Context: an optimization exercise on an open-source flow, tuned for small area. The choices shown serve that exercise and are no tape-out recipe. In this exercise RTL edits were held to simulation tests only and were not proved equivalent to the original. Not every run is shown, and edits may drop behaviour that the tests do not exercise. The clock port is modelled as an ideal driver; clocking choices that lean on that would not hold on a real chip.

==> design.v <==
`timescale 1ns / 1ps
module clock_divider_1kHz(
    input i_clk,
    input i_reset,
    output o_clk
    );
    reg r_clk;
    reg[31:0] r_counter;
    assign o_clk = (r_counter == 4 - 1) & ~r_clk;
    always @(posedge i_clk or posedge i_reset) begin
        if(i_reset) begin
            r_clk <= 0;
            r_counter <= 0;
        end
        else begin
            if(r_counter == 4 - 1) begin  
                r_counter <= 0;
                r_clk <= ~r_clk;
            end
            else begin
                r_counter <= r_counter + 1;
            end
        end
    end
endmodule
`timescale 1ns / 1ps
module clock_divider_10Hz(
    input i_clk,
    input i_reset,
    output o_clk
    );
    reg r_clk;
    reg[31:0] r_counter;
    assign o_clk = (r_counter == 100 - 1) & ~r_clk;
    always @(posedge i_clk or posedge i_reset) begin
        if(i_reset) begin
            r_clk <= 0;
            r_counter <= 0;
        end
        else begin
            if(r_counter == 100 - 1) begin  
                r_counter <= 0;
                r_clk <= ~r_clk;
            end
            else begin
                r_counter <= r_counter + 1;
            end
        end
    end
endmodule
`timescale 1ns / 1ps
module counter_FND(
    input i_clk,
    input i_reset,
    input i_en,
    output[1:0] o_counter
    );
    reg[1:0] r_counter;
    assign o_counter = r_counter;
    always @(posedge i_clk or posedge i_reset)begin
        if(i_reset)begin
            r_counter <= 0;
        end
        else if(i_en) begin
            r_counter <= r_counter + 1;
        end
    end
endmodule
`timescale 1ns / 1ps
module counter_data(
    input i_clk,
    input i_reset,
    input i_en,
    output[13:0] o_counter
    );
    reg[13:0] r_counter;
    assign o_counter = r_counter;
    always @(posedge i_clk or posedge i_reset)begin
        if(i_reset)begin
            r_counter <= 0;
        end
        else if(i_en) begin
            r_counter <= r_counter + 1;
        end
    end
endmodule
`timescale 1ns / 1ps
module decoder_2x4(
    input[1:0] i_digitSelect,
    output[3:0] o_digit
    );
    reg[3:0] r_digit;
    assign o_digit = r_digit;
    always @(i_digitSelect) begin
        r_digit = 4'b1111;
        case(i_digitSelect)
            2'h0 : r_digit = 4'b1110;
            2'h1 : r_digit = 4'b1101;
            2'h2 : r_digit = 4'b1011;
            2'h3 : r_digit = 4'b0111;
        endcase
    end
endmodule
`timescale 1ns / 1ps
module digit_divider(
    input[13:0] i_value,   
    output[3:0] o_1000, o_100, o_10, o_1
    );
    assign o_1    = i_value % 10;
    assign o_10   = i_value / 10 % 10;
    assign o_100  = i_value / 100 % 10;
    assign o_1000 = i_value / 1000 % 10;
endmodule
`timescale 1ns / 1ps
module mux_4x1(
    input [3:0] i_1000, i_100, i_10, i_1,
    input [1:0] i_counter,
    output [3:0] o_value
    );
    reg [3:0] r_value;
    assign o_value = r_value;
    always @(*) begin
        case(i_counter)
            2'h0 : r_value = i_1;
            2'h1 : r_value = i_10;
            2'h2 : r_value = i_100;
            2'h3 : r_value = i_1000;
        endcase
    end
endmodule
`timescale 1ns / 1ps
module BCD_to_FND_decoder(
    input [3:0] i_value,
    output [7:0] o_font
    );
    reg[7:0] r_font;
    assign o_font = r_font;
    always @(i_value) begin
        case(i_value)
            4'h0 : r_font = 8'hc0;
            4'h1 : r_font = 8'hf9;
            4'h2 : r_font = 8'ha4;
            4'h3 : r_font = 8'hb0;
            4'h4 : r_font = 8'h99;
            4'h5 : r_font = 8'h92;
            4'h6 : r_font = 8'h82;
            4'h7 : r_font = 8'hf8;
            4'h8 : r_font = 8'h80;
            4'h9 : r_font = 8'h90;
            4'ha : r_font = 8'h7f;
            default : r_font = 8'hff;
        endcase
    end
endmodule
`timescale 1ns / 1ps
module TOP_Final(
    input i_clk,
    input i_reset,
    output[3:0] o_digit,
    output [7:0] o_font
    );
    wire w_clk_to_counter_FND;   
    wire [1:0] w_counter_to_2_4_decoder;   
    wire w_clk_to_counter_data;   
    wire [13:0] w_counter_to_digit_divider;   
    wire [3:0] w_1000, w_100, w_10, w_1;   
    wire [3:0] w_MUX_to_BCD_to_decoder;   
    clock_divider_1kHz clock_divider_1kHz_dut(
        .i_clk(i_clk),
        .i_reset(i_reset),
        .o_clk(w_clk_to_counter_FND)   
    );
    counter_FND counter_FND_dut(
        .i_clk(i_clk),
        .i_en(w_clk_to_counter_FND),
        .i_reset(i_reset),
        .o_counter(w_counter_to_2_4_decoder)   
    );    
    decoder_2x4 decoder_2x4_dut(
        .i_digitSelect(w_counter_to_2_4_decoder),   
        .o_digit(o_digit)
    );
    clock_divider_10Hz clock_divider_10Hz_dut(
        .i_clk(i_clk),
        .i_reset(i_reset),
        .o_clk(w_clk_to_counter_data)   
    );
    counter_data counter_data_dut(
        .i_clk(i_clk),
        .i_en(w_clk_to_counter_data),
        .i_reset(i_reset),
        .o_counter(w_counter_to_digit_divider)   
    );
    digit_divider digit_divider_dut(
        .i_value(w_counter_to_digit_divider),   
        .o_1000(w_1000),   
        .o_100(w_100),
        .o_10(w_10),
        .o_1(w_1)
    );
    mux_4x1 mux_4x1_dut(
        .i_1000(w_1000),  
        .i_100(w_100), 
        .i_10(w_10),
        .i_1(w_1),
        .i_counter(w_counter_to_2_4_decoder),   
        .o_value(w_MUX_to_BCD_to_decoder)   
    );
    BCD_to_FND_decoder BCD_to_FND_decoder_dut(
        .i_value(w_MUX_to_BCD_to_decoder),   
        .o_font(o_font)
    );
endmodule
==> run.sh <==
#!/bin/bash
# synth_recipe.tcl (not shown) runs the flow's synth.tcl, then flattens the netlist and writes it again
# the make line also repeats each setting of config.mk as NAME=value (left out here)
make -C /OpenROAD-flow-scripts/flow DESIGN_CONFIG=/design/flow/config.mk WORK_HOME=/design/flow/orfs CLKGATE_MAP_FILE= SYNTH_SCRIPT=/design/flow/synth_recipe.tcl finish
==> config.mk <==
export PLATFORM = sky130hd
export DESIGN_NAME = TOP_Final
export DESIGN_NICKNAME = TOP_Final
export VERILOG_FILES = /design/flow/design.v
export SDC_FILE = /design/flow/constraint.sdc
export NUM_CORES = 4
export LEC_CHECK = 0
export CAP_MARGIN = 20
export CORE_MARGIN = 2
export CORE_UTILIZATION = 40
export SLEW_MARGIN = 20
==> constraint.sdc <==
create_clock -name core_clock -period 100.0 [get_ports {i_clk}]
set_input_delay 20.0000 -clock core_clock [delete_from_list [all_inputs] [get_ports {i_clk}]]
set_output_delay 20.0000 -clock core_clock [all_outputs]
set_load 0.01 [all_outputs]
run_1/wires.png
Drawn at 2 px/um.
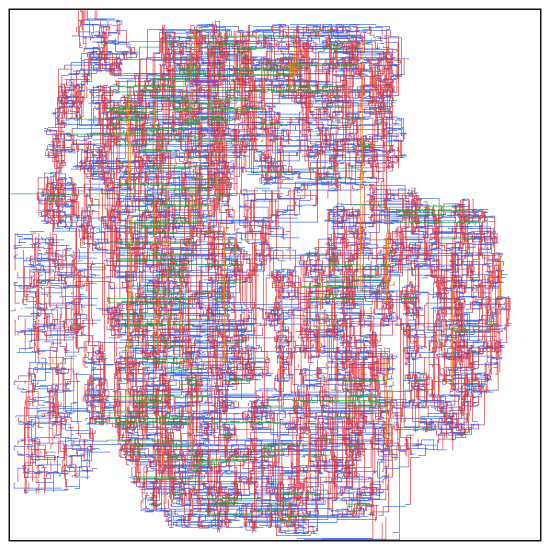
color	layer	wire length
purple	metal 5	11.0 um
orange	metal 4	1950 um
blue	metal 1	41.9 mm
red	metal 2	39.7 mm
green	metal 3	5950 um
GRT Util Overall: 0.247
routed wire length: 89500 um

run_1/io_placement.png
Drawn at 2 px/um. Pins as bars across the die edge, other pins in gray.
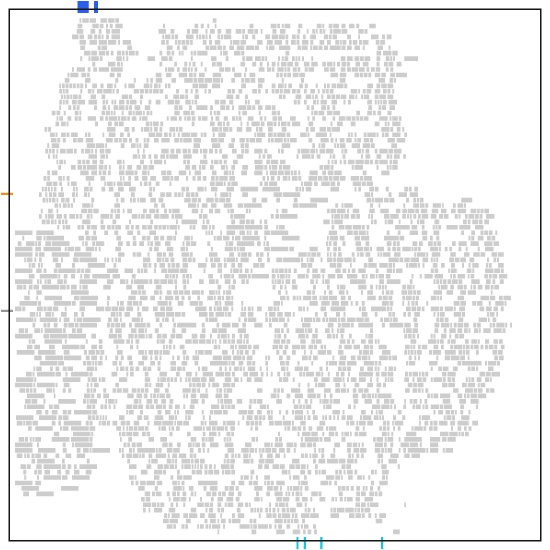
color	port	pins	direction	edge
orange	i_clk	1	input	left
blue	o_font	8	output	top
cyan	o_digit	4	output	bottom
all pins by edge	8 top, 4 bottom, 2 left

==> flow_metrics.env, run 1 <==
export IMPL_status="complete, no violations"
export IMPL_min_period_over_period=0.940
export IMPL_top_regs="clock_divider_10Hz_dut.r_counter (32), clock_divider_1kHz_dut.r_counter (32), counter_data_dut.r_counter (14)"
export IMPL_grt_max_degree=70
export IMPL_yosys_warnings=7
export IMPL_clockNetworkAreaShare=0.0103
export IMPL_cts_tree="yes"
export IMPL_yosysMostFrequentCell="nor2_1"
export IMPL_root_buffer="clkbuf_16"
export IMPL_worst_slack_ns=5.99
export IMPL_synth_edf_count=0
export IMPL_multi_input_gates=3561
export IMPL_synth_area_mm2=0.0273
export IMPL_synth_top_area_cell="ha_1"
export IMPL_multi_input_area_share=0.850
export IMPL_inv_count=114
export IMPL_grt_pass1_vias=27300
export IMPL_synth_main_ff_cell="dfrtp_1"
export IMPL_hold_start="clock_divider_1kHz_dut.r_clk"
export IMPL_drv_cap=0
export IMPL_antenna_found_initial=1
export IMPL_clock_latency_ns=0.38
export IMPL_cp_data_arrival_time_ns=74.01
export IMPL_multi_input_area_mm2=0.0244
export IMPL_postSynthCellCount=3859
export IMPL_finalCriticalPeriod_ns=94.01
export IMPL_cts_repair_resized=0
export IMPL_crit_fanout=37
export IMPL_crit_family="simple AND/OR/NAND/NOR gates"
export IMPL_cts_buffer_depth=2
export IMPL_end_kind="primary output"
export IMPL_postCtsSetupBuffers=0
export IMPL_r2r_cells=13
export IMPL_cp_depth=298
export IMPL_async_flop_share=1.00
export IMPL_cts_sinks=82
export IMPL_ys_seq_area_frac=0.0753
export IMPL_worstPathRequired_ns=80.00
export IMPL_nWellTaps=873
export IMPL_finish_utilization=0.426
export IMPL_portBuffers=13
export IMPL_r2r_start="clock_divider_10Hz_dut.r_counter[6]"
export IMPL_busiest_layer="met2"
export IMPL_synth_cell_types=149
export IMPL_dp_worst_setup_slack_ns=3.73
export IMPL_seq_cells=82
export IMPL_hold_end="clock_divider_1kHz_dut.r_clk"
export IMPL_start_kind="flop"
export IMPL_drt_vias_per_instance=6.29
export IMPL_layout_common_cells="nor2_1 (403), nand2_1 (342), a21oi_1 (265)"
export IMPL_via_count=29500
export IMPL_path_common_cell="ha_1"
export IMPL_clock_buffers=9
export IMPL_cpPeakStageDelay_ns=0.75
export IMPL_crit_end="o_font[4]"
export IMPL_syn_area_per_cell_um2=7.06
export IMPL_met2_usage=0.400
export IMPL_initial_core_util=0.405
export IMPL_buffer_area_frac=0.0150
export IMPL_htreeDepth=3
export IMPL_grt_pass1_wl_um=144000
export IMPL_synthAdderAreaFrac=0.109
export IMPL_sh_seq_area=0.0716
export IMPL_place_congestion=0.980
export IMPL_use_met1=0.348
export IMPL_finalSetupViolCount=0
export IMPL_core_area_mm2=0.0673
export IMPL_ys_seq_elements=82
export IMPL_dominant_cells="multi-input gates"
export IMPL_slowest_stage="o311ai_2"
run_1/power_grid.png
Drawn at 2 px/um. Pins as bars on the die edge.
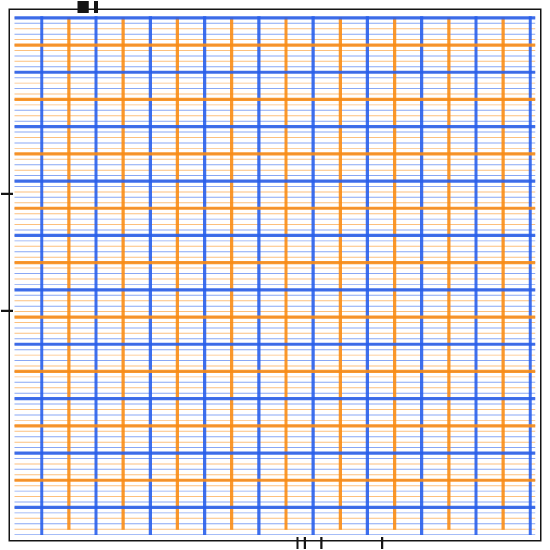
color	net
blue	VSS
orange	VDD
met1 rails	96
met4 straps	19
signal pins	14
met5 straps	19
chip width: 265 um
die height: 265 um

==> run 2, diff against run 1 <==
==> design.v (replaced) <==
`timescale 1ns / 1ps
module TOP_Final(
    input i_clk,
    input i_reset,
    output [3:0] o_digit,
    output [7:0] o_font
    );
    reg [4:0] u;
    reg [4:0] x;
    reg [3:0] d0, d1, d2, d3;
    reg       f;
    wire blk  = &u[2:0];
    wire inc  = blk & (x == 5'd24);
    wire c1   = inc & (d0 == 4'd9);
    wire c2   = c1 & (d1 == 4'd9);
    wire c3   = c2 & (d2 == 4'd9);
    wire c4   = c3 & (d3 == 4'd9);
    wire wrap = inc & f & (d3 == 4'd6) & (d2 == 4'd3) & (d1 == 4'd8) & (d0 == 4'd3);
    always @(posedge i_clk or posedge i_reset) begin
        if (i_reset) begin
            u  <= 5'd4;
            x  <= 5'd0;
            d0 <= 4'd0;
            d1 <= 4'd0;
            d2 <= 4'd0;
            d3 <= 4'd0;
            f  <= 1'b0;
        end else begin
            u <= u + 5'd1;
            x <= (x == 5'd24) ? 5'd0 : x + 5'd1;
            if (wrap) begin
                d0 <= 4'd0;
                d1 <= 4'd0;
                d2 <= 4'd0;
                d3 <= 4'd0;
                f  <= 1'b0;
            end else begin
                if (inc) d0 <= c1 ? 4'd0 : d0 + 4'd1;
                if (c1)  d1 <= c2 ? 4'd0 : d1 + 4'd1;
                if (c2)  d2 <= c3 ? 4'd0 : d2 + 4'd1;
                if (c3)  d3 <= c4 ? 4'd0 : d3 + 4'd1;
                if (c4)  f  <= 1'b1;
            end
        end
    end
    wire [1:0] s = u[4:3];
    assign o_digit = ~(4'b0001 << s);
    reg [3:0] dig;
    always @(*) begin
        case (s)
            2'd0: dig = d0;
            2'd1: dig = d1;
            2'd2: dig = d2;
            default: dig = d3;
        endcase
    end
    reg [7:0] font;
    always @(*) begin
        case (dig)
            4'd0: font = 8'hc0;
            4'd1: font = 8'hf9;
            4'd2: font = 8'ha4;
            4'd3: font = 8'hb0;
            4'd4: font = 8'h99;
            4'd5: font = 8'h92;
            4'd6: font = 8'h82;
            4'd7: font = 8'hf8;
            4'd8: font = 8'h80;
            4'd9: font = 8'h90;
            default: font = 8'hff;
        endcase
    end
    assign o_font = font;
endmodule
==> flow_metrics.env, run 2 <==
export IMPL_syn_area_per_cell_um2=9.80
export IMPL_status="complete, no violations"
export IMPL_htreeDepth=1
export IMPL_cts_buffer_depth=2
export IMPL_postCtsSetupBuffers=0
export IMPL_busiest_layer="met2"
export IMPL_yosys_warnings=1
export IMPL_hold_end="u[0]"
export IMPL_grt_pass1_vias=1446
export IMPL_cts_repair_resized=0
export IMPL_multi_input_area_mm2=0.00107
export IMPL_dominant_cells="multi-input gates"
export IMPL_end_kind="primary output"
export IMPL_crit_end="o_font[0]"
export IMPL_multi_input_gates=139
export IMPL_r2r_cells=6
export IMPL_buffer_area_frac=0.0589
export IMPL_ys_seq_area_frac=0.365
export IMPL_finalCriticalPeriod_ns=22.79
export IMPL_postSynthCellCount=189
export IMPL_r2r_start="x[0]"
export IMPL_multi_input_area_share=0.525
export IMPL_grt_usage=0.158
export IMPL_synth_area_mm2=0.00185
export IMPL_worstPathRequired_ns=80.00
export IMPL_cts_sinks=27
export IMPL_crit_fanout=11
export IMPL_use_met1=0.199
export IMPL_drt_vias_per_instance=5.59
export IMPL_crit_family="multiplexers"
export IMPL_met2_usage=0.263
export IMPL_start_kind="flop"
export IMPL_cts_tree="yes"
export IMPL_slowest_stage="mux4_1"
export IMPL_cp_data_arrival_time_ns=2.79
export IMPL_hold_start="u[0]"
export IMPL_synthAdderAreaFrac=0.128
export IMPL_worst_slack_ns=77.21
export IMPL_synth_cell_types=48
export IMPL_ys_seq_elements=27
export IMPL_cpPeakStageDelay_ns=0.76
export IMPL_clock_buffers=4
export IMPL_finish_utilization=0.462
export IMPL_top_regs="u (5), x (5)"
export IMPL_clock_latency_ns=0.28
export IMPL_nWellTaps=52
export IMPL_yosysMostFrequentCell="dfrtp_1"
export IMPL_seq_cells=27
export IMPL_synth_top_area_cell="dfrtp_1"
export IMPL_cp_depth=7
export IMPL_antenna_found_initial=0
export IMPL_sh_seq_area=0.332
export IMPL_root_buffer="clkbuf_8"
export IMPL_initial_core_util=0.420
export IMPL_layout_common_cells="dfrtp_1 (26), ha_1 (19), nand2_1 (16)"
export IMPL_grt_max_degree=28
export IMPL_grt_pass1_wl_um=6500
export IMPL_async_flop_share=1.00
export IMPL_inv_count=16
run_2/power_grid.png
Drawn at 6 px/um. Pins as bars on the die edge.
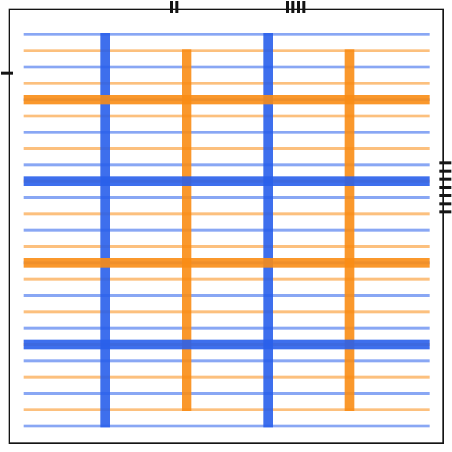
color	net
orange	VDD
blue	VSS
signal pins	14
met1 rails	25
rows	24
Core Region: 0.00441 mm^2
chip width: 72.1 um
die height: 72.1 um

run_2/wires.png
Drawn at 8 px/um.
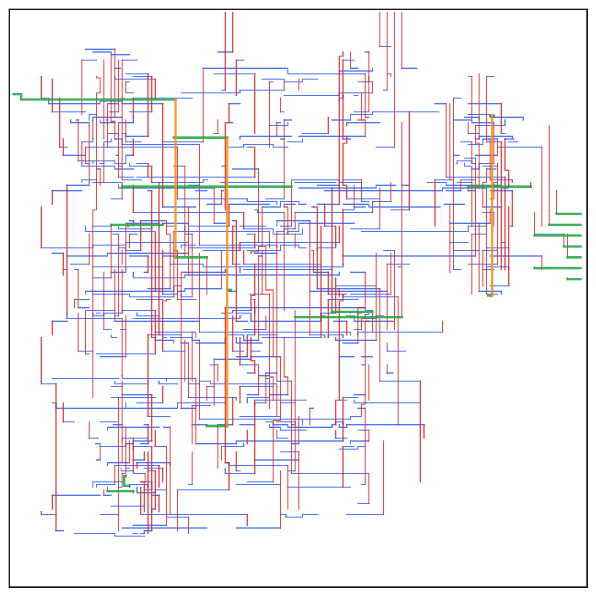
color	layer	wire length
orange	metal 4	78.2 um
green	metal 3	118 um
red	metal 2	1760 um
blue	metal 1	1720 um
routed wire length: 3680 um
wire per inst: 14.7 um
via count: 1398

==> run 3, diff against run 2 <==
==> design.v (replaced) <==
`timescale 1ns / 1ps
module TOP_Final(
    input i_clk,
    input i_reset,
    output [3:0] o_digit,
    output [7:0] o_font
    );
    reg [2:0] b;
    reg [1:0] s;
    reg [4:0] x;
    reg [3:0] d0, d1, d2, d3;
    reg       f;
    wire t   = ~b[1] & b[0];
    wire e   = t & b[2];
    wire inc = e & x[0] & x[2] & x[4];
    reg fx;
    always @(*) begin
        case ({x[4], x[3], x[2], x[1]})
            4'b0010, 4'b0100, 4'b1000, 4'b1001, 4'b1011,
            4'b1101, 4'b1110, 4'b1111: fx = 1'b1;
            default: fx = 1'b0;
        endcase
    end
    wire a0 = inc & d0[0];
    wire c1 = a0 & d0[3];
    wire a1 = c1 & d1[0];
    wire c2 = a1 & d1[3];
    wire a2 = c2 & d2[0];
    wire c3 = a2 & d2[3];
    wire a3 = c3 & d3[0];
    wire c4 = a3 & d3[3];
    wire wrap = a0 & d0[1] & f & d3[2] & d3[1] & d2[1] & d2[0] & d1[3];
    always @(posedge i_clk or posedge i_reset) begin
        if (i_reset) begin
            b  <= 3'b000;
            s  <= 2'd0;
            x  <= 5'b01010;
            d0 <= 4'd0;
            d1 <= 4'd0;
            d2 <= 4'd0;
            d3 <= 4'd0;
            f  <= 1'b0;
        end else begin
            b <= {b[1:0], ~(b[2] ^ t)};
            s <= {s[1] ^ (s[0] & e), s[0] ^ e};
            x <= {x[3:0], fx};
            d0[0] <= d0[0] ^ inc;
            d0[1] <= d0[1] ^ (a0 & ~d0[3]);
            d0[2] <= d0[2] ^ (a0 & d0[1] & ~wrap);
            d0[3] <= a0 ? (d0[1] & d0[2]) : d0[3];
            d1[0] <= d1[0] ^ c1;
            d1[1] <= d1[1] ^ (a1 & ~d1[3]);
            d1[2] <= d1[2] ^ (a1 & d1[1]);
            d1[3] <= a1 ? (d1[1] & d1[2]) : (d1[3] & ~wrap);
            d2[0] <= (d2[0] ^ c2) & ~wrap;
            d2[1] <= (d2[1] ^ (a2 & ~d2[3])) & ~wrap;
            d2[2] <= d2[2] ^ (a2 & d2[1]);
            d2[3] <= a2 ? (d2[1] & d2[2]) : d2[3];
            d3[0] <= d3[0] ^ c3;
            d3[1] <= (d3[1] ^ (a3 & ~d3[3])) & ~wrap;
            d3[2] <= (d3[2] ^ (a3 & d3[1])) & ~wrap;
            d3[3] <= a3 ? (d3[1] & d3[2]) : d3[3];
            f <= f ? ~wrap : c4;
        end
    end
    assign o_digit = {~(s[1] & s[0]), ~(s[1] & ~s[0]), ~(~s[1] & s[0]), ~(~s[1] & ~s[0])};
    reg [3:0] q;
    always @(*) begin
        case (s)
            2'd0: q = d0;
            2'd1: q = d1;
            2'd2: q = d2;
            default: q = d3;
        endcase
    end
    wire one  = ~q[3] & ~q[2] & ~q[1] & q[0];
    wire four = q[2] & ~q[1] & ~q[0];
    assign o_font[0] = one | four;
    assign o_font[1] = q[2] & (q[1] ^ q[0]);
    assign o_font[2] = ~q[2] & q[1] & ~q[0];
    assign o_font[3] = one | four | (q[2] & q[1] & q[0]);
    assign o_font[4] = q[0] | (q[2] & ~q[1]);
    assign o_font[5] = (~q[2] & q[1]) | (~q[3] & ~q[2] & q[0]) | (q[1] & q[0]);
    assign o_font[6] = (~q[3] & ~q[2] & ~q[1]) | (q[2] & q[1] & q[0]);
    assign o_font[7] = 1'b1;
endmodule
--- a/config.mk
+++ b/config.mk
@@ -10,2 +10,5 @@
 export CORE_UTILIZATION = 40
+export CTS_BUF_LIST = sky130_fd_sc_hd__clkbuf_16
+export CTS_CLUSTER_DIAMETER = 200
+export CTS_CLUSTER_SIZE = 40
 export SLEW_MARGIN = 20
run_3/clk_routes.png
Drawn at 8 px/um.
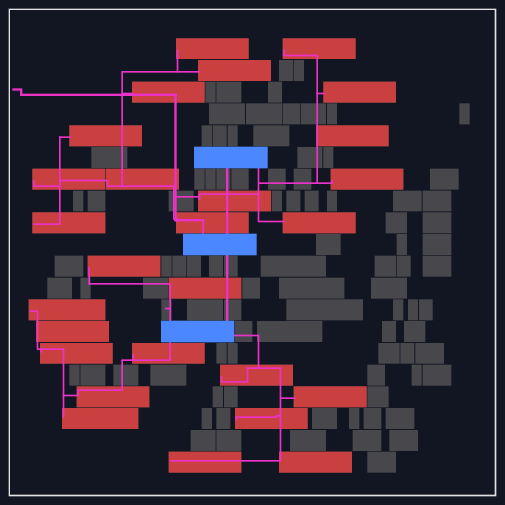
[red] flip-flops | count: 27
[magenta] clock wires | length: 318 um
[blue] clock drivers | count: 3
routed clock nets	4

run_3/io_placement.png
Drawn at 8 px/um. Pins as bars across the die edge, other pins in gray.
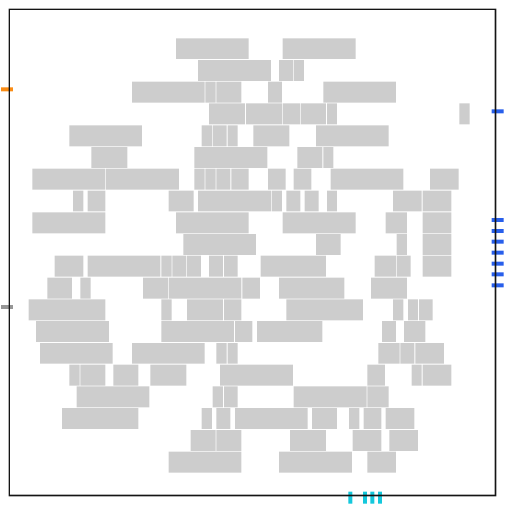
color	port	pins	direction	edge
cyan	o_digit	4	output	bottom
blue	o_font	8	output	right
orange	i_clk	1	input	left
chip width: 60.6 um
port bufs: 12

==> flow_metrics.env, run 3 <==
export IMPL_synth_cell_types=31
export IMPL_min_period_over_period=0.224
export IMPL_r2r_start="b[0]"
export IMPL_worstPathRequired_ns=80.00
export IMPL_end_kind="primary output"
export IMPL_hold_buffers=0
export IMPL_drv_slew=0
export IMPL_ant_nets=0
export IMPL_grt_max_degree=28
export IMPL_layout_common_cells="dfrtp_1 (25), clkdlybuf4s50_1 (12), nor2_1 (8), inv_1 (8), ha_1 (8)"
export IMPL_dp_worst_setup_slack_ns=77.89
export IMPL_drcViolationCount=0
export IMPL_clockNetworkAreaShare=0.0522
export IMPL_place_congestion=0.786
export IMPL_yosysMostFrequentCell="dfrtp_1"
export IMPL_syn_to_final_growth_pct=18.0
export IMPL_crit_end="o_font[3]"
export IMPL_drt_vias_per_instance=4.90
export IMPL_whs_path_depth=0
export IMPL_crit_buf_inv=1
export IMPL_start_kind="flop"
export IMPL_fmax_mhz=44.7
export IMPL_grt_pass1_vias=811
export IMPL_clock_buffers=3
export IMPL_fin_cells=167
export IMPL_finalCriticalPeriod_ns=22.37
export IMPL_dp_cells=163
export IMPL_hold_class="reg2reg"
export IMPL_initial_core_util=0.420
export IMPL_crit_fanout=9
export IMPL_cts_buffer_depth=2
export IMPL_sh_seq_area=0.449
export IMPL_syn_area_per_cell_um2=11.6
export IMPL_hold_start="b[0]"
export IMPL_regMostFlops="x"
export IMPL_num_antenna_cells=0
export IMPL_cts_buffers=3
export IMPL_buffers=12
export IMPL_postCtsSetupBuffers=0
export IMPL_largest_register_ffs=5
export IMPL_drtIter0Drc=20
export IMPL_layout_drive_gt1_share=0.0894
export IMPL_dr_pass1_iters=4
export IMPL_wl_per_cell_um=13.2
export IMPL_async_flop_share=1.00
export IMPL_multi_input_area_um2=549
export IMPL_use_met1=0.187
export IMPL_overflow=0
export IMPL_grt_usage=0.146
export IMPL_yosysTopAreaCellShare=0.488
export IMPL_htreeDepth=1
export IMPL_synthTopCellsByArea="dfrtp_1 (49%), ha_1 (7.8%), mux4_2 (5.3%)"
export IMPL_fin_area_mm2=0.00151
export IMPL_crit_chain="mux4_2 -> nor2_1 -> mux2i_1 -> o21ai_1 -> clkdlybuf4s50_1"
export IMPL_met1_length_um=974
export IMPL_cts_repair_resized=0
export IMPL_ios=14
export IMPL_fillCellCount=309
export IMPL_dr_max_layer_used="met4"
export IMPL_reg2reg_to="d3[1]"
export IMPL_slew_headroom=0.522
export IMPL_skew_ns=0.00129
export IMPL_rrSetupSlack_ns=97.18
export IMPL_cp_depth=5
export IMPL_synth_xor_area_frac=0.0752
export IMPL_drv_cap=0
export IMPL_synth_compound_area_frac=0.0488
export IMPL_finalSetupViolCount=0
export IMPL_hold_viol_final=0
export IMPL_yosys_area_share_simple=0.143
export IMPL_busiest_layer="met2"
export IMPL_met2_usage=0.226
export IMPL_synth_top_family_by_area="simple AND/OR/NAND/NOR gates"
export IMPL_die_area_mm2=0.00367
export IMPL_clock_latency_ns=0.26
export IMPL_grt_use_met3=0.0320
export IMPL_synth_edf_count=0
export IMPL_r2r_cells=13
export IMPL_status="complete, no violations"
export IMPL_setup_tns_ns=0
export IMPL_ys_seq_area_frac=0.529
export IMPL_root_buffer="clkbuf_16"
export IMPL_clk_pin_slew_ns=0.06
export IMPL_finish_utilization=0.495
export IMPL_placed_area_mm2=0.00143
export IMPL_slowest_stage="mux4_2"
export IMPL_final_common_cell="dfrtp_1"
export IMPL_yosys_warnings=1
export IMPL_crit_family="multiplexers"
export IMPL_synth_top_area_cell="dfrtp_1"
export IMPL_buffer_area_frac=0.0795
export IMPL_multi_input_area_share=0.363
export IMPL_grt_pass1_wl_um=3820
export IMPL_ys_seq_elements=27
export IMPL_yosys_top_cells_count="dfrtp_1 (25), ha_1 (8), inv_1 (8), nor2_1 (8)"
export IMPL_seq_cells=27
export IMPL_drt_total_wl_um=2210
export IMPL_postSynthCellCount=110
export IMPL_route_met3_wl_um=74
export IMPL_rows=20
export IMPL_seq_area_um2=678
export IMPL_hold_worst_slack_ns=0.374
export IMPL_cpPeakStageDelay_ns=0.64
export IMPL_worst_pin_slew_ns=0.712
export IMPL_wl_met2_um=1070
export IMPL_worstSetupStartpoint="s[1]"
export IMPL_synth_area_mm2=0.00128
export IMPL_layout_nets=134
export IMPL_cts_tree="yes"
export IMPL_synth_mux_area_frac=0.0811
export IMPL_dominant_cells="sequential cells"
export IMPL_worst_slack_ns=77.63
export IMPL_cp_data_arrival_time_ns=2.37
export IMPL_synthAdderAreaFrac=0.0781
export IMPL_hold_end="b[1]"
export IMPL_antenna_found_initial=0
export IMPL_via_count=819
export IMPL_worstSetupPathType="reg2out"
export IMPL_multi_input_gates=72
export IMPL_cts_sinks=27
export IMPL_synth_main_ff_cell="dfrtp_1"
export IMPL_nWellTaps=44
export IMPL_core_area_mm2=0.00305
export IMPL_rsz0062_at_grt="false"
export IMPL_inv_count=8
export IMPL_dp_hpwl_um=1650
==> run 4, diff against run 3 <==
--- a/config.mk
+++ b/config.mk
@@ -10,5 +10,3 @@
 export CORE_UTILIZATION = 40
-export CTS_BUF_LIST = sky130_fd_sc_hd__clkbuf_16
-export CTS_CLUSTER_DIAMETER = 200
-export CTS_CLUSTER_SIZE = 40
+export CTS_BUF_LIST = sky130_fd_sc_hd__clkbuf_8
 export SLEW_MARGIN = 20
==> flow_metrics.env, run 4 <==
export IMPL_synth_edf_count=0
export IMPL_status="complete, no violations"
export IMPL_synth_mux_area_frac=0.0811
export IMPL_wl_met2_um=1110
export IMPL_crit_buf_inv=1
export IMPL_fp_dieH_um=60.6
export IMPL_multi_input_area_um2=549
export IMPL_cts_sinks=27
export IMPL_num_antenna_cells=0
export IMPL_synth_top_area_cell="dfrtp_1"
export IMPL_worst_pin_slew_ns=0.709
export IMPL_drv_cap=0
export IMPL_crit_end="o_font[3]"
export IMPL_die_area_mm2=0.00367
export IMPL_cts_buffer_depth=2
export IMPL_skew_ns=0.00141
export IMPL_ant_nets=0
export IMPL_hold_class="reg2reg"
export IMPL_worst_slack_ns=77.61
export IMPL_r2r_start="b[0]"
export IMPL_cts_repair_resized=0
export IMPL_syn_area_per_cell_um2=11.6
export IMPL_met1_length_um=973
export IMPL_yosys_warnings=1
export IMPL_whs_path_depth=0
export IMPL_synthTopCellsByArea="dfrtp_1 (49%), ha_1 (7.8%), mux4_2 (5.3%)"
export IMPL_fmax_mhz=44.7
export IMPL_fin_cells=167
export IMPL_worstSetupStartpoint="s[1]"
export IMPL_hold_end="b[1]"
export IMPL_met2_usage=0.229
export IMPL_hold_start="b[0]"
export IMPL_dominant_cells="sequential cells"
export IMPL_drcViolationCount=0
export IMPL_initial_core_util=0.420
export IMPL_finalSetupViolCount=0
export IMPL_multi_input_area_share=0.372
export IMPL_regMostFlops="x"
export IMPL_yosysTopAreaCellShare=0.488
export IMPL_dieWidth_um=60.6
export IMPL_rows=20
export IMPL_finalCriticalPeriod_ns=22.39
export IMPL_synth_main_ff_cell="dfrtp_1"
export IMPL_synth_compound_area_frac=0.0488
export IMPL_dp_cells=163
export IMPL_ys_seq_elements=27
export IMPL_multi_input_gates=72
export IMPL_worstSetupPathType="reg2out"
export IMPL_placed_area_mm2=0.00143
export IMPL_syn_to_final_growth_pct=15.3
export IMPL_crit_fanout=9
export IMPL_htreeDepth=1
export IMPL_sh_seq_area=0.459
export IMPL_inv_count=8
export IMPL_yosys_top_cells_count="dfrtp_1 (25), ha_1 (8), inv_1 (8), nor2_1 (8)"
export IMPL_seq_cells=27
export IMPL_antenna_found_initial=0
export IMPL_layout_drive_gt1_share=0.0894
export IMPL_postCtsSetupBuffers=0
export IMPL_final_common_cell="dfrtp_1"
export IMPL_grt_pass1_wl_um=3730
export IMPL_layout_nets=134
export IMPL_slew_headroom=0.524
export IMPL_fin_area_mm2=0.00148
export IMPL_yosys_area_share_simple=0.143
export IMPL_route_met3_wl_um=72
export IMPL_hold_buffers=0
export IMPL_busiest_layer="met2"
export IMPL_ys_seq_area_frac=0.529
export IMPL_cpPeakStageDelay_ns=0.66
export IMPL_clk_pin_slew_ns=0.09
export IMPL_ios=14
export IMPL_grt_max_degree=28
export IMPL_grt_use_met3=0.0256
export IMPL_end_kind="primary output"
export IMPL_clock_latency_ns=0.26
export IMPL_worstPathRequired_ns=80.00
export IMPL_hold_worst_slack_ns=0.379
export IMPL_yosysMostFrequentCell="dfrtp_1"
export IMPL_synth_xor_area_frac=0.0752
export IMPL_largest_register_ffs=5
export IMPL_dp_hpwl_um=1650
export IMPL_synth_top_family_by_area="simple AND/OR/NAND/NOR gates"
export IMPL_synth_cell_types=31
export IMPL_buffer_area_frac=0.0813
export IMPL_layout_common_cells="dfrtp_1 (25), clkdlybuf4s50_1 (12), nor2_1 (8), inv_1 (8), ha_1 (8)"
export IMPL_grt_pass1_vias=793
export IMPL_rrSetupSlack_ns=97.21
export IMPL_reg2reg_to="d3[1]"
export IMPL_fillCellCount=317
export IMPL_crit_family="multiplexers"
export IMPL_overflow=0
export IMPL_core_area_mm2=0.00305
export IMPL_clockNetworkAreaShare=0.0305
export IMPL_cts_buffers=3
export IMPL_clock_buffers=3
export IMPL_place_congestion=0.786
export IMPL_dr_pass1_iters=4
export IMPL_start_kind="flop"
export IMPL_drt_vias_per_instance=4.79
export IMPL_drv_slew=0
export IMPL_buffers=12
export IMPL_async_flop_share=1.00
export IMPL_nWellTaps=44
export IMPL_finish_utilization=0.484
export IMPL_min_period_over_period=0.224
export IMPL_portBuffers=12
export IMPL_setup_tns_ns=0
export IMPL_cp_data_arrival_time_ns=2.39
export IMPL_synthAdderAreaFrac=0.0781
export IMPL_crit_chain="mux4_1 -> nor2_1 -> mux2i_1 -> o21ai_1 -> clkdlybuf4s50_1"
export IMPL_cp_depth=5
export IMPL_root_buffer="clkbuf_8"
export IMPL_hold_viol_final=0
export IMPL_dp_worst_setup_slack_ns=77.89
export IMPL_seq_area_um2=678
export IMPL_rsz0062_at_grt="false"
export IMPL_slowest_stage="mux4_1"
export IMPL_drtIter0Drc=22
export IMPL_synth_area_mm2=0.00128
export IMPL_dr_max_layer_used="met4"
export IMPL_use_met1=0.185
export IMPL_cts_tree="yes"
export IMPL_postSynthCellCount=110
export IMPL_r2r_cells=13
run_4/io_placement.png
Drawn at 8 px/um. Pins as bars across the die edge, other pins in gray.
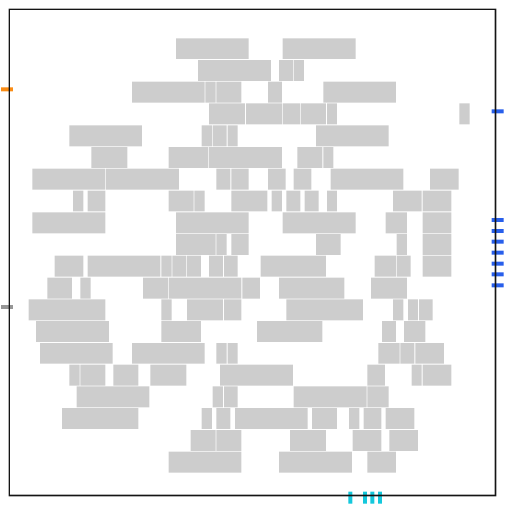
color	port	pins	direction	edge
orange	i_clk	1	input	left
cyan	o_digit	4	output	bottom
blue	o_font	8	output	right
all pins by edge	8 right, 4 bottom, 2 left

run_4/wires.png
Drawn at 10 px/um.
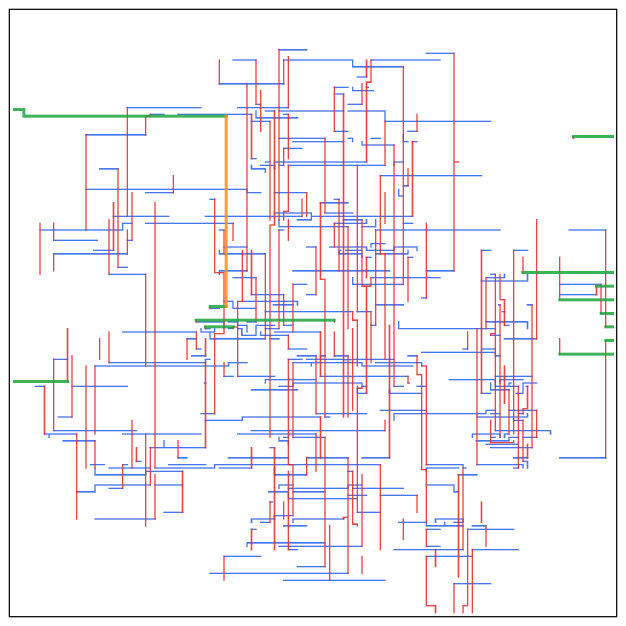
color	layer	wire length
orange	metal 4	19.0 um
red	metal 2	1110 um
blue	metal 1	974 um
green	metal 3	72.9 um
GRT Util Overall: 0.141
wire per inst: 13.0 um
routed wire length: 2170 um
via count: 800

==> run 5, diff against run 4 <==
==> flow/run.sh (new file) <==
#!/bin/bash
# The standard ORFS layout (standard.sh), with the port buffers made of the
# smallest buffer cell instead of the one buffer_ports picks by default.
set -euo pipefail
cd "$(dirname "$0")/.."
bash standard.sh "BUFFER_PORTS_ARGS=-buffer_cell sky130_fd_sc_hd__buf_1" finish > standard_flow.log 2>&1
==> standard.sh (new file) <==
#!/bin/bash
# synth_recipe.tcl (not shown) runs the flow's synth.tcl, then flattens the netlist and writes it again
# the make line also repeats each setting of config.mk as NAME=value (left out here)
make -C /OpenROAD-flow-scripts/flow DESIGN_CONFIG=/design/flow/config.mk WORK_HOME=/design/flow/orfs CLKGATE_MAP_FILE= SYNTH_SCRIPT=/design/flow/synth_recipe.tcl "${@:-finish}"
removed: run.sh
run_5/wires.png
Drawn at 10 px/um.
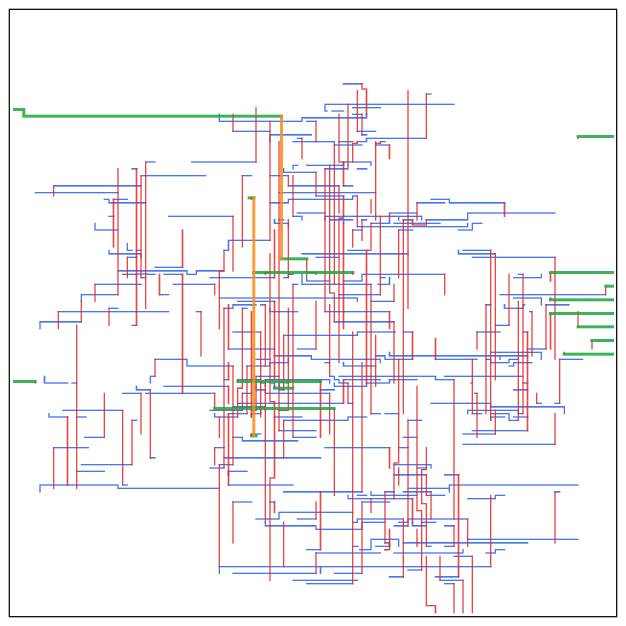
color	layer	wire length
red	metal 2	1040 um
green	metal 3	97.5 um
orange	metal 4	38.1 um
blue	metal 1	995 um

run_5/power_grid.png
Drawn at 8 px/um. Pins as bars on the die edge.
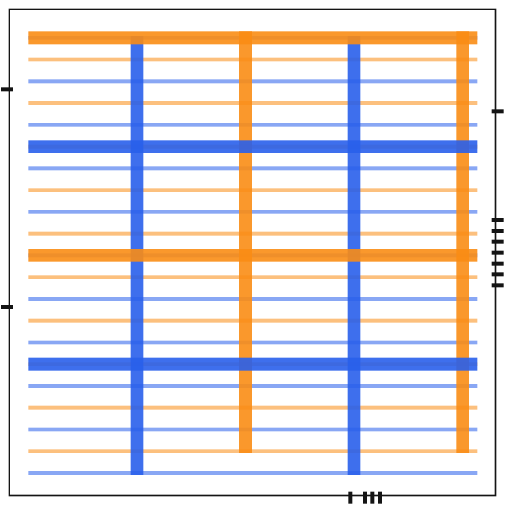
color	net
orange	VDD
blue	VSS
met4 straps	4
met5 straps	4
rows	20
signal pins	14
Core Region: 0.00305 mm^2
die height: 60.6 um

==> flow_metrics.env, run 5 <==
export IMPL_status="complete, no violations"
export IMPL_cts_sinks=27
export IMPL_clock_buffers=3
export IMPL_dp_cells=163
export IMPL_cts_repair_resized=0
export IMPL_crit_end="o_font[1]"
export IMPL_seq_area_um2=678
export IMPL_slowest_stage="mux4_2"
export IMPL_dp_worst_setup_slack_ns=78.22
export IMPL_ant_nets=0
export IMPL_busiest_layer="met2"
export IMPL_met1_length_um=994
export IMPL_grt_use_met3=0.0362
export IMPL_crit_family="multiplexers"
export IMPL_hold_worst_slack_ns=0.380
export IMPL_synthTopCellsByArea="dfrtp_1 (49%), ha_1 (7.8%), mux4_2 (5.3%)"
export IMPL_grt_max_degree=28
export IMPL_rows=20
export IMPL_placed_area_mm2=0.00136
export IMPL_dr_pass1_iters=4
export IMPL_hold_class="reg2reg"
export IMPL_seq_cells=27
export IMPL_final_common_cell="dfrtp_1"
export IMPL_drcViolationCount=0
export IMPL_drv_slew=0
export IMPL_portBuffers=12
export IMPL_crit_fanout=9
export IMPL_route_met3_wl_um=97
export IMPL_num_antenna_cells=0
export IMPL_fin_area_mm2=0.00140
export IMPL_met2_usage=0.249
export IMPL_whs_path_depth=0
export IMPL_synthAdderAreaFrac=0.0781
export IMPL_root_buffer="clkbuf_8"
export IMPL_yosysTopAreaCellShare=0.488
export IMPL_hold_buffers=0
export IMPL_hold_end="b[1]"
export IMPL_ys_seq_area_frac=0.529
export IMPL_cts_buffer_depth=2
export IMPL_finish_utilization=0.459
export IMPL_wl_met2_um=1040
export IMPL_use_met1=0.187
export IMPL_synth_cell_types=31
export IMPL_drtIter0Drc=27
export IMPL_dp_hpwl_um=1630
export IMPL_buffer_area_frac=0.0321
export IMPL_buffers=12
export IMPL_initial_core_util=0.420
export IMPL_grt_pass1_wl_um=3950
export IMPL_drv_cap=0
export IMPL_regMostFlops="x"
export IMPL_worst_slack_ns=77.93
export IMPL_nWellTaps=44
export IMPL_hold_viol_final=0
export IMPL_skew_ns=0.00420
export IMPL_layout_common_cells="dfrtp_1 (25), buf_1 (12), nor2_1 (8), inv_1 (8), ha_1 (8)"
export IMPL_start_kind="flop"
export IMPL_cp_data_arrival_time_ns=2.07
export IMPL_cts_buffers=3
export IMPL_sh_seq_area=0.483
export IMPL_synth_main_ff_cell="dfrtp_1"
export IMPL_syn_to_final_growth_pct=9.47
export IMPL_fin_cells=167
export IMPL_dieWidth_um=60.6
export IMPL_synth_mux_area_frac=0.0811
export IMPL_yosys_area_share_simple=0.143
export IMPL_clockNetworkAreaShare=0.0321
export IMPL_ios=14
export IMPL_dr_max_layer_used="met4"
export IMPL_place_congestion=0.764
export IMPL_async_flop_share=1.00
export IMPL_postSynthCellCount=110
export IMPL_min_period_over_period=0.221
export IMPL_finalCriticalPeriod_ns=22.07
export IMPL_clock_latency_ns=0.27
export IMPL_multi_input_area_um2=549
export IMPL_syn_area_per_cell_um2=11.6
export IMPL_finalSetupViolCount=0
export IMPL_multi_input_gates=72
export IMPL_largest_register_ffs=5
export IMPL_rsz0062_at_grt="false"
export IMPL_hold_start="b[0]"
export IMPL_reg2reg_to="d3[1]"
export IMPL_cpPeakStageDelay_ns=0.63
export IMPL_end_kind="primary output"
export IMPL_rrSetupSlack_ns=97.16
export IMPL_synth_top_area_cell="dfrtp_1"
export IMPL_grt_pass1_vias=857
export IMPL_setup_tns_ns=0
export IMPL_via_count=818
export IMPL_crit_buf_inv=1
export IMPL_worst_pin_slew_ns=0.707
export IMPL_synth_top_family_by_area="simple AND/OR/NAND/NOR gates"
export IMPL_layout_drive_gt1_share=0.0894
export IMPL_cp_depth=4
export IMPL_multi_input_area_share=0.392
export IMPL_cts_tree="yes"
export IMPL_yosys_warnings=1
export IMPL_worstPathRequired_ns=80.00
export IMPL_antenna_found_initial=0
export IMPL_synth_edf_count=0
export IMPL_synth_compound_area_frac=0.0488
export IMPL_yosysMostFrequentCell="dfrtp_1"
export IMPL_inv_count=8
==> run 6: a larger rewrite; changed files in full <==
==> design.v <==
`timescale 1ns / 1ps
module TOP_Final(
    input i_clk,
    input i_reset,
    output [3:0] o_digit,
    output [7:0] o_font
    );
    reg [2:0] b;
    reg [1:0] s;
    reg [4:0] x;
    reg [3:0] d0, d1, d2, d3;
    reg       f;
    wire [2:0] b_n;
    wire [1:0] s_n;
    wire [3:0] d0_n, d1_n, d2_n, d3_n;
    wire       f_n;
    wire       fx;
    always @(posedge i_clk or posedge i_reset) begin
        if (i_reset) begin
            b  <= 3'b000;
            s  <= 2'b00;
            x  <= 5'b01010;
            d0 <= 4'd0;
            d1 <= 4'd0;
            d2 <= 4'd0;
            d3 <= 4'd0;
            f  <= 1'b0;
        end else begin
            b  <= b_n;
            s  <= s_n;
            x  <= {x[3:0], fx};
            d0 <= d0_n;
            d1 <= d1_n;
            d2 <= d2_n;
            d3 <= d3_n;
            f  <= f_n;
        end
    end
    wire t, e, k, inc, fu, fv;
    g_nor2b  g_t  (.a(b[1]), .bn(b[0]), .y(t));           
    g_xnor2  g_b0 (.a(b[2]), .b(t), .y(b_n[0]));
    assign b_n[2:1] = b[1:0];
    g_and2   g_e  (.a(b[2]), .b(t), .y(e));               
    g_xor2   g_s0 (.a(s[0]), .b(e), .y(s_n[0]));
    g_nand2  g_k  (.a(s[0]), .b(e), .y(k));
    g_xnor2  g_s1 (.a(s[1]), .b(k), .y(s_n[1]));
    g_a21oi  g_fu (.a1(x[2]), .a2(x[3]), .b1(x[1]), .y(fu));
    g_o21ai  g_fv (.a1(x[2]), .a2(x[3]), .b1(fu), .y(fv));
    g_xnor2  g_fx (.a(x[4]), .b(fv), .y(fx));
    g_and4   g_in (.a(e), .b(x[0]), .c(x[2]), .d(x[4]), .y(inc));
    g_or2    g_o0 (.a(s[1]), .b(s[0]), .y(o_digit[0]));
    g_nand2b g_o1 (.an(s[1]), .b(s[0]), .y(o_digit[1]));
    g_nand2b g_o2 (.an(s[0]), .b(s[1]), .y(o_digit[2]));
    g_nand2  g_o3 (.a(s[1]), .b(s[0]), .y(o_digit[3]));
    wire a0, w1, w2, wrap, wrap_b;
    g_nand4  g_w1 (.a(a0), .b(d0[1]), .c(f), .d(d3[2]), .y(w1));
    g_nand4  g_w2 (.a(d3[1]), .b(d2[1]), .c(d2[0]), .d(d1[3]), .y(w2));
    g_nor2   g_w  (.a(w1), .b(w2), .y(wrap));
    g_inv    g_wb (.a(wrap), .y(wrap_b));
    wire h01, k02, p0, cb1;
    g_ha     g_00 (.a(d0[0]), .b(inc), .s(d0_n[0]), .co(a0));
    g_xnor2  g_01 (.a(d0[1]), .b(a0), .y(h01));
    g_nor2   g_02 (.a(h01), .b(d0[3]), .y(d0_n[1]));
    g_nand3  g_03 (.a(a0), .b(d0[1]), .c(wrap_b), .y(k02));
    g_xnor2  g_04 (.a(d0[2]), .b(k02), .y(d0_n[2]));
    g_nor2b  g_05 (.a(k02), .bn(d0[2]), .y(p0));
    g_nand2  g_06 (.a(a0), .b(d0[3]), .y(cb1));           
    g_a21o   g_07 (.a1(d0[3]), .a2(cb1), .b1(p0), .y(d0_n[3]));
    wire a1, h11, k12, p1, cb2;
    g_xnor2  g_10 (.a(d1[0]), .b(cb1), .y(d1_n[0]));
    g_nor2b  g_1a (.a(cb1), .bn(d1[0]), .y(a1));
    g_xnor2  g_11 (.a(d1[1]), .b(a1), .y(h11));
    g_nor2   g_12 (.a(h11), .b(d1[3]), .y(d1_n[1]));
    g_nand2  g_13 (.a(a1), .b(d1[1]), .y(k12));
    g_xnor2  g_14 (.a(d1[2]), .b(k12), .y(d1_n[2]));
    g_nor2b  g_15 (.a(k12), .bn(d1[2]), .y(p1));
    g_nand2  g_16 (.a(a1), .b(d1[3]), .y(cb2));
    g_a31o   g_17 (.a1(d1[3]), .a2(cb2), .a3(wrap_b), .b1(p1), .y(d1_n[3]));
    wire a2, h20, h21, k22, p2, cb3;
    g_xor2   g_20 (.a(d2[0]), .b(cb2), .y(h20));
    g_nor2   g_2w (.a(h20), .b(wrap), .y(d2_n[0]));
    g_nor2b  g_2a (.a(cb2), .bn(d2[0]), .y(a2));
    g_xnor2  g_21 (.a(d2[1]), .b(a2), .y(h21));
    g_nor3   g_22 (.a(h21), .b(d2[3]), .c(wrap), .y(d2_n[1]));
    g_nand2  g_23 (.a(a2), .b(d2[1]), .y(k22));
    g_xnor2  g_24 (.a(d2[2]), .b(k22), .y(d2_n[2]));
    g_nor2b  g_25 (.a(k22), .bn(d2[2]), .y(p2));
    g_nand2  g_26 (.a(a2), .b(d2[3]), .y(cb3));
    g_a21o   g_27 (.a1(d2[3]), .a2(cb3), .b1(p2), .y(d2_n[3]));
    wire a3, h31, k32, h32, p3, cb4, fb;
    g_xnor2  g_30 (.a(d3[0]), .b(cb3), .y(d3_n[0]));
    g_nor2b  g_3a (.a(cb3), .bn(d3[0]), .y(a3));
    g_xnor2  g_31 (.a(d3[1]), .b(a3), .y(h31));
    g_nor3   g_32 (.a(h31), .b(d3[3]), .c(wrap), .y(d3_n[1]));
    g_nand2  g_33 (.a(a3), .b(d3[1]), .y(k32));
    g_xor2   g_34 (.a(d3[2]), .b(k32), .y(h32));
    g_nor2   g_3w (.a(h32), .b(wrap), .y(d3_n[2]));
    g_nor2b  g_35 (.a(k32), .bn(d3[2]), .y(p3));
    g_nand2  g_36 (.a(a3), .b(d3[3]), .y(cb4));
    g_a21o   g_37 (.a1(d3[3]), .a2(cb4), .b1(p3), .y(d3_n[3]));
    g_nand2  g_f0 (.a(f), .b(wrap_b), .y(fb));
    g_nand2  g_f1 (.a(fb), .b(cb4), .y(f_n));
    wire [3:0] m;
    g_mux4 g_m0 (.a0(d0[0]), .a1(d1[0]), .a2(d2[0]), .a3(d3[0]), .s0(s[0]), .s1(s[1]), .y(m[0]));
    g_mux4 g_m1 (.a0(d0[1]), .a1(d1[1]), .a2(d2[1]), .a3(d3[1]), .s0(s[0]), .s1(s[1]), .y(m[1]));
    g_mux4 g_m2 (.a0(d0[2]), .a1(d1[2]), .a2(d2[2]), .a3(d3[2]), .s0(s[0]), .s1(s[1]), .y(m[2]));
    g_mux4 g_m3 (.a0(d0[3]), .a1(d1[3]), .a2(d2[3]), .a3(d3[3]), .s0(s[0]), .s1(s[1]), .y(m[3]));
    wire n0, n1, n2, n3, n4, n5, n6, n7, n8;
    g_inv    g_d0 (.a(m[0]), .y(n0));
    g_inv    g_d1 (.a(m[1]), .y(n1));
    g_nor2   g_d2 (.a(n0), .b(n1), .y(n2));
    g_o21ai  g_d3 (.a1(m[0]), .a2(m[1]), .b1(m[2]), .y(n3));
    g_nor2   g_d4 (.a(n3), .b(n2), .y(o_font[1]));
    g_nor2   g_d5 (.a(m[2]), .b(m[0]), .y(n4));
    g_nor2   g_d6 (.a(m[2]), .b(n1), .y(n5));
    g_nor4   g_d7 (.a(m[3]), .b(n4), .c(n5), .d(o_font[1]), .y(o_font[3]));
    g_nor2   g_d8 (.a(m[2]), .b(m[3]), .y(n6));
    g_inv    g_d9 (.a(n6), .y(n7));
    g_nor3   g_da (.a(m[0]), .b(n1), .c(n7), .y(o_font[2]));
    g_a211oi g_db (.a1(n7), .a2(m[0]), .b1(m[1]), .c1(n4), .y(o_font[0]));
    g_nor2   g_dc (.a(n6), .b(n2), .y(n8));
    g_nor2   g_dd (.a(n5), .b(n8), .y(o_font[6]));
    g_a21oi  g_de (.a1(n0), .a2(n1), .b1(n8), .y(o_font[5]));
    g_a21oi  g_df (.a1(n0), .a2(m[1]), .b1(n4), .y(o_font[4]));
    assign o_font[7] = 1'b1;
endmodule
module g_inv   (input a, output y);                 assign y = ~a;                 endmodule
module g_nand2 (input a, input b, output y);        assign y = ~(a & b);           endmodule
module g_nor2  (input a, input b, output y);        assign y = ~(a | b);           endmodule
module g_and2  (input a, input b, output y);        assign y = a & b;              endmodule
module g_or2   (input a, input b, output y);        assign y = a | b;              endmodule
module g_xor2  (input a, input b, output y);        assign y = a ^ b;              endmodule
module g_xnor2 (input a, input b, output y);        assign y = ~(a ^ b);           endmodule
module g_nor2b (input a, input bn, output y);       assign y = ~a & bn;            endmodule
module g_nand2b(input an, input b, output y);       assign y = an | ~b;            endmodule
module g_nand3 (input a, input b, input c, output y); assign y = ~(a & b & c);     endmodule
module g_nor3  (input a, input b, input c, output y); assign y = ~(a | b | c);     endmodule
module g_nand4 (input a, input b, input c, input d, output y); assign y = ~(a & b & c & d); endmodule
module g_nor4  (input a, input b, input c, input d, output y); assign y = ~(a | b | c | d); endmodule
module g_and4  (input a, input b, input c, input d, output y); assign y = a & b & c & d;    endmodule
module g_a21o  (input a1, input a2, input b1, output y);  assign y = (a1 & a2) | b1;        endmodule
module g_a31o  (input a1, input a2, input a3, input b1, output y); assign y = (a1 & a2 & a3) | b1; endmodule
module g_a21oi (input a1, input a2, input b1, output y);  assign y = ~((a1 & a2) | b1);     endmodule
module g_o21ai (input a1, input a2, input b1, output y);  assign y = ~((a1 | a2) & b1);     endmodule
module g_a211oi(input a1, input a2, input b1, input c1, output y); assign y = ~((a1 & a2) | b1 | c1); endmodule
module g_ha    (input a, input b, output s, output co); assign s = a ^ b; assign co = a & b; endmodule
module g_mux4  (input a0, input a1, input a2, input a3, input s0, input s1, output y);
    assign y = s1 ? (s0 ? a3 : a2) : (s0 ? a1 : a0);
endmodule
==> flow/run.sh <==
#!/bin/bash
# The standard ORFS layout (standard.sh) with three changes:
#  - before floorplanning, every logic cell is set to the smallest drive of its own
#    family (flow/downsize.tcl); the resizer later upsizes any cell that needs it;
#  - the port buffers use the smallest buffer cell;
#  - after clock tree synthesis the tree's root buffer is removed, so the clock port
#    drives the leaf clock buffers directly (flow/post_cts.tcl).
set -euo pipefail
cd "$(dirname "$0")/.."
W="$PWD"
bash standard.sh "BUFFER_PORTS_ARGS=-buffer_cell sky130_fd_sc_hd__buf_1" \
  "PRE_FLOORPLAN_TCL=$W/flow/downsize.tcl" "POST_CTS_TCL=$W/flow/post_cts.tcl" \
  finish > "$W/standard_flow.log" 2>&1
==> flow/downsize.tcl <==
# Replace every cell by the smallest-area cell of its own family (same name but the drive suffix).
proc ds_downsize {} {
  set n 0; set saved 0.0
  foreach inst [get_cells *] {
    set lc [get_lib_cells -of_objects $inst]
    set name [get_name $lc]
    if {![regexp {^(sky130_fd_sc_hd__[a-z0-9]+)_([0-9]+)$} $name -> base drv]} continue
    if {[regexp {__(df|sdf|edf|sedf|dl)} $base] || [string match "*clkbuf*" $base] || [string match "*clkinv*" $base] || [string match "*tap*" $base] || [string match "*fill*" $base] || [string match "*decap*" $base] || [string match "*conb*" $base]} continue
    set best $name; set barea [get_property $lc area]
    foreach c [get_lib_cells ${base}_*] {
      set cn [get_name $c]
      if {![regexp "^${base}_\[0-9\]+\$" $cn]} continue
      if {[get_property $c dont_use]} continue
      set a [get_property $c area]
      if {$a < $barea - 1e-6} { set best $cn; set barea $a }
    }
    if {$best ne $name} {
      set saved [expr {$saved + [get_property $lc area] - $barea}]
      replace_cell $inst [get_lib_cells $best]
      incr n
    }
  }
  puts "downsize: replaced $n cells, saved $saved um2"
}

ds_downsize
==> flow/post_cts.tcl <==
# Remove the clock tree's root buffer: the clock port then drives the few leaf clock
# buffers directly (the leaf buffers still drive every register).
proc pc_remove_root {} {
  set block [ord::get_db_block]
  set clk [$block findNet i_clk]
  set roots {}
  foreach it [$clk getITerms] {
    set inst [$it getInst]
    if {[string match "sky130_fd_sc_hd__clkbuf_*" [[$inst getMaster] getName]]} { lappend roots $inst }
  }
  if {[llength $roots] != 1} { puts "post_cts: [llength $roots] buffers on i_clk, nothing removed"; return }
  set root [lindex $roots 0]
  set out [[$root findITerm X] getNet]
  set loads {}
  foreach it [$out getITerms] {
    if {[$it getInst] ne $root} { lappend loads $it }
  }
  if {[llength $loads] > 4} { puts "post_cts: root drives [llength $loads] pins, nothing removed"; return }
  foreach it $loads { $it disconnect; $it connect $clk }
  odb::dbInst_destroy $root
  odb::dbNet_destroy $out
  puts "post_cts: removed root clock buffer, i_clk now drives [llength $loads] pins"
}
pc_remove_root
==> config.mk <==
export PLATFORM = sky130hd
export DESIGN_NAME = TOP_Final
export DESIGN_NICKNAME = TOP_Final
export VERILOG_FILES = /design/flow/design.v
export SDC_FILE = /design/flow/constraint.sdc
export NUM_CORES = 4
export LEC_CHECK = 0
export CAP_MARGIN = 20
export CORE_MARGIN = 2
export CORE_UTILIZATION = 30
export CTS_BUF_LIST = sky130_fd_sc_hd__clkbuf_8
export SLEW_MARGIN = 20
export SYNTH_HIERARCHICAL = 1
export SYNTH_MINIMUM_KEEP_SIZE = 0
==> flow_metrics.env, run 6 <==
export IMPL_sh_seq_area=0.502
export IMPL_grt_pass1_wl_um=3740
export IMPL_crit_fanout=10
export IMPL_regMostFlops="x"
export IMPL_hold_start="b[0]"
export IMPL_hold_end="b[1]"
export IMPL_final_common_cell="dfrtp_1"
export IMPL_drt_vias_per_instance=4.75
export IMPL_busiest_layer="met2"
export IMPL_antenna_found_initial=0
export IMPL_drtIter0Drc=40
export IMPL_dominant_cells="sequential cells"
export IMPL_worstSetupStartpoint="s[0]"
export IMPL_min_period_over_period=0.220
export IMPL_portBuffers=12
export IMPL_drt_total_wl_um=2290
export IMPL_layout_nets=125
export IMPL_met2_usage=0.179
export IMPL_drv_slew=0
export IMPL_multi_input_area_um2=510
export IMPL_reg2reg_to="d3[2]"
export IMPL_yosys_warnings=7
export IMPL_clk_pin_slew_ns=0.10
export IMPL_grt_use_met3=0.0300
export IMPL_layout_common_cells="dfrtp_1 (25), xnor2_1 (12), nor2_1 (12), buf_1 (12), nand2_1 (11)"
export IMPL_status="complete, no violations"
export IMPL_slowest_stage="mux4_2"
export IMPL_seq_cells=27
export IMPL_num_antenna_cells=0
export IMPL_rows=23
export IMPL_finalCriticalPeriod_ns=22.04
export IMPL_cp_depth=5
export IMPL_skew_ns=0.00287
export IMPL_place_congestion=0.838
export IMPL_buffers=12
export IMPL_worst_slack_ns=77.96
export IMPL_use_met1=0.138
export IMPL_crit_chain="mux4_2 -> o21ai_1 -> nor2_1 -> nor4_1 -> buf_1"
export IMPL_dr_pass1_iters=4
export IMPL_finish_utilization=0.343
export IMPL_worstPathRequired_ns=80.00
export IMPL_multi_input_area_share=0.378
export IMPL_route_met3_wl_um=86
export IMPL_ios=14
export IMPL_cts_sinks=27
export IMPL_wl_per_cell_um=13.4
export IMPL_grt_max_degree=28
export IMPL_die_area_mm2=0.00456
export IMPL_crit_family="multiplexers"
export IMPL_drcViolationCount=0
export IMPL_whs_path_depth=0
export IMPL_fillCellCount=381
export IMPL_dp_worst_setup_slack_ns=78.15
export IMPL_hold_worst_slack_ns=0.383
export IMPL_grt_pass1_vias=767
export IMPL_grt_usage=0.109
export IMPL_dr_max_layer_used="met4"
export IMPL_largest_register_ffs=5
export IMPL_dp_hpwl_um=1750
export IMPL_rrSetupSlack_ns=97.16
export IMPL_start_kind="flop"
export IMPL_overflow=0
export IMPL_crit_buf_inv=1
export IMPL_cp_data_arrival_time_ns=2.04
export IMPL_end_kind="primary output"
export IMPL_placed_area_mm2=0.00132
export IMPL_finalSetupViolCount=0
export IMPL_worstSetupPathType="reg2out"
export IMPL_postSynthCellCount=107
export IMPL_dp_cells=168
export IMPL_cts_tree="yes"
export IMPL_cpPeakStageDelay_ns=0.61
export IMPL_ant_nets=0
export IMPL_clockNetworkAreaShare=0.0269
export IMPL_inv_count=5
export IMPL_setup_tns_ns=0
export IMPL_worst_pin_slew_ns=0.932
export IMPL_slew_headroom=0.375
export IMPL_r2r_start="b[1]"
export IMPL_hold_class="reg2reg"
export IMPL_fmax_mhz=45.4
export IMPL_crit_end="o_font[3]"
export IMPL_clock_latency_ns=0.15
export IMPL_fin_area_mm2=0.00135
export IMPL_nWellTaps=50
export IMPL_multi_input_gates=74
run_6/io_placement.png
Drawn at 6 px/um. Pins as bars across the die edge, other pins in gray.
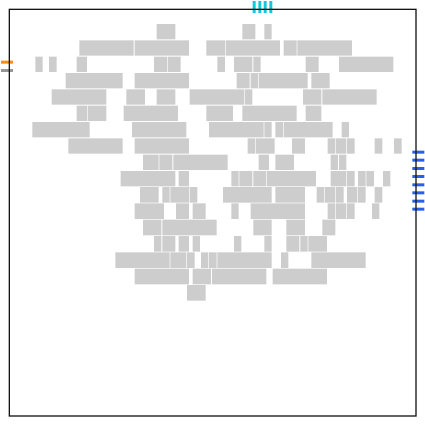
color	port	pins	direction	edge
cyan	o_digit	4	output	top
orange	i_clk	1	input	left
blue	o_font	8	output	right
all pins by edge	8 right, 4 top, 2 left
die height: 67.5 um
chip width: 67.5 um

run_6/power_grid.png
Drawn at 6 px/um. Pins as bars on the die edge.
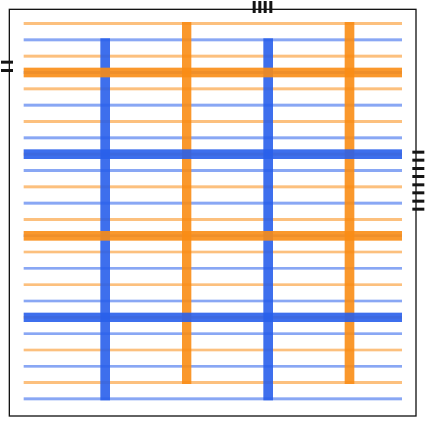
color	net
orange	VDD
blue	VSS
met4 straps	4
met5 straps	4
Core Region: 0.00394 mm^2

==> run 7, diff against run 6 <==
--- a/design.v
+++ b/design.v
@@ -7,7 +7,14 @@
     );
-    reg [2:0] b;
+    reg       b0, b2;
     reg [1:0] s;
-    reg [4:0] x;
-    reg [3:0] d0, d1, d2, d3;
-    reg       f;
+    reg       x0, x2, x4;
+    reg [3:0] d0;
+    reg       d1_0, d1_2, d1_3, d2_2, d2_3, d3_0, d3_3;
+    reg       b1, x1, x3;
+    reg       d1_1, d2_0, d2_1, d3_1, d3_2, f;
+    wire [2:0] b = {b2, b1, b0};
+    wire [4:0] x = {x4, x3, x2, x1, x0};
+    wire [3:0] d1 = {d1_3, d1_2, d1_1, d1_0};
+    wire [3:0] d2 = {d2_3, d2_2, d2_1, d2_0};
+    wire [3:0] d3 = {d3_3, d3_2, d3_1, d3_0};
     wire [2:0] b_n;
@@ -19,20 +26,43 @@
         if (i_reset) begin
-            b  <= 3'b000;
+            b0 <= 1'b0;
+            b2 <= 1'b0;
             s  <= 2'b00;
-            x  <= 5'b01010;
+            x0 <= 1'b0;
+            x2 <= 1'b1;
+            x4 <= 1'b1;
             d0 <= 4'd0;
-            d1 <= 4'd0;
-            d2 <= 4'd0;
-            d3 <= 4'd0;
-            f  <= 1'b0;
+            d1_0 <= 1'b0;
+            d1_2 <= 1'b0;
+            d1_3 <= 1'b0;
+            d2_2 <= 1'b0;
+            d2_3 <= 1'b0;
+            d3_0 <= 1'b0;
+            d3_3 <= 1'b0;
         end else begin
-            b  <= b_n;
+            b0 <= b_n[0];
+            b2 <= b1;
             s  <= s_n;
-            x  <= {x[3:0], fx};
+            x0 <= fx;
+            x2 <= x1;
+            x4 <= x3;
             d0 <= d0_n;
-            d1 <= d1_n;
-            d2 <= d2_n;
-            d3 <= d3_n;
-            f  <= f_n;
+            d1_0 <= d1_n[0];
+            d1_2 <= d1_n[2];
+            d1_3 <= d1_n[3];
+            d2_2 <= d2_n[2];
+            d2_3 <= d2_n[3];
+            d3_0 <= d3_n[0];
+            d3_3 <= d3_n[3];
         end
+    end
+    always @(posedge i_clk) begin
+        b1   <= b0;
+        x1   <= x0;
+        x3   <= x2;
+        d1_1 <= d1_n[1];
+        d2_0 <= d2_n[0];
+        d2_1 <= d2_n[1];
+        d3_1 <= d3_n[1];
+        d3_2 <= d3_n[2];
+        f    <= f_n;
     end
@@ -41,3 +71,2 @@
     g_xnor2  g_b0 (.a(b[2]), .b(t), .y(b_n[0]));
-    assign b_n[2:1] = b[1:0];
     g_and2   g_e  (.a(b[2]), .b(t), .y(e));               
@@ -49,3 +78,3 @@
     g_xnor2  g_fx (.a(x[4]), .b(fv), .y(fx));
-    g_and4   g_in (.a(e), .b(x[0]), .c(x[2]), .d(x[4]), .y(inc));
+    g_and4   g_in (.a(e), .b(x[1]), .c(x[2]), .d(x[3]), .y(inc));
     g_or2    g_o0 (.a(s[1]), .b(s[0]), .y(o_digit[0]));
@@ -54,7 +83,7 @@
     g_nand2  g_o3 (.a(s[1]), .b(s[0]), .y(o_digit[3]));
-    wire a0, w1, w2, wrap, wrap_b;
+    wire a0, w1, w2, clr, wrap_b;
     g_nand4  g_w1 (.a(a0), .b(d0[1]), .c(f), .d(d3[2]), .y(w1));
     g_nand4  g_w2 (.a(d3[1]), .b(d2[1]), .c(d2[0]), .d(d1[3]), .y(w2));
-    g_nor2   g_w  (.a(w1), .b(w2), .y(wrap));
-    g_inv    g_wb (.a(wrap), .y(wrap_b));
+    g_or2    g_wb (.a(w1), .b(w2), .y(wrap_b));
+    g_o21bai g_cl (.a1(w1), .a2(w2), .b1n(i_reset), .y(clr));
     wire h01, k02, p0, cb1;
@@ -72,3 +101,3 @@
     g_xnor2  g_11 (.a(d1[1]), .b(a1), .y(h11));
-    g_nor2   g_12 (.a(h11), .b(d1[3]), .y(d1_n[1]));
+    g_nor3   g_12 (.a(h11), .b(d1[3]), .c(i_reset), .y(d1_n[1]));
     g_nand2  g_13 (.a(a1), .b(d1[1]), .y(k12));
@@ -80,6 +109,6 @@
     g_xor2   g_20 (.a(d2[0]), .b(cb2), .y(h20));
-    g_nor2   g_2w (.a(h20), .b(wrap), .y(d2_n[0]));
+    g_nor2   g_2w (.a(h20), .b(clr), .y(d2_n[0]));
     g_nor2b  g_2a (.a(cb2), .bn(d2[0]), .y(a2));
     g_xnor2  g_21 (.a(d2[1]), .b(a2), .y(h21));
-    g_nor3   g_22 (.a(h21), .b(d2[3]), .c(wrap), .y(d2_n[1]));
+    g_nor3   g_22 (.a(h21), .b(d2[3]), .c(clr), .y(d2_n[1]));
     g_nand2  g_23 (.a(a2), .b(d2[1]), .y(k22));
@@ -93,6 +122,6 @@
     g_xnor2  g_31 (.a(d3[1]), .b(a3), .y(h31));
-    g_nor3   g_32 (.a(h31), .b(d3[3]), .c(wrap), .y(d3_n[1]));
+    g_nor3   g_32 (.a(h31), .b(d3[3]), .c(clr), .y(d3_n[1]));
     g_nand2  g_33 (.a(a3), .b(d3[1]), .y(k32));
     g_xor2   g_34 (.a(d3[2]), .b(k32), .y(h32));
-    g_nor2   g_3w (.a(h32), .b(wrap), .y(d3_n[2]));
+    g_nor2   g_3w (.a(h32), .b(clr), .y(d3_n[2]));
     g_nor2b  g_35 (.a(k32), .bn(d3[2]), .y(p3));
@@ -101,3 +130,3 @@
     g_nand2  g_f0 (.a(f), .b(wrap_b), .y(fb));
-    g_nand2  g_f1 (.a(fb), .b(cb4), .y(f_n));
+    g_a21oi  g_f1 (.a1(fb), .a2(cb4), .b1(i_reset), .y(f_n));
     wire [3:0] m;
@@ -145,2 +174,3 @@
 module g_a211oi(input a1, input a2, input b1, input c1, output y); assign y = ~((a1 & a2) | b1 | c1); endmodule
+module g_o21bai(input a1, input a2, input b1n, output y); assign y = ~((a1 | a2) & ~b1n); endmodule
 module g_ha    (input a, input b, output s, output co); assign s = a ^ b; assign co = a & b; endmodule
run_7/clk_routes.png
Drawn at 8 px/um.
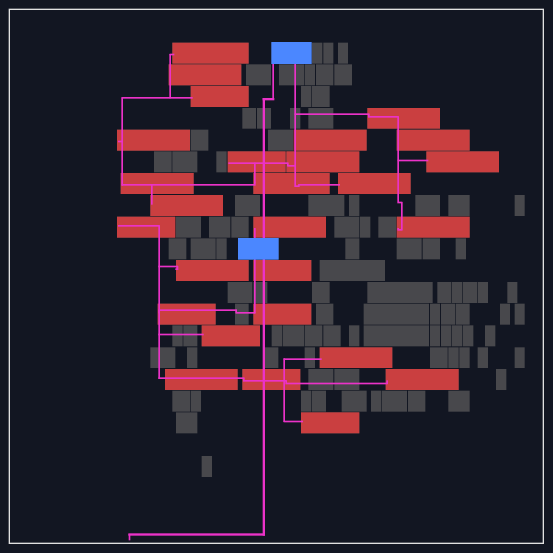
[blue] clock drivers | count: 2
[red] flip-flops | count: 27
[magenta] clock wires | length: 296 um
routed clock nets	3
Final Skew: 0.00337 ns
worst skew pair latency: 0.15 ns

==> flow_metrics.env, run 7 <==
export IMPL_dp_cells=166
export IMPL_grt_usage=0.108
export IMPL_ios=14
export IMPL_fin_cells=169
export IMPL_portBuffers=12
export IMPL_cts_sinks=27
export IMPL_use_met1=0.128
export IMPL_regMostFlops="d0"
export IMPL_end_kind="primary output"
export IMPL_start_kind="flop"
export IMPL_grt_pass1_vias=785
export IMPL_clock_buffers=2
export IMPL_top_regs="d0 (4), s (2)"
export IMPL_seq_area_um2=633
export IMPL_drv_slew=0
export IMPL_layout_drive_gt1_share=0.0744
export IMPL_hold_end="x2"
export IMPL_wl_met2_um=999
export IMPL_status="complete, no violations"
export IMPL_crit_fanout=10
export IMPL_drtIter0Drc=26
export IMPL_crit_end="o_font[3]"
export IMPL_worst_slack_ns=77.98
export IMPL_final_common_cell="dfrtp_1"
export IMPL_crit_buf_inv=1
export IMPL_busiest_layer="met2"
export IMPL_hold_viol_final=0
export IMPL_route_met3_wl_um=44
export IMPL_hold_start="x1"
export IMPL_finalSetupViolCount=0
export IMPL_buffers=12
export IMPL_overflow=0
export IMPL_inv_count=4
export IMPL_sh_seq_area=0.484
export IMPL_cp_data_arrival_time_ns=2.02
export IMPL_fillCellCount=376
export IMPL_initial_core_util=0.316
export IMPL_met2_usage=0.191
export IMPL_worst_pin_slew_ns=0.681
export IMPL_nWellTaps=48
export IMPL_setup_tns_ns=0
export IMPL_rows=22
export IMPL_worstSetupStartpoint="s[0]"
export IMPL_rrSetupSlack_ns=97.13
export IMPL_antenna_found_initial=0
export IMPL_finish_utilization=0.352
export IMPL_dr_pass1_iters=2
export IMPL_cpPeakStageDelay_ns=0.61
export IMPL_num_antenna_cells=0
export IMPL_clk_pin_slew_ns=0.09
export IMPL_dr_max_layer_used="met4"
export IMPL_largest_register_ffs=4
export IMPL_fin_area_mm2=0.00131
export IMPL_dp_hpwl_um=1660
export IMPL_r2r_start="b0"
export IMPL_grt_pass1_wl_um=3620
export IMPL_fmax_mhz=45.4
export IMPL_placed_area_mm2=0.00128
export IMPL_drt_vias_per_instance=4.57
export IMPL_met1_length_um=969
export IMPL_buffer_area_frac=0.0344
export IMPL_whs_path_depth=0
export IMPL_min_period_over_period=0.220
export IMPL_clockNetworkAreaShare=0.0249
export IMPL_hold_worst_slack_ns=0.329
export IMPL_slowest_stage="mux4_2"
export IMPL_finalCriticalPeriod_ns=22.02
export IMPL_drt_total_wl_um=2070
export IMPL_layout_common_cells="dfrtp_1 (16), xnor2_1 (12), buf_1 (12)"
export IMPL_r2r_cells=13
export IMPL_multi_input_area_um2=523
export IMPL_worstSetupPathType="reg2out"
export IMPL_dp_worst_setup_slack_ns=78.15
export IMPL_crit_family="multiplexers"
export IMPL_layout_nets=125
export IMPL_reg2reg_to="d3_2"
export IMPL_dominant_cells="sequential cells"
export IMPL_drcViolationCount=0
export IMPL_slew_headroom=0.546
export IMPL_die_area_mm2=0.00443
export IMPL_cts_tree="yes"
export IMPL_hold_class="reg2reg"
export IMPL_wl_per_cell_um=12.2
export IMPL_rsz0062_at_grt="false"
export IMPL_cp_depth=5
export IMPL_multi_input_gates=75
export IMPL_place_congestion=0.807
export IMPL_worstPathRequired_ns=80.00
export IMPL_grt_use_met3=0.0101
export IMPL_via_count=773
export IMPL_drv_cap=0
export IMPL_postSynthCellCount=107
export IMPL_grt_max_degree=19
export IMPL_crit_chain="mux4_2 -> o21ai_1 -> nor2_1 -> nor4_1 -> buf_1"
export IMPL_yosys_warnings=7
export IMPL_multi_input_area_share=0.400
export IMPL_seq_cells=27
export IMPL_ant_nets=0
run_7/power_grid.png
Drawn at 8 px/um. Pins as bars on the die edge.
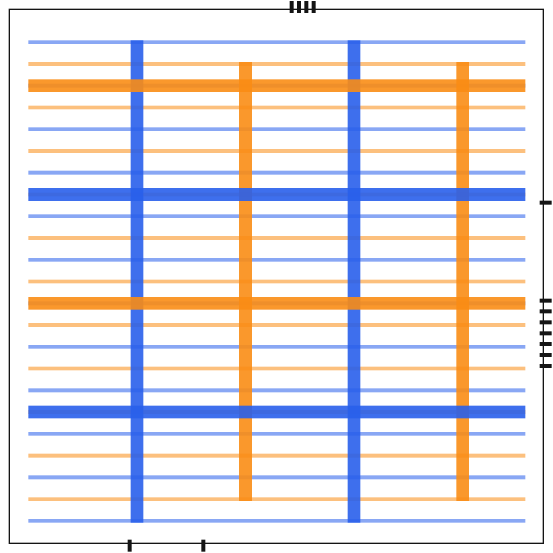
color	net
orange	VDD
blue	VSS
signal pins	14
met1 rails	23
met4 straps	4
rows	22
chip width: 66.6 um
die height: 66.6 um
Core Region: 0.00372 mm^2

--- run 8 (changed files replaced; the others as in run 7) ---
==> design.v <==
`timescale 1ns / 1ps
module TOP_Final(
    input i_clk,
    input i_reset,
    output [3:0] o_digit,
    output [7:0] o_font
    );
    reg       b0, b2;
    reg [1:0] s;
    reg       x0, x2, x4;
    reg [3:0] d0;
    reg       d1_0, d1_2, d1_3, d2_2, d2_3, d3_0, d3_3;
    reg       b1, x1, x3;
    reg       d1_1, d2_0, d2_1, d3_1, d3_2, f;
    wire n__000_, n__001_, n__002_, n__003_, n__004_, n__005_, n__006_, n__007_, n__008_, n__009_, n__010_, n__011_, n__012_, n__013_, n__014_, n__015_, n__016_, n__017_, n__018_, n__019_, n__020_, n__021_, n__022_, n__023_, n__024_, n__025_, n__026_, n__027_, n__028_, n__029_, n__030_, n__031_, n__032_, n__033_, n__034_, n__035_, n__036_, n__037_, n__038_, n__039_, n__040_, n__041_, n__042_, n__043_, n__044_, n__045_, n__046_, n__047_, n__048_, n__049_, n__050_, n__051_, n__052_, n__053_, n__054_, n__055_, n__056_, n__057_, n__058_, n__059_, n__060_, n__061_, n__062_, n__063_, n__064_, n__065_, n__066_, n__067_, n__068_, n__069_, n__070_, n__071_, n__072_, n__073_, n__074_, n__075_, n__076_, n__077_, n__078_, n__079_, n__080_, n__081_, n_f_n, n_fx;
    always @(posedge i_clk or posedge i_reset) begin
        if (i_reset) begin
            b0 <= 1'b0;
            b2 <= 1'b0;
            s[0] <= 1'b0;
            s[1] <= 1'b0;
            x0 <= 1'b0;
            x2 <= 1'b1;
            x4 <= 1'b1;
            d0[0] <= 1'b0;
            d0[1] <= 1'b0;
            d0[2] <= 1'b0;
            d0[3] <= 1'b0;
            d1_0 <= 1'b0;
            d1_2 <= 1'b0;
            d1_3 <= 1'b0;
            d2_2 <= 1'b0;
            d2_3 <= 1'b0;
            d3_0 <= 1'b0;
            d3_3 <= 1'b0;
        end else begin
            b0 <= n__010_;
            b2 <= b1;
            s[0] <= n__009_;
            s[1] <= n__007_;
            x0 <= n_fx;
            x2 <= x1;
            x4 <= x3;
            d0[0] <= n__003_;
            d0[1] <= n__002_;
            d0[2] <= n__019_;
            d0[3] <= n__012_;
            d1_0 <= n__008_;
            d1_2 <= n__001_;
            d1_3 <= n__005_;
            d2_2 <= n__014_;
            d2_3 <= n__015_;
            d3_0 <= n__017_;
            d3_3 <= n__011_;
        end
    end
    always @(posedge i_clk) begin
        b1 <= b0;
        x1 <= x0;
        x3 <= x2;
        d1_1 <= n__004_;
        d2_0 <= n__006_;
        d2_1 <= n__013_;
        d3_1 <= n__018_;
        d3_2 <= n__016_;
        f <= n_f_n;
    end
    g_clkinv c1 (.A(d0[3]), .Y(n__053_));
    g_clkinv c2 (.A(d2_3), .Y(n__054_));
    g_clkinv c3 (.A(d3_3), .Y(n__055_));
    g_clkinv c4 (.A(i_reset), .Y(n__000_));
    g_clkinv c5 (.A(f), .Y(n__056_));
    g_clkinv c6 (.A(b1), .Y(n__057_));
    g_or2 c7 (.A(s[0]), .B(s[1]), .X(o_digit[0]));
    g_nand2b c8 (.A_N(s[0]), .B(s[1]), .Y(o_digit[2]));
    g_o22ai c9 (.A1(d0[0]), .A2(o_digit[0]), .B1(o_digit[2]), .B2(d2_0), .Y(n__058_));
    g_nand2 c10 (.A(s[0]), .B(s[1]), .Y(o_digit[3]));
    g_clkinv c11 (.A(o_digit[3]), .Y(n__059_));
    g_nand2b c12 (.A_N(s[1]), .B(s[0]), .Y(o_digit[1]));
    g_o22ai c13 (.A1(d3_0), .A2(o_digit[3]), .B1(o_digit[1]), .B2(d1_0), .Y(n__060_));
    g_or2 c14 (.A(n__058_), .B(n__060_), .X(n__061_));
    g_nor2 c15 (.A(d2_1), .B(o_digit[2]), .Y(n__062_));
    g_o22ai c16 (.A1(d3_1), .A2(o_digit[3]), .B1(o_digit[1]), .B2(d1_1), .Y(n__063_));
    g_nor2 c17 (.A(n__062_), .B(n__063_), .Y(n__064_));
    g_o21ai c18 (.A1(d0[1]), .A2(o_digit[0]), .B1(n__064_), .Y(n__065_));
    g_and2 c19 (.A(n__061_), .B(n__065_), .X(n__066_));
    g_o22ai c20 (.A1(d2_2), .A2(o_digit[2]), .B1(o_digit[3]), .B2(d3_2), .Y(n__067_));
    g_o22ai c21 (.A1(d0[2]), .A2(o_digit[0]), .B1(o_digit[1]), .B2(d1_2), .Y(n__068_));
    g_nor2 c22 (.A(n__067_), .B(n__068_), .Y(n__069_));
    g_nand2 c23 (.A(n__066_), .B(n__069_), .Y(n__070_));
    g_o22ai c24 (.A1(d3_3), .A2(o_digit[3]), .B1(o_digit[1]), .B2(d1_3), .Y(n__071_));
    g_o22ai c25 (.A1(d0[3]), .A2(o_digit[0]), .B1(o_digit[2]), .B2(d2_3), .Y(n__072_));
    g_nor2 c26 (.A(n__071_), .B(n__072_), .Y(n__073_));
    g_nor2 c27 (.A(n__069_), .B(n__073_), .Y(n__074_));
    g_nand2 c28 (.A(n__065_), .B(n__074_), .Y(n__075_));
    g_nand2 c29 (.A(n__061_), .B(n__070_), .Y(o_font[4]));
    g_nand2 c30 (.A(n__070_), .B(n__075_), .Y(n__076_));
    g_nand2 c31 (.A(o_font[4]), .B(n__076_), .Y(n__077_));
    g_clkinv c32 (.A(n__077_), .Y(o_font[0]));
    g_nand2b c33 (.A_N(n__066_), .B(n__074_), .Y(n__078_));
    g_nor2b c34 (.A(n__078_), .B_N(n__061_), .Y(o_font[2]));
    g_nor2 c35 (.A(n__061_), .B(n__065_), .Y(n__079_));
    g_nor3b c36 (.A(n__066_), .B(n__079_), .C_N(n__069_), .Y(o_font[1]));
    g_nand2 c37 (.A(n__069_), .B(n__079_), .Y(n__080_));
    g_a21oi c38 (.A1(n__077_), .A2(n__080_), .B1(n__073_), .Y(o_font[3]));
    g_and3 c39 (.A(n__057_), .B(b0), .C(b2), .X(n__081_));
    g_and2 c40 (.A(x2), .B(x3), .X(n__020_));
    g_and4 c41 (.A(d0[0]), .B(x1), .C(n__081_), .D(n__020_), .X(n__021_));
    g_nand2 c42 (.A(d0[1]), .B(n__021_), .Y(n__022_));
    g_nand2 c43 (.A(d1_3), .B(d2_0), .Y(n__023_));
    g_nand4 c44 (.A(d3_2), .B(d2_1), .C(d3_1), .D(f), .Y(n__024_));
    g_nor2 c45 (.A(n__023_), .B(n__024_), .Y(n__025_));
    g_nand3 c46 (.A(d0[1]), .B(n__021_), .C(n__025_), .Y(n__026_));
    g_nand2 c47 (.A(n__000_), .B(n__026_), .Y(n__027_));
    g_and3 c48 (.A(d0[3]), .B(d1_0), .C(n__021_), .X(n__028_));
    g_nor2b c49 (.A(n__023_), .B_N(n__028_), .Y(n__029_));
    g_and3 c50 (.A(d2_3), .B(d3_0), .C(n__029_), .X(n__030_));
    g_nand3 c51 (.A(d3_3), .B(n__000_), .C(n__030_), .Y(n__031_));
    g_o21ai c52 (.A1(n__056_), .A2(n__027_), .B1(n__031_), .Y(n_f_n));
    g_nand3 c53 (.A(d3_2), .B(d3_1), .C(n__030_), .Y(n__032_));
    g_o21ai c54 (.A1(n__055_), .A2(n__030_), .B1(n__032_), .Y(n__011_));
    g_a21oi c55 (.A1(d3_1), .A2(n__030_), .B1(d3_2), .Y(n__033_));
    g_nor3b c56 (.A(n__033_), .B(n__027_), .C_N(n__032_), .Y(n__016_));
    g_xnor2 c57 (.A(d3_1), .B(n__030_), .Y(n__034_));
    g_nor3 c58 (.A(d3_3), .B(n__027_), .C(n__034_), .Y(n__018_));
    g_a21oi c59 (.A1(d2_3), .A2(n__029_), .B1(d3_0), .Y(n__035_));
    g_nor2 c60 (.A(n__030_), .B(n__035_), .Y(n__017_));
    g_nand2 c61 (.A(d2_1), .B(n__029_), .Y(n__036_));
    g_nand3 c62 (.A(d2_2), .B(d2_1), .C(n__029_), .Y(n__037_));
    g_o21ai c63 (.A1(n__054_), .A2(n__029_), .B1(n__037_), .Y(n__015_));
    g_xnor2 c64 (.A(d2_2), .B(n__036_), .Y(n__014_));
    g_o21ai c65 (.A1(d2_1), .A2(n__029_), .B1(n__054_), .Y(n__038_));
    g_nor3b c66 (.A(n__027_), .B(n__038_), .C_N(n__036_), .Y(n__013_));
    g_a21oi c67 (.A1(d1_3), .A2(n__028_), .B1(d2_0), .Y(n__039_));
    g_nor3 c68 (.A(n__027_), .B(n__029_), .C(n__039_), .Y(n__006_));
    g_nand2 c69 (.A(d1_1), .B(n__028_), .Y(n__040_));
    g_nand3 c70 (.A(d1_2), .B(d1_1), .C(n__028_), .Y(n__041_));
    g_nand2 c71 (.A(d1_3), .B(n__026_), .Y(n__042_));
    g_o21ai c72 (.A1(n__028_), .A2(n__042_), .B1(n__041_), .Y(n__005_));
    g_xnor2 c73 (.A(d1_2), .B(n__040_), .Y(n__001_));
    g_o21ai c74 (.A1(d1_1), .A2(n__028_), .B1(n__000_), .Y(n__043_));
    g_nor3b c75 (.A(d1_3), .B(n__043_), .C_N(n__040_), .Y(n__004_));
    g_a21oi c76 (.A1(d0[3]), .A2(n__021_), .B1(d1_0), .Y(n__044_));
    g_nor2 c77 (.A(n__028_), .B(n__044_), .Y(n__008_));
    g_nor2 c78 (.A(n__022_), .B(n__025_), .Y(n__045_));
    g_nand2 c79 (.A(d0[2]), .B(n__045_), .Y(n__046_));
    g_o21ai c80 (.A1(n__053_), .A2(n__021_), .B1(n__046_), .Y(n__012_));
    g_xor2 c81 (.A(d0[2]), .B(n__045_), .X(n__019_));
    g_o21ai c82 (.A1(d0[1]), .A2(n__021_), .B1(n__053_), .Y(n__047_));
    g_a21oi c83 (.A1(d0[1]), .A2(n__021_), .B1(n__047_), .Y(n__002_));
    g_nor2 c84 (.A(x2), .B(x3), .Y(n__048_));
    g_nor3 c85 (.A(x1), .B(n__020_), .C(n__048_), .Y(n__049_));
    g_xor2 c86 (.A(x4), .B(n__049_), .X(n_fx));
    g_a21oi c87 (.A1(s[0]), .A2(n__081_), .B1(s[1]), .Y(n__050_));
    g_a21oi c88 (.A1(n__059_), .A2(n__081_), .B1(n__050_), .Y(n__007_));
    g_a21oi c89 (.A1(n__057_), .A2(b0), .B1(b2), .Y(n__051_));
    g_or2 c90 (.A(n__081_), .B(n__051_), .X(n__010_));
    g_nand2 c91 (.A(n__075_), .B(n__080_), .Y(o_font[6]));
    g_o21ai c92 (.A1(n__061_), .A2(n__065_), .B1(n__078_), .Y(o_font[5]));
    g_a31oi c93 (.A1(x1), .A2(n__081_), .A3(n__020_), .B1(d0[0]), .Y(n__052_));
    g_nor2 c94 (.A(n__021_), .B(n__052_), .Y(n__003_));
    g_xor2 c95 (.A(s[0]), .B(n__081_), .X(n__009_));
    assign o_font[7] = 1'h1;
endmodule
module g_a21oi(input A1, input A2, input B1, output Y); assign Y = (~A1&~B1) | (~A2&~B1); endmodule
module g_a31oi(input A1, input A2, input A3, input B1, output Y); assign Y = (~A1&~B1) | (~A2&~B1) | (~A3&~B1); endmodule
module g_and2(input A, input B, output X); assign X = (A&B); endmodule
module g_and3(input A, input B, input C, output X); assign X = (A&B&C); endmodule
module g_and4(input A, input B, input C, input D, output X); assign X = (A&B&C&D); endmodule
module g_clkinv(input A, output Y); assign Y = (~A); endmodule
module g_nand2(input A, input B, output Y); assign Y = (~A) | (~B); endmodule
module g_nand2b(input A_N, input B, output Y); assign Y = (A_N) | (~B); endmodule
module g_nand3(input A, input B, input C, output Y); assign Y = (~A) | (~B) | (~C); endmodule
module g_nand4(input A, input B, input C, input D, output Y); assign Y = (~A) | (~B) | (~C) | (~D); endmodule
module g_nor2(input A, input B, output Y); assign Y = (~A&~B); endmodule
module g_nor2b(input A, input B_N, output Y); assign Y = (~A&B_N); endmodule
module g_nor3(input A, input B, input C, output Y); assign Y = (~A&~B&~C); endmodule
module g_nor3b(input A, input B, input C_N, output Y); assign Y = (~A&~B&C_N); endmodule
module g_o21ai(input A1, input A2, input B1, output Y); assign Y = (~A1&~A2) | (~B1); endmodule
module g_o22ai(input A1, input A2, input B1, input B2, output Y); assign Y = (~B1&~B2) | (~A1&~A2); endmodule
module g_or2(input A, input B, output X); assign X = (A) | (B); endmodule
module g_xnor2(input A, input B, output Y); assign Y = (~A&~B) | (A&B); endmodule
module g_xor2(input A, input B, output X); assign X = (A&~B) | (~A&B); endmodule
run_8/clk_routes.png
Drawn at 8 px/um.
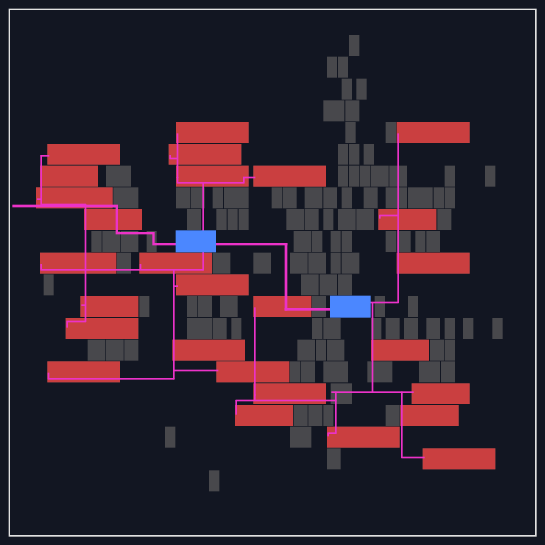
[blue] clock drivers | count: 2
[red] flip-flops | count: 27
[magenta] clock wires | length: 269 um
routed clock nets	3
Final Skew: 0.00566 ns

run_8/io_placement.png
Drawn at 8 px/um. Pins as bars across the die edge, other pins in gray.
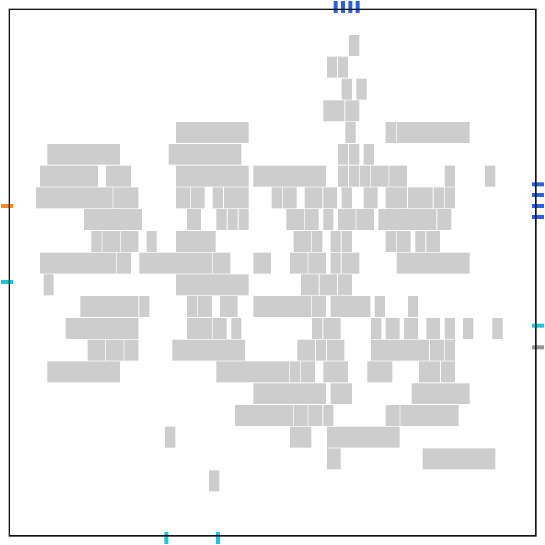
color	port	pins	direction	edge
cyan	o_digit	4	output	2 bottom, 1 left, 1 right
orange	i_clk	1	input	left
blue	o_font	8	output	4 right, 4 top

==> flow_metrics.env, run 8 <==
export IMPL_busiest_layer="met2"
export IMPL_wl_met2_um=1110
export IMPL_slew_headroom=0.536
export IMPL_initial_core_util=0.311
export IMPL_drcViolationCount=0
export IMPL_crit_fanout=6
export IMPL_drtIter0Drc=58
export IMPL_worst_slack_ns=78.05
export IMPL_hold_viol_final=0
export IMPL_buffers=12
export IMPL_rows=22
export IMPL_end_kind="primary output"
export IMPL_min_period_over_period=0.220
export IMPL_route_met3_wl_um=87
export IMPL_worstSetupStartpoint="s[0]"
export IMPL_crit_buf_inv=1
export IMPL_multi_input_gates=88
export IMPL_wl_per_cell_um=12.6
export IMPL_ios=14
export IMPL_final_common_cell="dfrtp_1"
export IMPL_status="complete, no violations"
export IMPL_drt_vias_per_instance=4.96
export IMPL_grt_pass1_wl_um=4040
export IMPL_r2r_cells=7
export IMPL_cp_depth=9
export IMPL_layout_nets=142
export IMPL_grt_usage=0.120
export IMPL_crit_chain="or2_1 -> o22ai_1 -> or2_1 -> and2_1 -> nand2_1 -> nand2_1 -> nand2_1 -> a21oi_1 -> buf_1"
export IMPL_regMostFlops="d0"
export IMPL_yosys_warnings=7
export IMPL_hold_end="x4"
export IMPL_fin_area_mm2=0.00128
export IMPL_die_area_mm2=0.00431
export IMPL_dieWidth_um=65.6
export IMPL_fmax_mhz=45.6
export IMPL_reg2reg_to="d3_2"
export IMPL_finish_utilization=0.349
export IMPL_hold_class="reg2reg"
export IMPL_rsz0062_at_grt="false"
export IMPL_slowest_stage="dfrtp_1"
export IMPL_dr_max_layer_used="met4"
export IMPL_clockNetworkAreaShare=0.0275
export IMPL_largest_register_ffs=4
export IMPL_overflow=0
export IMPL_cp_data_arrival_time_ns=1.95
export IMPL_setup_tns_ns=0
export IMPL_crit_end="o_font[3]"
export IMPL_dominant_cells="sequential cells"
export IMPL_clk_pin_slew_ns=0.09
export IMPL_portBuffers=12
export IMPL_worstPathRequired_ns=80.00
export IMPL_fin_cells=187
export IMPL_top_regs="d0 (4), s (2)"
export IMPL_cts_sinks=27
export IMPL_antenna_found_initial=0
export IMPL_clock_buffers=2
export IMPL_num_antenna_cells=0
export IMPL_core_area_mm2=0.00366
export IMPL_fillCellCount=372
export IMPL_drv_slew=0
export IMPL_dp_cells=184
export IMPL_use_met1=0.161
export IMPL_worst_pin_slew_ns=0.696
export IMPL_met2_usage=0.203
export IMPL_placed_area_mm2=0.00124
export IMPL_met1_length_um=1150
export IMPL_grt_pass1_vias=893
export IMPL_path_common_cell="nand2_1"
export IMPL_multi_input_area_share=0.368
export IMPL_clock_latency_ns=0.15
export IMPL_r2r_start="x2"
export IMPL_whs_path_depth=0
export IMPL_layout_drive_gt1_share=0.0360
export IMPL_dp_hpwl_um=1800
export IMPL_layout_common_cells="dfrtp_1 (16), nand2_1 (15), nor2_1 (12), buf_1 (12), o21ai_1 (10)"
export IMPL_hold_start="x3"
export IMPL_hold_worst_slack_ns=0.331
export IMPL_nWellTaps=48
export IMPL_postSynthCellCount=125
export IMPL_via_count=928
export IMPL_crit_family="simple AND/OR/NAND/NOR gates"
export IMPL_place_congestion=0.759
export IMPL_multi_input_area_um2=469
export IMPL_dr_pass1_iters=4
export IMPL_sh_seq_area=0.496
export IMPL_worstSetupPathType="reg2out"
export IMPL_finalSetupViolCount=0
export IMPL_drt_total_wl_um=2360
export IMPL_rrSetupSlack_ns=97.49
export IMPL_seq_cells=27
export IMPL_drv_cap=0
export IMPL_grt_max_degree=19
export IMPL_inv_count=9
export IMPL_cts_tree="yes"
export IMPL_finalCriticalPeriod_ns=21.95
export IMPL_dp_worst_setup_slack_ns=78.24
export IMPL_grt_use_met3=0.0274
export IMPL_ant_nets=0
export IMPL_fp_dieH_um=65.6
export IMPL_buffer_area_frac=0.0353
export IMPL_start_kind="flop"
export IMPL_cpPeakStageDelay_ns=0.44
export IMPL_seq_area_um2=633
## Run 9: files that changed since run 8, shown whole
==> design.v <==
`timescale 1ns / 1ps
module TOP_Final(
    input i_clk,
    input i_reset,
    output [3:0] o_digit,
    output [7:0] o_font
    );
    reg       b0, b2;
    reg [1:0] s;
    reg       x0, x2, x4;
    reg [3:0] d0;
    reg       d1_0, d1_2, d1_3, d2_2, d2_3, d3_0, d3_3;
    reg       b1, x1, x3;
    reg       d1_1, d2_0, d2_1, d3_1, d3_2, f;
    wire n__000_, n__001_, n__002_, n__003_, n__004_, n__005_, n__006_, n__007_, n__008_, n__009_, n__010_, n__011_, n__012_, n__013_, n__014_, n__015_, n__016_, n__017_, n__018_, n__019_, n__020_, n__021_, n__022_, n__023_, n__024_, n__025_, n__026_, n__027_, n__028_, n__029_, n__030_, n__031_, n__032_, n__033_, n__034_, n__035_, n__036_, n__037_, n__038_, n__039_, n__040_, n__041_, n__042_, n__043_, n__044_, n__045_, n__046_, n__047_, n__048_, n__049_, n__050_, n__051_, n__052_, n__053_, n__054_, n__055_, n__056_, n__057_, n__058_, n__059_, n__060_, n__061_, n__062_, n__063_, n__064_, n__065_, n__066_, n__067_, n__068_, n__069_, n__070_, n__071_, n__072_, n__073_, n__074_, n__075_, n__076_, n__077_, n__078_, n_f_n, n_fx;
    always @(posedge i_clk or posedge i_reset) begin
        if (i_reset) begin
            b0 <= 1'b0;
            b2 <= 1'b0;
            s[0] <= 1'b0;
            s[1] <= 1'b0;
            x0 <= 1'b0;
            x2 <= 1'b1;
            x4 <= 1'b1;
            d0[0] <= 1'b0;
            d0[1] <= 1'b0;
            d0[2] <= 1'b0;
            d0[3] <= 1'b0;
            d1_0 <= 1'b0;
            d1_2 <= 1'b0;
            d1_3 <= 1'b0;
            d2_2 <= 1'b0;
            d2_3 <= 1'b0;
            d3_0 <= 1'b0;
            d3_3 <= 1'b0;
        end else begin
            b0 <= n__010_;
            b2 <= b1;
            s[0] <= n__009_;
            s[1] <= n__007_;
            x0 <= n_fx;
            x2 <= x1;
            x4 <= x3;
            d0[0] <= n__003_;
            d0[1] <= n__002_;
            d0[2] <= n__019_;
            d0[3] <= n__012_;
            d1_0 <= n__008_;
            d1_2 <= n__001_;
            d1_3 <= n__005_;
            d2_2 <= n__014_;
            d2_3 <= n__015_;
            d3_0 <= n__017_;
            d3_3 <= n__011_;
        end
    end
    always @(posedge i_clk) begin
        b1 <= b0;
        x1 <= x0;
        x3 <= x2;
        d1_1 <= n__004_;
        d2_0 <= n__006_;
        d2_1 <= n__013_;
        d3_1 <= n__018_;
        d3_2 <= n__016_;
        f <= n_f_n;
    end
    g_clkinv c1 (.A(s[0]), .Y(n__051_));
    g_clkinv c2 (.A(d0[3]), .Y(n__052_));
    g_clkinv c3 (.A(d2_3), .Y(n__053_));
    g_clkinv c4 (.A(d3_3), .Y(n__054_));
    g_clkinv c5 (.A(i_reset), .Y(n__000_));
    g_clkinv c6 (.A(f), .Y(n__055_));
    g_nand2 c7 (.A(n__051_), .B(s[1]), .Y(o_digit[2]));
    g_or2 c8 (.A(s[0]), .B(s[1]), .X(o_digit[0]));
    g_o22ai c9 (.A1(d2_0), .A2(o_digit[2]), .B1(o_digit[0]), .B2(d0[0]), .Y(n__056_));
    g_nand2b c10 (.A_N(s[1]), .B(s[0]), .Y(o_digit[1]));
    g_nand2 c11 (.A(s[0]), .B(s[1]), .Y(o_digit[3]));
    g_o22ai c12 (.A1(d1_0), .A2(o_digit[1]), .B1(o_digit[3]), .B2(d3_0), .Y(n__057_));
    g_nor2 c13 (.A(n__056_), .B(n__057_), .Y(n__058_));
    g_o22ai c14 (.A1(d1_1), .A2(o_digit[1]), .B1(o_digit[3]), .B2(d3_1), .Y(n__059_));
    g_o22ai c15 (.A1(d2_1), .A2(o_digit[2]), .B1(o_digit[0]), .B2(d0[1]), .Y(n__060_));
    g_nor2 c16 (.A(n__059_), .B(n__060_), .Y(n__061_));
    g_nor2 c17 (.A(n__058_), .B(n__061_), .Y(n__062_));
    g_o22ai c18 (.A1(d2_2), .A2(o_digit[2]), .B1(o_digit[3]), .B2(d3_2), .Y(n__063_));
    g_o22ai c19 (.A1(d0[2]), .A2(o_digit[0]), .B1(o_digit[1]), .B2(d1_2), .Y(n__064_));
    g_nor2 c20 (.A(n__063_), .B(n__064_), .Y(n__065_));
    g_nand2 c21 (.A(n__062_), .B(n__065_), .Y(n__066_));
    g_o22ai c22 (.A1(d1_3), .A2(o_digit[1]), .B1(o_digit[3]), .B2(d3_3), .Y(n__067_));
    g_o22ai c23 (.A1(d2_3), .A2(o_digit[2]), .B1(o_digit[0]), .B2(d0[3]), .Y(n__068_));
    g_nor2 c24 (.A(n__067_), .B(n__068_), .Y(n__069_));
    g_o22ai c25 (.A1(n__063_), .A2(n__064_), .B1(n__067_), .B2(n__068_), .Y(n__070_));
    g_nor2 c26 (.A(n__061_), .B(n__070_), .Y(n__071_));
    g_nand2 c27 (.A(n__058_), .B(n__071_), .Y(n__072_));
    g_o21ai c28 (.A1(n__056_), .A2(n__057_), .B1(n__066_), .Y(o_font[4]));
    g_nand2 c29 (.A(n__066_), .B(n__072_), .Y(o_font[0]));
    g_nand2 c30 (.A(n__058_), .B(n__061_), .Y(n__073_));
    g_o21ai c31 (.A1(n__062_), .A2(n__070_), .B1(n__073_), .Y(o_font[5]));
    g_nor4 c32 (.A(n__058_), .B(n__059_), .C(n__060_), .D(n__070_), .Y(o_font[2]));
    g_nand2 c33 (.A(n__065_), .B(n__073_), .Y(n__074_));
    g_nor2 c34 (.A(n__062_), .B(n__074_), .Y(o_font[1]));
    g_nand3 c35 (.A(n__058_), .B(n__061_), .C(n__065_), .Y(n__075_));
    g_a31oi c36 (.A1(n__066_), .A2(n__072_), .A3(n__075_), .B1(n__069_), .Y(o_font[3]));
    g_nand2 c37 (.A(x2), .B(x3), .Y(n__076_));
    g_nor2b c38 (.A(b1), .B_N(b0), .Y(n__077_));
    g_nand2 c39 (.A(b2), .B(n__077_), .Y(n__078_));
    g_nor2 c40 (.A(n__076_), .B(n__078_), .Y(n__020_));
    g_and3 c41 (.A(d0[0]), .B(x1), .C(n__020_), .X(n__021_));
    g_nand2 c42 (.A(d0[1]), .B(n__021_), .Y(n__022_));
    g_nand2 c43 (.A(d1_3), .B(d2_0), .Y(n__023_));
    g_nand3 c44 (.A(d3_2), .B(d2_1), .C(d3_1), .Y(n__024_));
    g_nor3 c45 (.A(n__055_), .B(n__023_), .C(n__024_), .Y(n__025_));
    g_nand3 c46 (.A(d0[1]), .B(n__021_), .C(n__025_), .Y(n__026_));
    g_nand2 c47 (.A(n__000_), .B(n__026_), .Y(n__027_));
    g_and3 c48 (.A(d0[3]), .B(d1_0), .C(n__021_), .X(n__028_));
    g_nor2b c49 (.A(n__023_), .B_N(n__028_), .Y(n__029_));
    g_and3 c50 (.A(d2_3), .B(d3_0), .C(n__029_), .X(n__030_));
    g_nand3 c51 (.A(d3_3), .B(n__000_), .C(n__030_), .Y(n__031_));
    g_o21ai c52 (.A1(n__055_), .A2(n__027_), .B1(n__031_), .Y(n_f_n));
    g_nand3 c53 (.A(d3_2), .B(d3_1), .C(n__030_), .Y(n__032_));
    g_o21ai c54 (.A1(n__054_), .A2(n__030_), .B1(n__032_), .Y(n__011_));
    g_a21oi c55 (.A1(d3_1), .A2(n__030_), .B1(d3_2), .Y(n__033_));
    g_nor3b c56 (.A(n__033_), .B(n__027_), .C_N(n__032_), .Y(n__016_));
    g_xnor2 c57 (.A(d3_1), .B(n__030_), .Y(n__034_));
    g_nor3 c58 (.A(d3_3), .B(n__027_), .C(n__034_), .Y(n__018_));
    g_a21oi c59 (.A1(d2_3), .A2(n__029_), .B1(d3_0), .Y(n__035_));
    g_nor2 c60 (.A(n__030_), .B(n__035_), .Y(n__017_));
    g_nand2 c61 (.A(d2_1), .B(n__029_), .Y(n__036_));
    g_nand3 c62 (.A(d2_2), .B(d2_1), .C(n__029_), .Y(n__037_));
    g_o21ai c63 (.A1(n__053_), .A2(n__029_), .B1(n__037_), .Y(n__015_));
    g_xnor2 c64 (.A(d2_2), .B(n__036_), .Y(n__014_));
    g_o21ai c65 (.A1(d2_1), .A2(n__029_), .B1(n__053_), .Y(n__038_));
    g_nor3b c66 (.A(n__027_), .B(n__038_), .C_N(n__036_), .Y(n__013_));
    g_a21oi c67 (.A1(d1_3), .A2(n__028_), .B1(d2_0), .Y(n__039_));
    g_nor3 c68 (.A(n__027_), .B(n__029_), .C(n__039_), .Y(n__006_));
    g_nand2 c69 (.A(d1_3), .B(n__026_), .Y(n__040_));
    g_and2 c70 (.A(d1_1), .B(n__028_), .X(n__041_));
    g_o2bb2ai c71 (.A1_N(d1_2), .A2_N(n__041_), .B1(n__040_), .B2(n__028_), .Y(n__005_));
    g_xor2 c72 (.A(d1_2), .B(n__041_), .X(n__001_));
    g_o21ai c73 (.A1(d1_1), .A2(n__028_), .B1(n__000_), .Y(n__042_));
    g_nor3 c74 (.A(d1_3), .B(n__041_), .C(n__042_), .Y(n__004_));
    g_a21oi c75 (.A1(d0[3]), .A2(n__021_), .B1(d1_0), .Y(n__043_));
    g_nor2 c76 (.A(n__028_), .B(n__043_), .Y(n__008_));
    g_nor2 c77 (.A(n__022_), .B(n__025_), .Y(n__044_));
    g_nand2 c78 (.A(d0[2]), .B(n__044_), .Y(n__045_));
    g_o21ai c79 (.A1(n__052_), .A2(n__021_), .B1(n__045_), .Y(n__012_));
    g_xor2 c80 (.A(d0[2]), .B(n__044_), .X(n__019_));
    g_o21ai c81 (.A1(d0[1]), .A2(n__021_), .B1(n__052_), .Y(n__046_));
    g_a21oi c82 (.A1(d0[1]), .A2(n__021_), .B1(n__046_), .Y(n__002_));
    g_a21oi c83 (.A1(x2), .A2(x3), .B1(x1), .Y(n__047_));
    g_o21ai c84 (.A1(x2), .A2(x3), .B1(n__047_), .Y(n__048_));
    g_xnor2 c85 (.A(x4), .B(n__048_), .Y(n_fx));
    g_o21ai c86 (.A1(n__051_), .A2(n__078_), .B1(s[1]), .Y(n__049_));
    g_o21ai c87 (.A1(o_digit[1]), .A2(n__078_), .B1(n__049_), .Y(n__007_));
    g_xnor2 c88 (.A(b2), .B(n__077_), .Y(n__010_));
    g_o21ai c89 (.A1(n__061_), .A2(n__070_), .B1(n__075_), .Y(o_font[6]));
    g_a21oi c90 (.A1(x1), .A2(n__020_), .B1(d0[0]), .Y(n__050_));
    g_nor2 c91 (.A(n__021_), .B(n__050_), .Y(n__003_));
    g_xnor2 c92 (.A(s[0]), .B(n__078_), .Y(n__009_));
    assign o_font[7] = 1'h1;
endmodule
module g_a21oi(input A1, input A2, input B1, output Y); assign Y = (~A1&~B1) | (~A2&~B1); endmodule
module g_a31oi(input A1, input A2, input A3, input B1, output Y); assign Y = (~A1&~B1) | (~A2&~B1) | (~A3&~B1); endmodule
module g_and2(input A, input B, output X); assign X = (A&B); endmodule
module g_and3(input A, input B, input C, output X); assign X = (A&B&C); endmodule
module g_clkinv(input A, output Y); assign Y = (~A); endmodule
module g_nand2(input A, input B, output Y); assign Y = (~A) | (~B); endmodule
module g_nand2b(input A_N, input B, output Y); assign Y = (A_N) | (~B); endmodule
module g_nand3(input A, input B, input C, output Y); assign Y = (~A) | (~B) | (~C); endmodule
module g_nor2(input A, input B, output Y); assign Y = (~A&~B); endmodule
module g_nor2b(input A, input B_N, output Y); assign Y = (~A&B_N); endmodule
module g_nor3(input A, input B, input C, output Y); assign Y = (~A&~B&~C); endmodule
module g_nor3b(input A, input B, input C_N, output Y); assign Y = (~A&~B&C_N); endmodule
module g_nor4(input A, input B, input C, input D, output Y); assign Y = (~A&~B&~C&~D); endmodule
module g_o21ai(input A1, input A2, input B1, output Y); assign Y = (~A1&~A2) | (~B1); endmodule
module g_o22ai(input A1, input A2, input B1, input B2, output Y); assign Y = (~B1&~B2) | (~A1&~A2); endmodule
module g_o2bb2ai(input A1_N, input A2_N, input B1, input B2, output Y); assign Y = (~B1&~B2) | (A1_N&A2_N); endmodule
module g_or2(input A, input B, output X); assign X = (A) | (B); endmodule
module g_xnor2(input A, input B, output Y); assign Y = (~A&~B) | (A&B); endmodule
module g_xor2(input A, input B, output X); assign X = (A&~B) | (~A&B); endmodule
run_9/clk_routes.png
Drawn at 8 px/um.
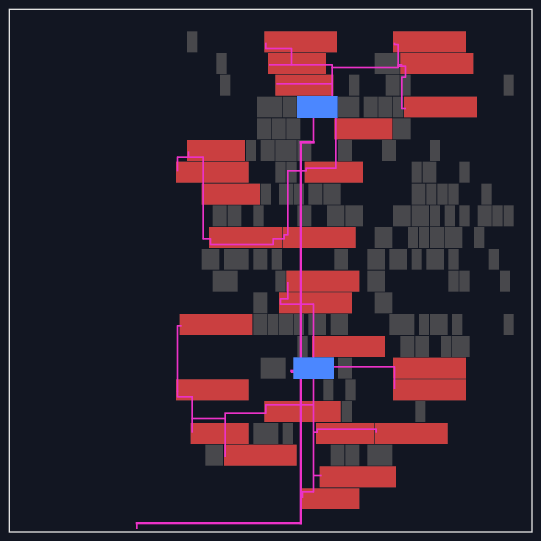
[red] flip-flops | count: 27
[magenta] clock wires | length: 267 um
[blue] clock drivers | count: 2
routed clock nets	3
Final Skew: 0.00279 ns
worst skew pair latency: 0.14 ns

run_9/io_placement.png
Drawn at 8 px/um. Pins as bars across the die edge, other pins in gray.
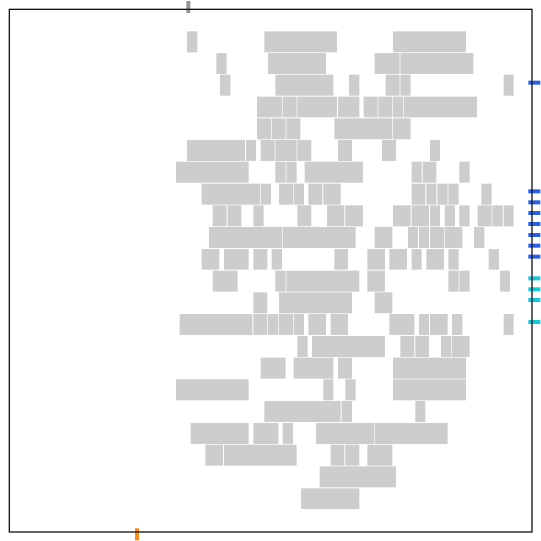
color	port	pins	direction	edge
orange	i_clk	1	input	bottom
blue	o_font	8	output	right
cyan	o_digit	4	output	right

==> flow_metrics.env, run 9 <==
export IMPL_crit_end="o_font[3]"
export IMPL_hold_end="x4"
export IMPL_cp_depth=7
export IMPL_met1_length_um=1060
export IMPL_grt_use_met3=0.0171
export IMPL_worstSetupPathType="reg2out"
export IMPL_clk_pin_slew_ns=0.08
export IMPL_r2r_start="b0"
export IMPL_buffer_area_frac=0.0359
export IMPL_status="complete, no violations"
export IMPL_hold_worst_slack_ns=0.347
export IMPL_num_antenna_cells=0
export IMPL_via_count=892
export IMPL_inv_count=7
export IMPL_largest_register_ffs=4
export IMPL_multi_input_area_um2=459
export IMPL_fmax_mhz=45.6
export IMPL_nWellTaps=48
export IMPL_portBuffers=12
export IMPL_drt_vias_per_instance=4.85
export IMPL_finalSetupViolCount=0
export IMPL_wl_per_cell_um=12.3
export IMPL_ant_nets=0
export IMPL_dr_pass1_iters=4
export IMPL_antenna_found_initial=0
export IMPL_worst_pin_slew_ns=0.677
export IMPL_multi_input_gates=87
export IMPL_cts_sinks=27
export IMPL_core_area_mm2=0.00363
export IMPL_grt_pass1_vias=923
export IMPL_initial_core_util=0.309
export IMPL_cp_data_arrival_time_ns=1.91
export IMPL_final_common_cell="dfrtp_1"
export IMPL_layout_drive_gt1_share=0.0294
export IMPL_drv_cap=0
export IMPL_buffers=12
export IMPL_wl_met2_um=1080
export IMPL_setup_tns_ns=0
export IMPL_drt_total_wl_um=2270
export IMPL_hold_viol_final=0
export IMPL_dieWidth_um=65.2
export IMPL_worst_slack_ns=78.09
export IMPL_hold_start="x3"
export IMPL_dp_hpwl_um=1710
export IMPL_cts_tree="yes"
export IMPL_fillCellCount=380
export IMPL_crit_fanout=5
export IMPL_crit_family="simple AND/OR/NAND/NOR gates"
export IMPL_worstSetupStartpoint="s[0]"
export IMPL_clockNetworkAreaShare=0.0249
export IMPL_grt_max_degree=19
export IMPL_dp_cells=181
export IMPL_fin_area_mm2=0.00125
export IMPL_dp_worst_setup_slack_ns=78.26
export IMPL_fp_dieH_um=65.2
export IMPL_busiest_layer="met2"
export IMPL_rsz0062_at_grt="false"
export IMPL_route_met3_wl_um=86
export IMPL_rrSetupSlack_ns=97.34
export IMPL_crit_chain="or2_1 -> o22ai_1 -> nor2_1 -> nor2_1 -> nand2_1 -> a31oi_1 -> buf_1"
export IMPL_place_congestion=0.866
export IMPL_drcViolationCount=0
export IMPL_worstPathRequired_ns=80.00
export IMPL_seq_cells=27
export IMPL_rows=22
export IMPL_drv_slew=0
export IMPL_whs_path_depth=0
export IMPL_clock_buffers=2
export IMPL_die_area_mm2=0.00425
export IMPL_drtIter0Drc=45
export IMPL_ios=14
export IMPL_placed_area_mm2=0.00122
export IMPL_min_period_over_period=0.219
export IMPL_reg2reg_to="d3_2"
export IMPL_dominant_cells="sequential cells"
export IMPL_yosys_warnings=7
export IMPL_slew_headroom=0.548
export IMPL_regMostFlops="d0"
export IMPL_cpPeakStageDelay_ns=0.43
export IMPL_met2_usage=0.210
export IMPL_dr_max_layer_used="met4"
export IMPL_crit_buf_inv=1
export IMPL_multi_input_area_share=0.366
run_9/wires.png
Drawn at 10 px/um.
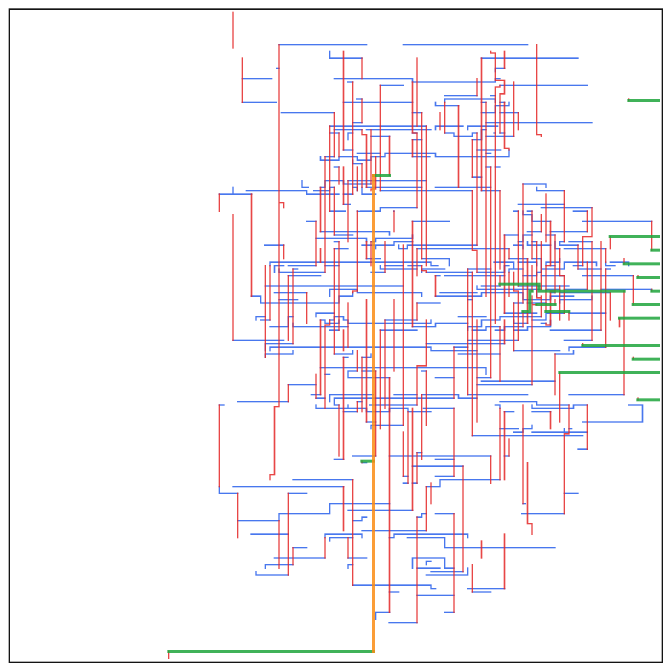

--- run 10: outline of the changes from run 9 ---
design.v: 180 -> 177 lines; modules unchanged: 18
  TOP_Final: edited, 160 -> 156 lines
  g_nand4: new, 1 lines
  g_o31ai: new, 1 lines
  removed: g_nor3b
==> module g_nand4 as of run 10 <==
module g_nand4(input A, input B, input C, input D, output Y); assign Y = (~A) | (~B) | (~C) | (~D); endmodule
==> module g_o31ai as of run 10 <==
module g_o31ai(input A1, input A2, input A3, input B1, output Y); assign Y = (~A1&~A2&~A3) | (~B1); endmodule
run_10/wires.png
Drawn at 10 px/um.
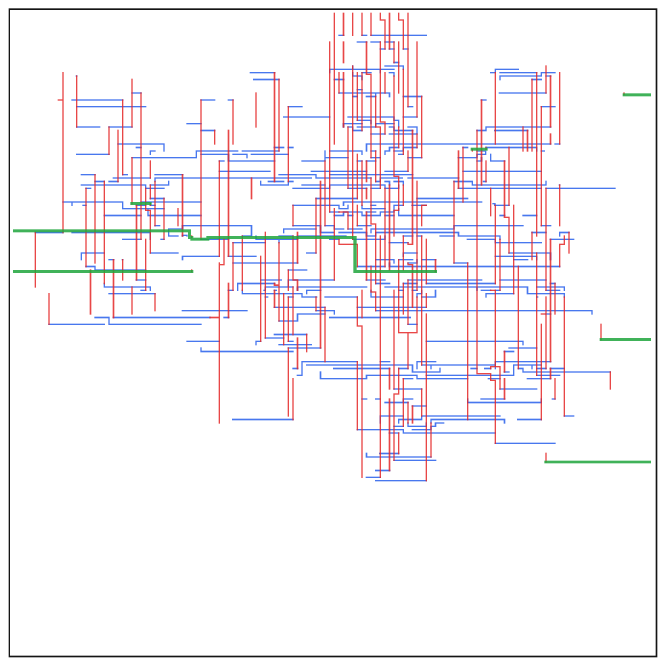
color	layer	wire length
blue	metal 1	1050 um
red	metal 2	1110 um
green	metal 3	85.2 um
wire per inst: 12.0 um
via count: 907

run_10/power_grid.png
Drawn at 8 px/um. Pins as bars on the die edge.
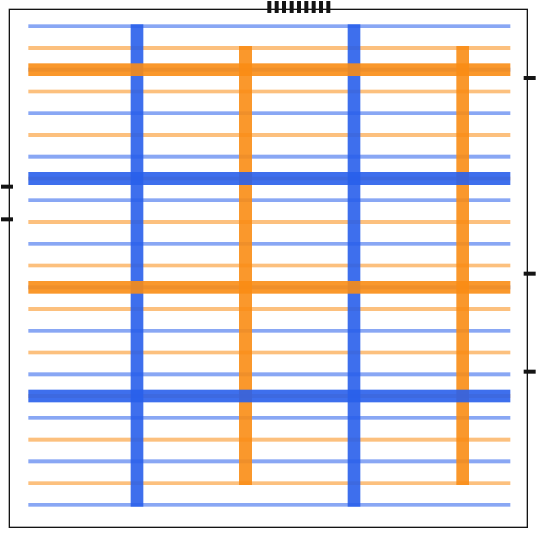
color	net
orange	VDD
blue	VSS
met4 straps	4
met1 rails	23
Core Region: 0.00361 mm^2
chip width: 64.6 um

==> flow_metrics.env, run 10 <==
export IMPL_reg2reg_to="d3_2"
export IMPL_inv_count=5
export IMPL_num_antenna_cells=0
export IMPL_end_kind="primary output"
export IMPL_seq_area_um2=598
export IMPL_layout_nets=142
export IMPL_multi_input_area_share=0.389
export IMPL_dp_hpwl_um=1740
export IMPL_crit_family="simple AND/OR/NAND/NOR gates"
export IMPL_top_regs="d0 (4), s (2)"
export IMPL_r2r_cells=9
export IMPL_regMostFlops="d0"
export IMPL_ios=14
export IMPL_grt_pass1_vias=921
export IMPL_overflow=0
export IMPL_fin_area_mm2=0.00123
export IMPL_grt_pass1_wl_um=3950
export IMPL_busiest_layer="met2"
export IMPL_finish_utilization=0.342
export IMPL_cts_tree="yes"
export IMPL_clock_latency_ns=0.15
export IMPL_buffer_area_frac=0.0365
export IMPL_drtIter0Drc=62
export IMPL_drcViolationCount=0
export IMPL_dp_cells=184
export IMPL_r2r_start="b0"
export IMPL_worst_slack_ns=78.16
export IMPL_crit_fanout=5
export IMPL_crit_buf_inv=1
export IMPL_finalCriticalPeriod_ns=21.84
export IMPL_clk_pin_slew_ns=0.08
export IMPL_start_kind="flop"
export IMPL_whs_path_depth=0
export IMPL_fin_cells=187
export IMPL_cts_sinks=27
export IMPL_drt_vias_per_instance=4.85
export IMPL_seq_cells=27
export IMPL_largest_register_ffs=4
export IMPL_sh_seq_area=0.484
export IMPL_cp_depth=7
export IMPL_cpPeakStageDelay_ns=0.43
export IMPL_path_common_cell="nor2_1"
export IMPL_hold_start="x0"
export IMPL_use_met1=0.144
export IMPL_die_area_mm2=0.00417
export IMPL_multi_input_gates=92
export IMPL_clock_buffers=2
export IMPL_drv_slew=0
export IMPL_rsz0062_at_grt="false"
export IMPL_layout_common_cells="nand2_1 (16), dfxtp_1 (16), nor2_1 (14)"
export IMPL_crit_end="o_font[3]"
export IMPL_min_period_over_period=0.218
export IMPL_dp_worst_setup_slack_ns=78.35
export IMPL_hold_worst_slack_ns=0.347
export IMPL_worstSetupStartpoint="s[0]"
export IMPL_hold_viol_final=0
export IMPL_postSynthCellCount=125
export IMPL_met1_length_um=1050
export IMPL_route_met3_wl_um=85
export IMPL_skew_ns=0.00442
export IMPL_yosys_warnings=7
export IMPL_dominant_cells="sequential cells"
export IMPL_finalSetupViolCount=0
export IMPL_grt_max_degree=16
export IMPL_worstSetupPathType="reg2out"
export IMPL_worst_pin_slew_ns=0.733
export IMPL_grt_usage=0.116
export IMPL_worstPathRequired_ns=80.00
export IMPL_fmax_mhz=45.8
export IMPL_clockNetworkAreaShare=0.0263
export IMPL_portBuffers=12
export IMPL_drt_total_wl_um=2240
export IMPL_cp_data_arrival_time_ns=1.84
export IMPL_fillCellCount=373
export IMPL_buffers=12
export IMPL_layout_drive_gt1_share=0.0360
export IMPL_hold_class="reg2reg"
export IMPL_nWellTaps=48
export IMPL_wl_met2_um=1110
export IMPL_status="complete, no violations"
export IMPL_antenna_found_initial=0
export IMPL_ant_nets=0
export IMPL_dr_max_layer_used="met3"
export IMPL_rows=22
export IMPL_placed_area_mm2=0.00120
export IMPL_crit_chain="or2_1 -> o22ai_1 -> nor2_1 -> nor2_1 -> nand2_1 -> a31oi_1 -> buf_1"
export IMPL_place_congestion=0.756
export IMPL_drv_cap=0
export IMPL_slowest_stage="dfrtp_1"
export IMPL_dr_pass1_iters=4
export IMPL_hold_end="x1"
export IMPL_slew_headroom=0.507
export IMPL_grt_use_met3=0.0313
export IMPL_multi_input_area_um2=480
export IMPL_met2_usage=0.208
export IMPL_initial_core_util=0.305
export IMPL_rrSetupSlack_ns=97.42
export IMPL_setup_tns_ns=0

-- port drivers added, routing unchanged --
The flow's constraints put no driver on any port. The routed layouts listed below were extracted and timed again, unchanged, in two steps. Step 1 (the two cells are an assumption about what drives the block):
set clk [get_ports {i_clk}]
set_driving_cell -lib_cell sky130_fd_sc_hd__clkbuf_16 $clk
set_driving_cell -lib_cell sky130_fd_sc_hd__buf_2 [delete_from_list [all_inputs] $clk]
Step 2 also shifts input and output timing later by t, the mid clock arrival at the registers, as if the neighbouring blocks saw the same clock. Three values: ideal ports, drivers, drivers and shift; two values: the first two.
run	t (ns)	setup WS [ns]	hold WS [ns]	pins driven straight from the clock port
run 1	0.428	5.989 / 5.931 / 6.360	0.473 / 0.473 / 0.473	1
run 2	0.300	77.212 / 77.186 / 77.486	0.463 / 0.463 / 0.463	1
run 3	0.284	77.629 / 77.601 / 77.885	0.374 / 0.374 / 0.374	1
run 4	0.286	77.612 / 77.588 / 77.875	0.379 / 0.379 / 0.379	1
run 5	0.294	77.930 / 77.906 / 78.200	0.380 / 0.380 / 0.380	1
run 6	0.186	77.964 / 77.929 / 78.115	0.383 / 0.383 / 0.383	2
run 7	0.180	77.977 / 77.941 / 78.121	0.329 / 0.329 / 0.329	2
run 8	0.181	78.050 / 78.017 / 78.198	0.331 / 0.331 / 0.331	2
run 9	0.175	78.086 / 78.052 / 78.228	0.347 / 0.347 / 0.347	2
run 10	0.174	78.158 / 78.127 / 78.301	0.347 / 0.347 / 0.347	2
After both steps every run listed still meets setup and hold.
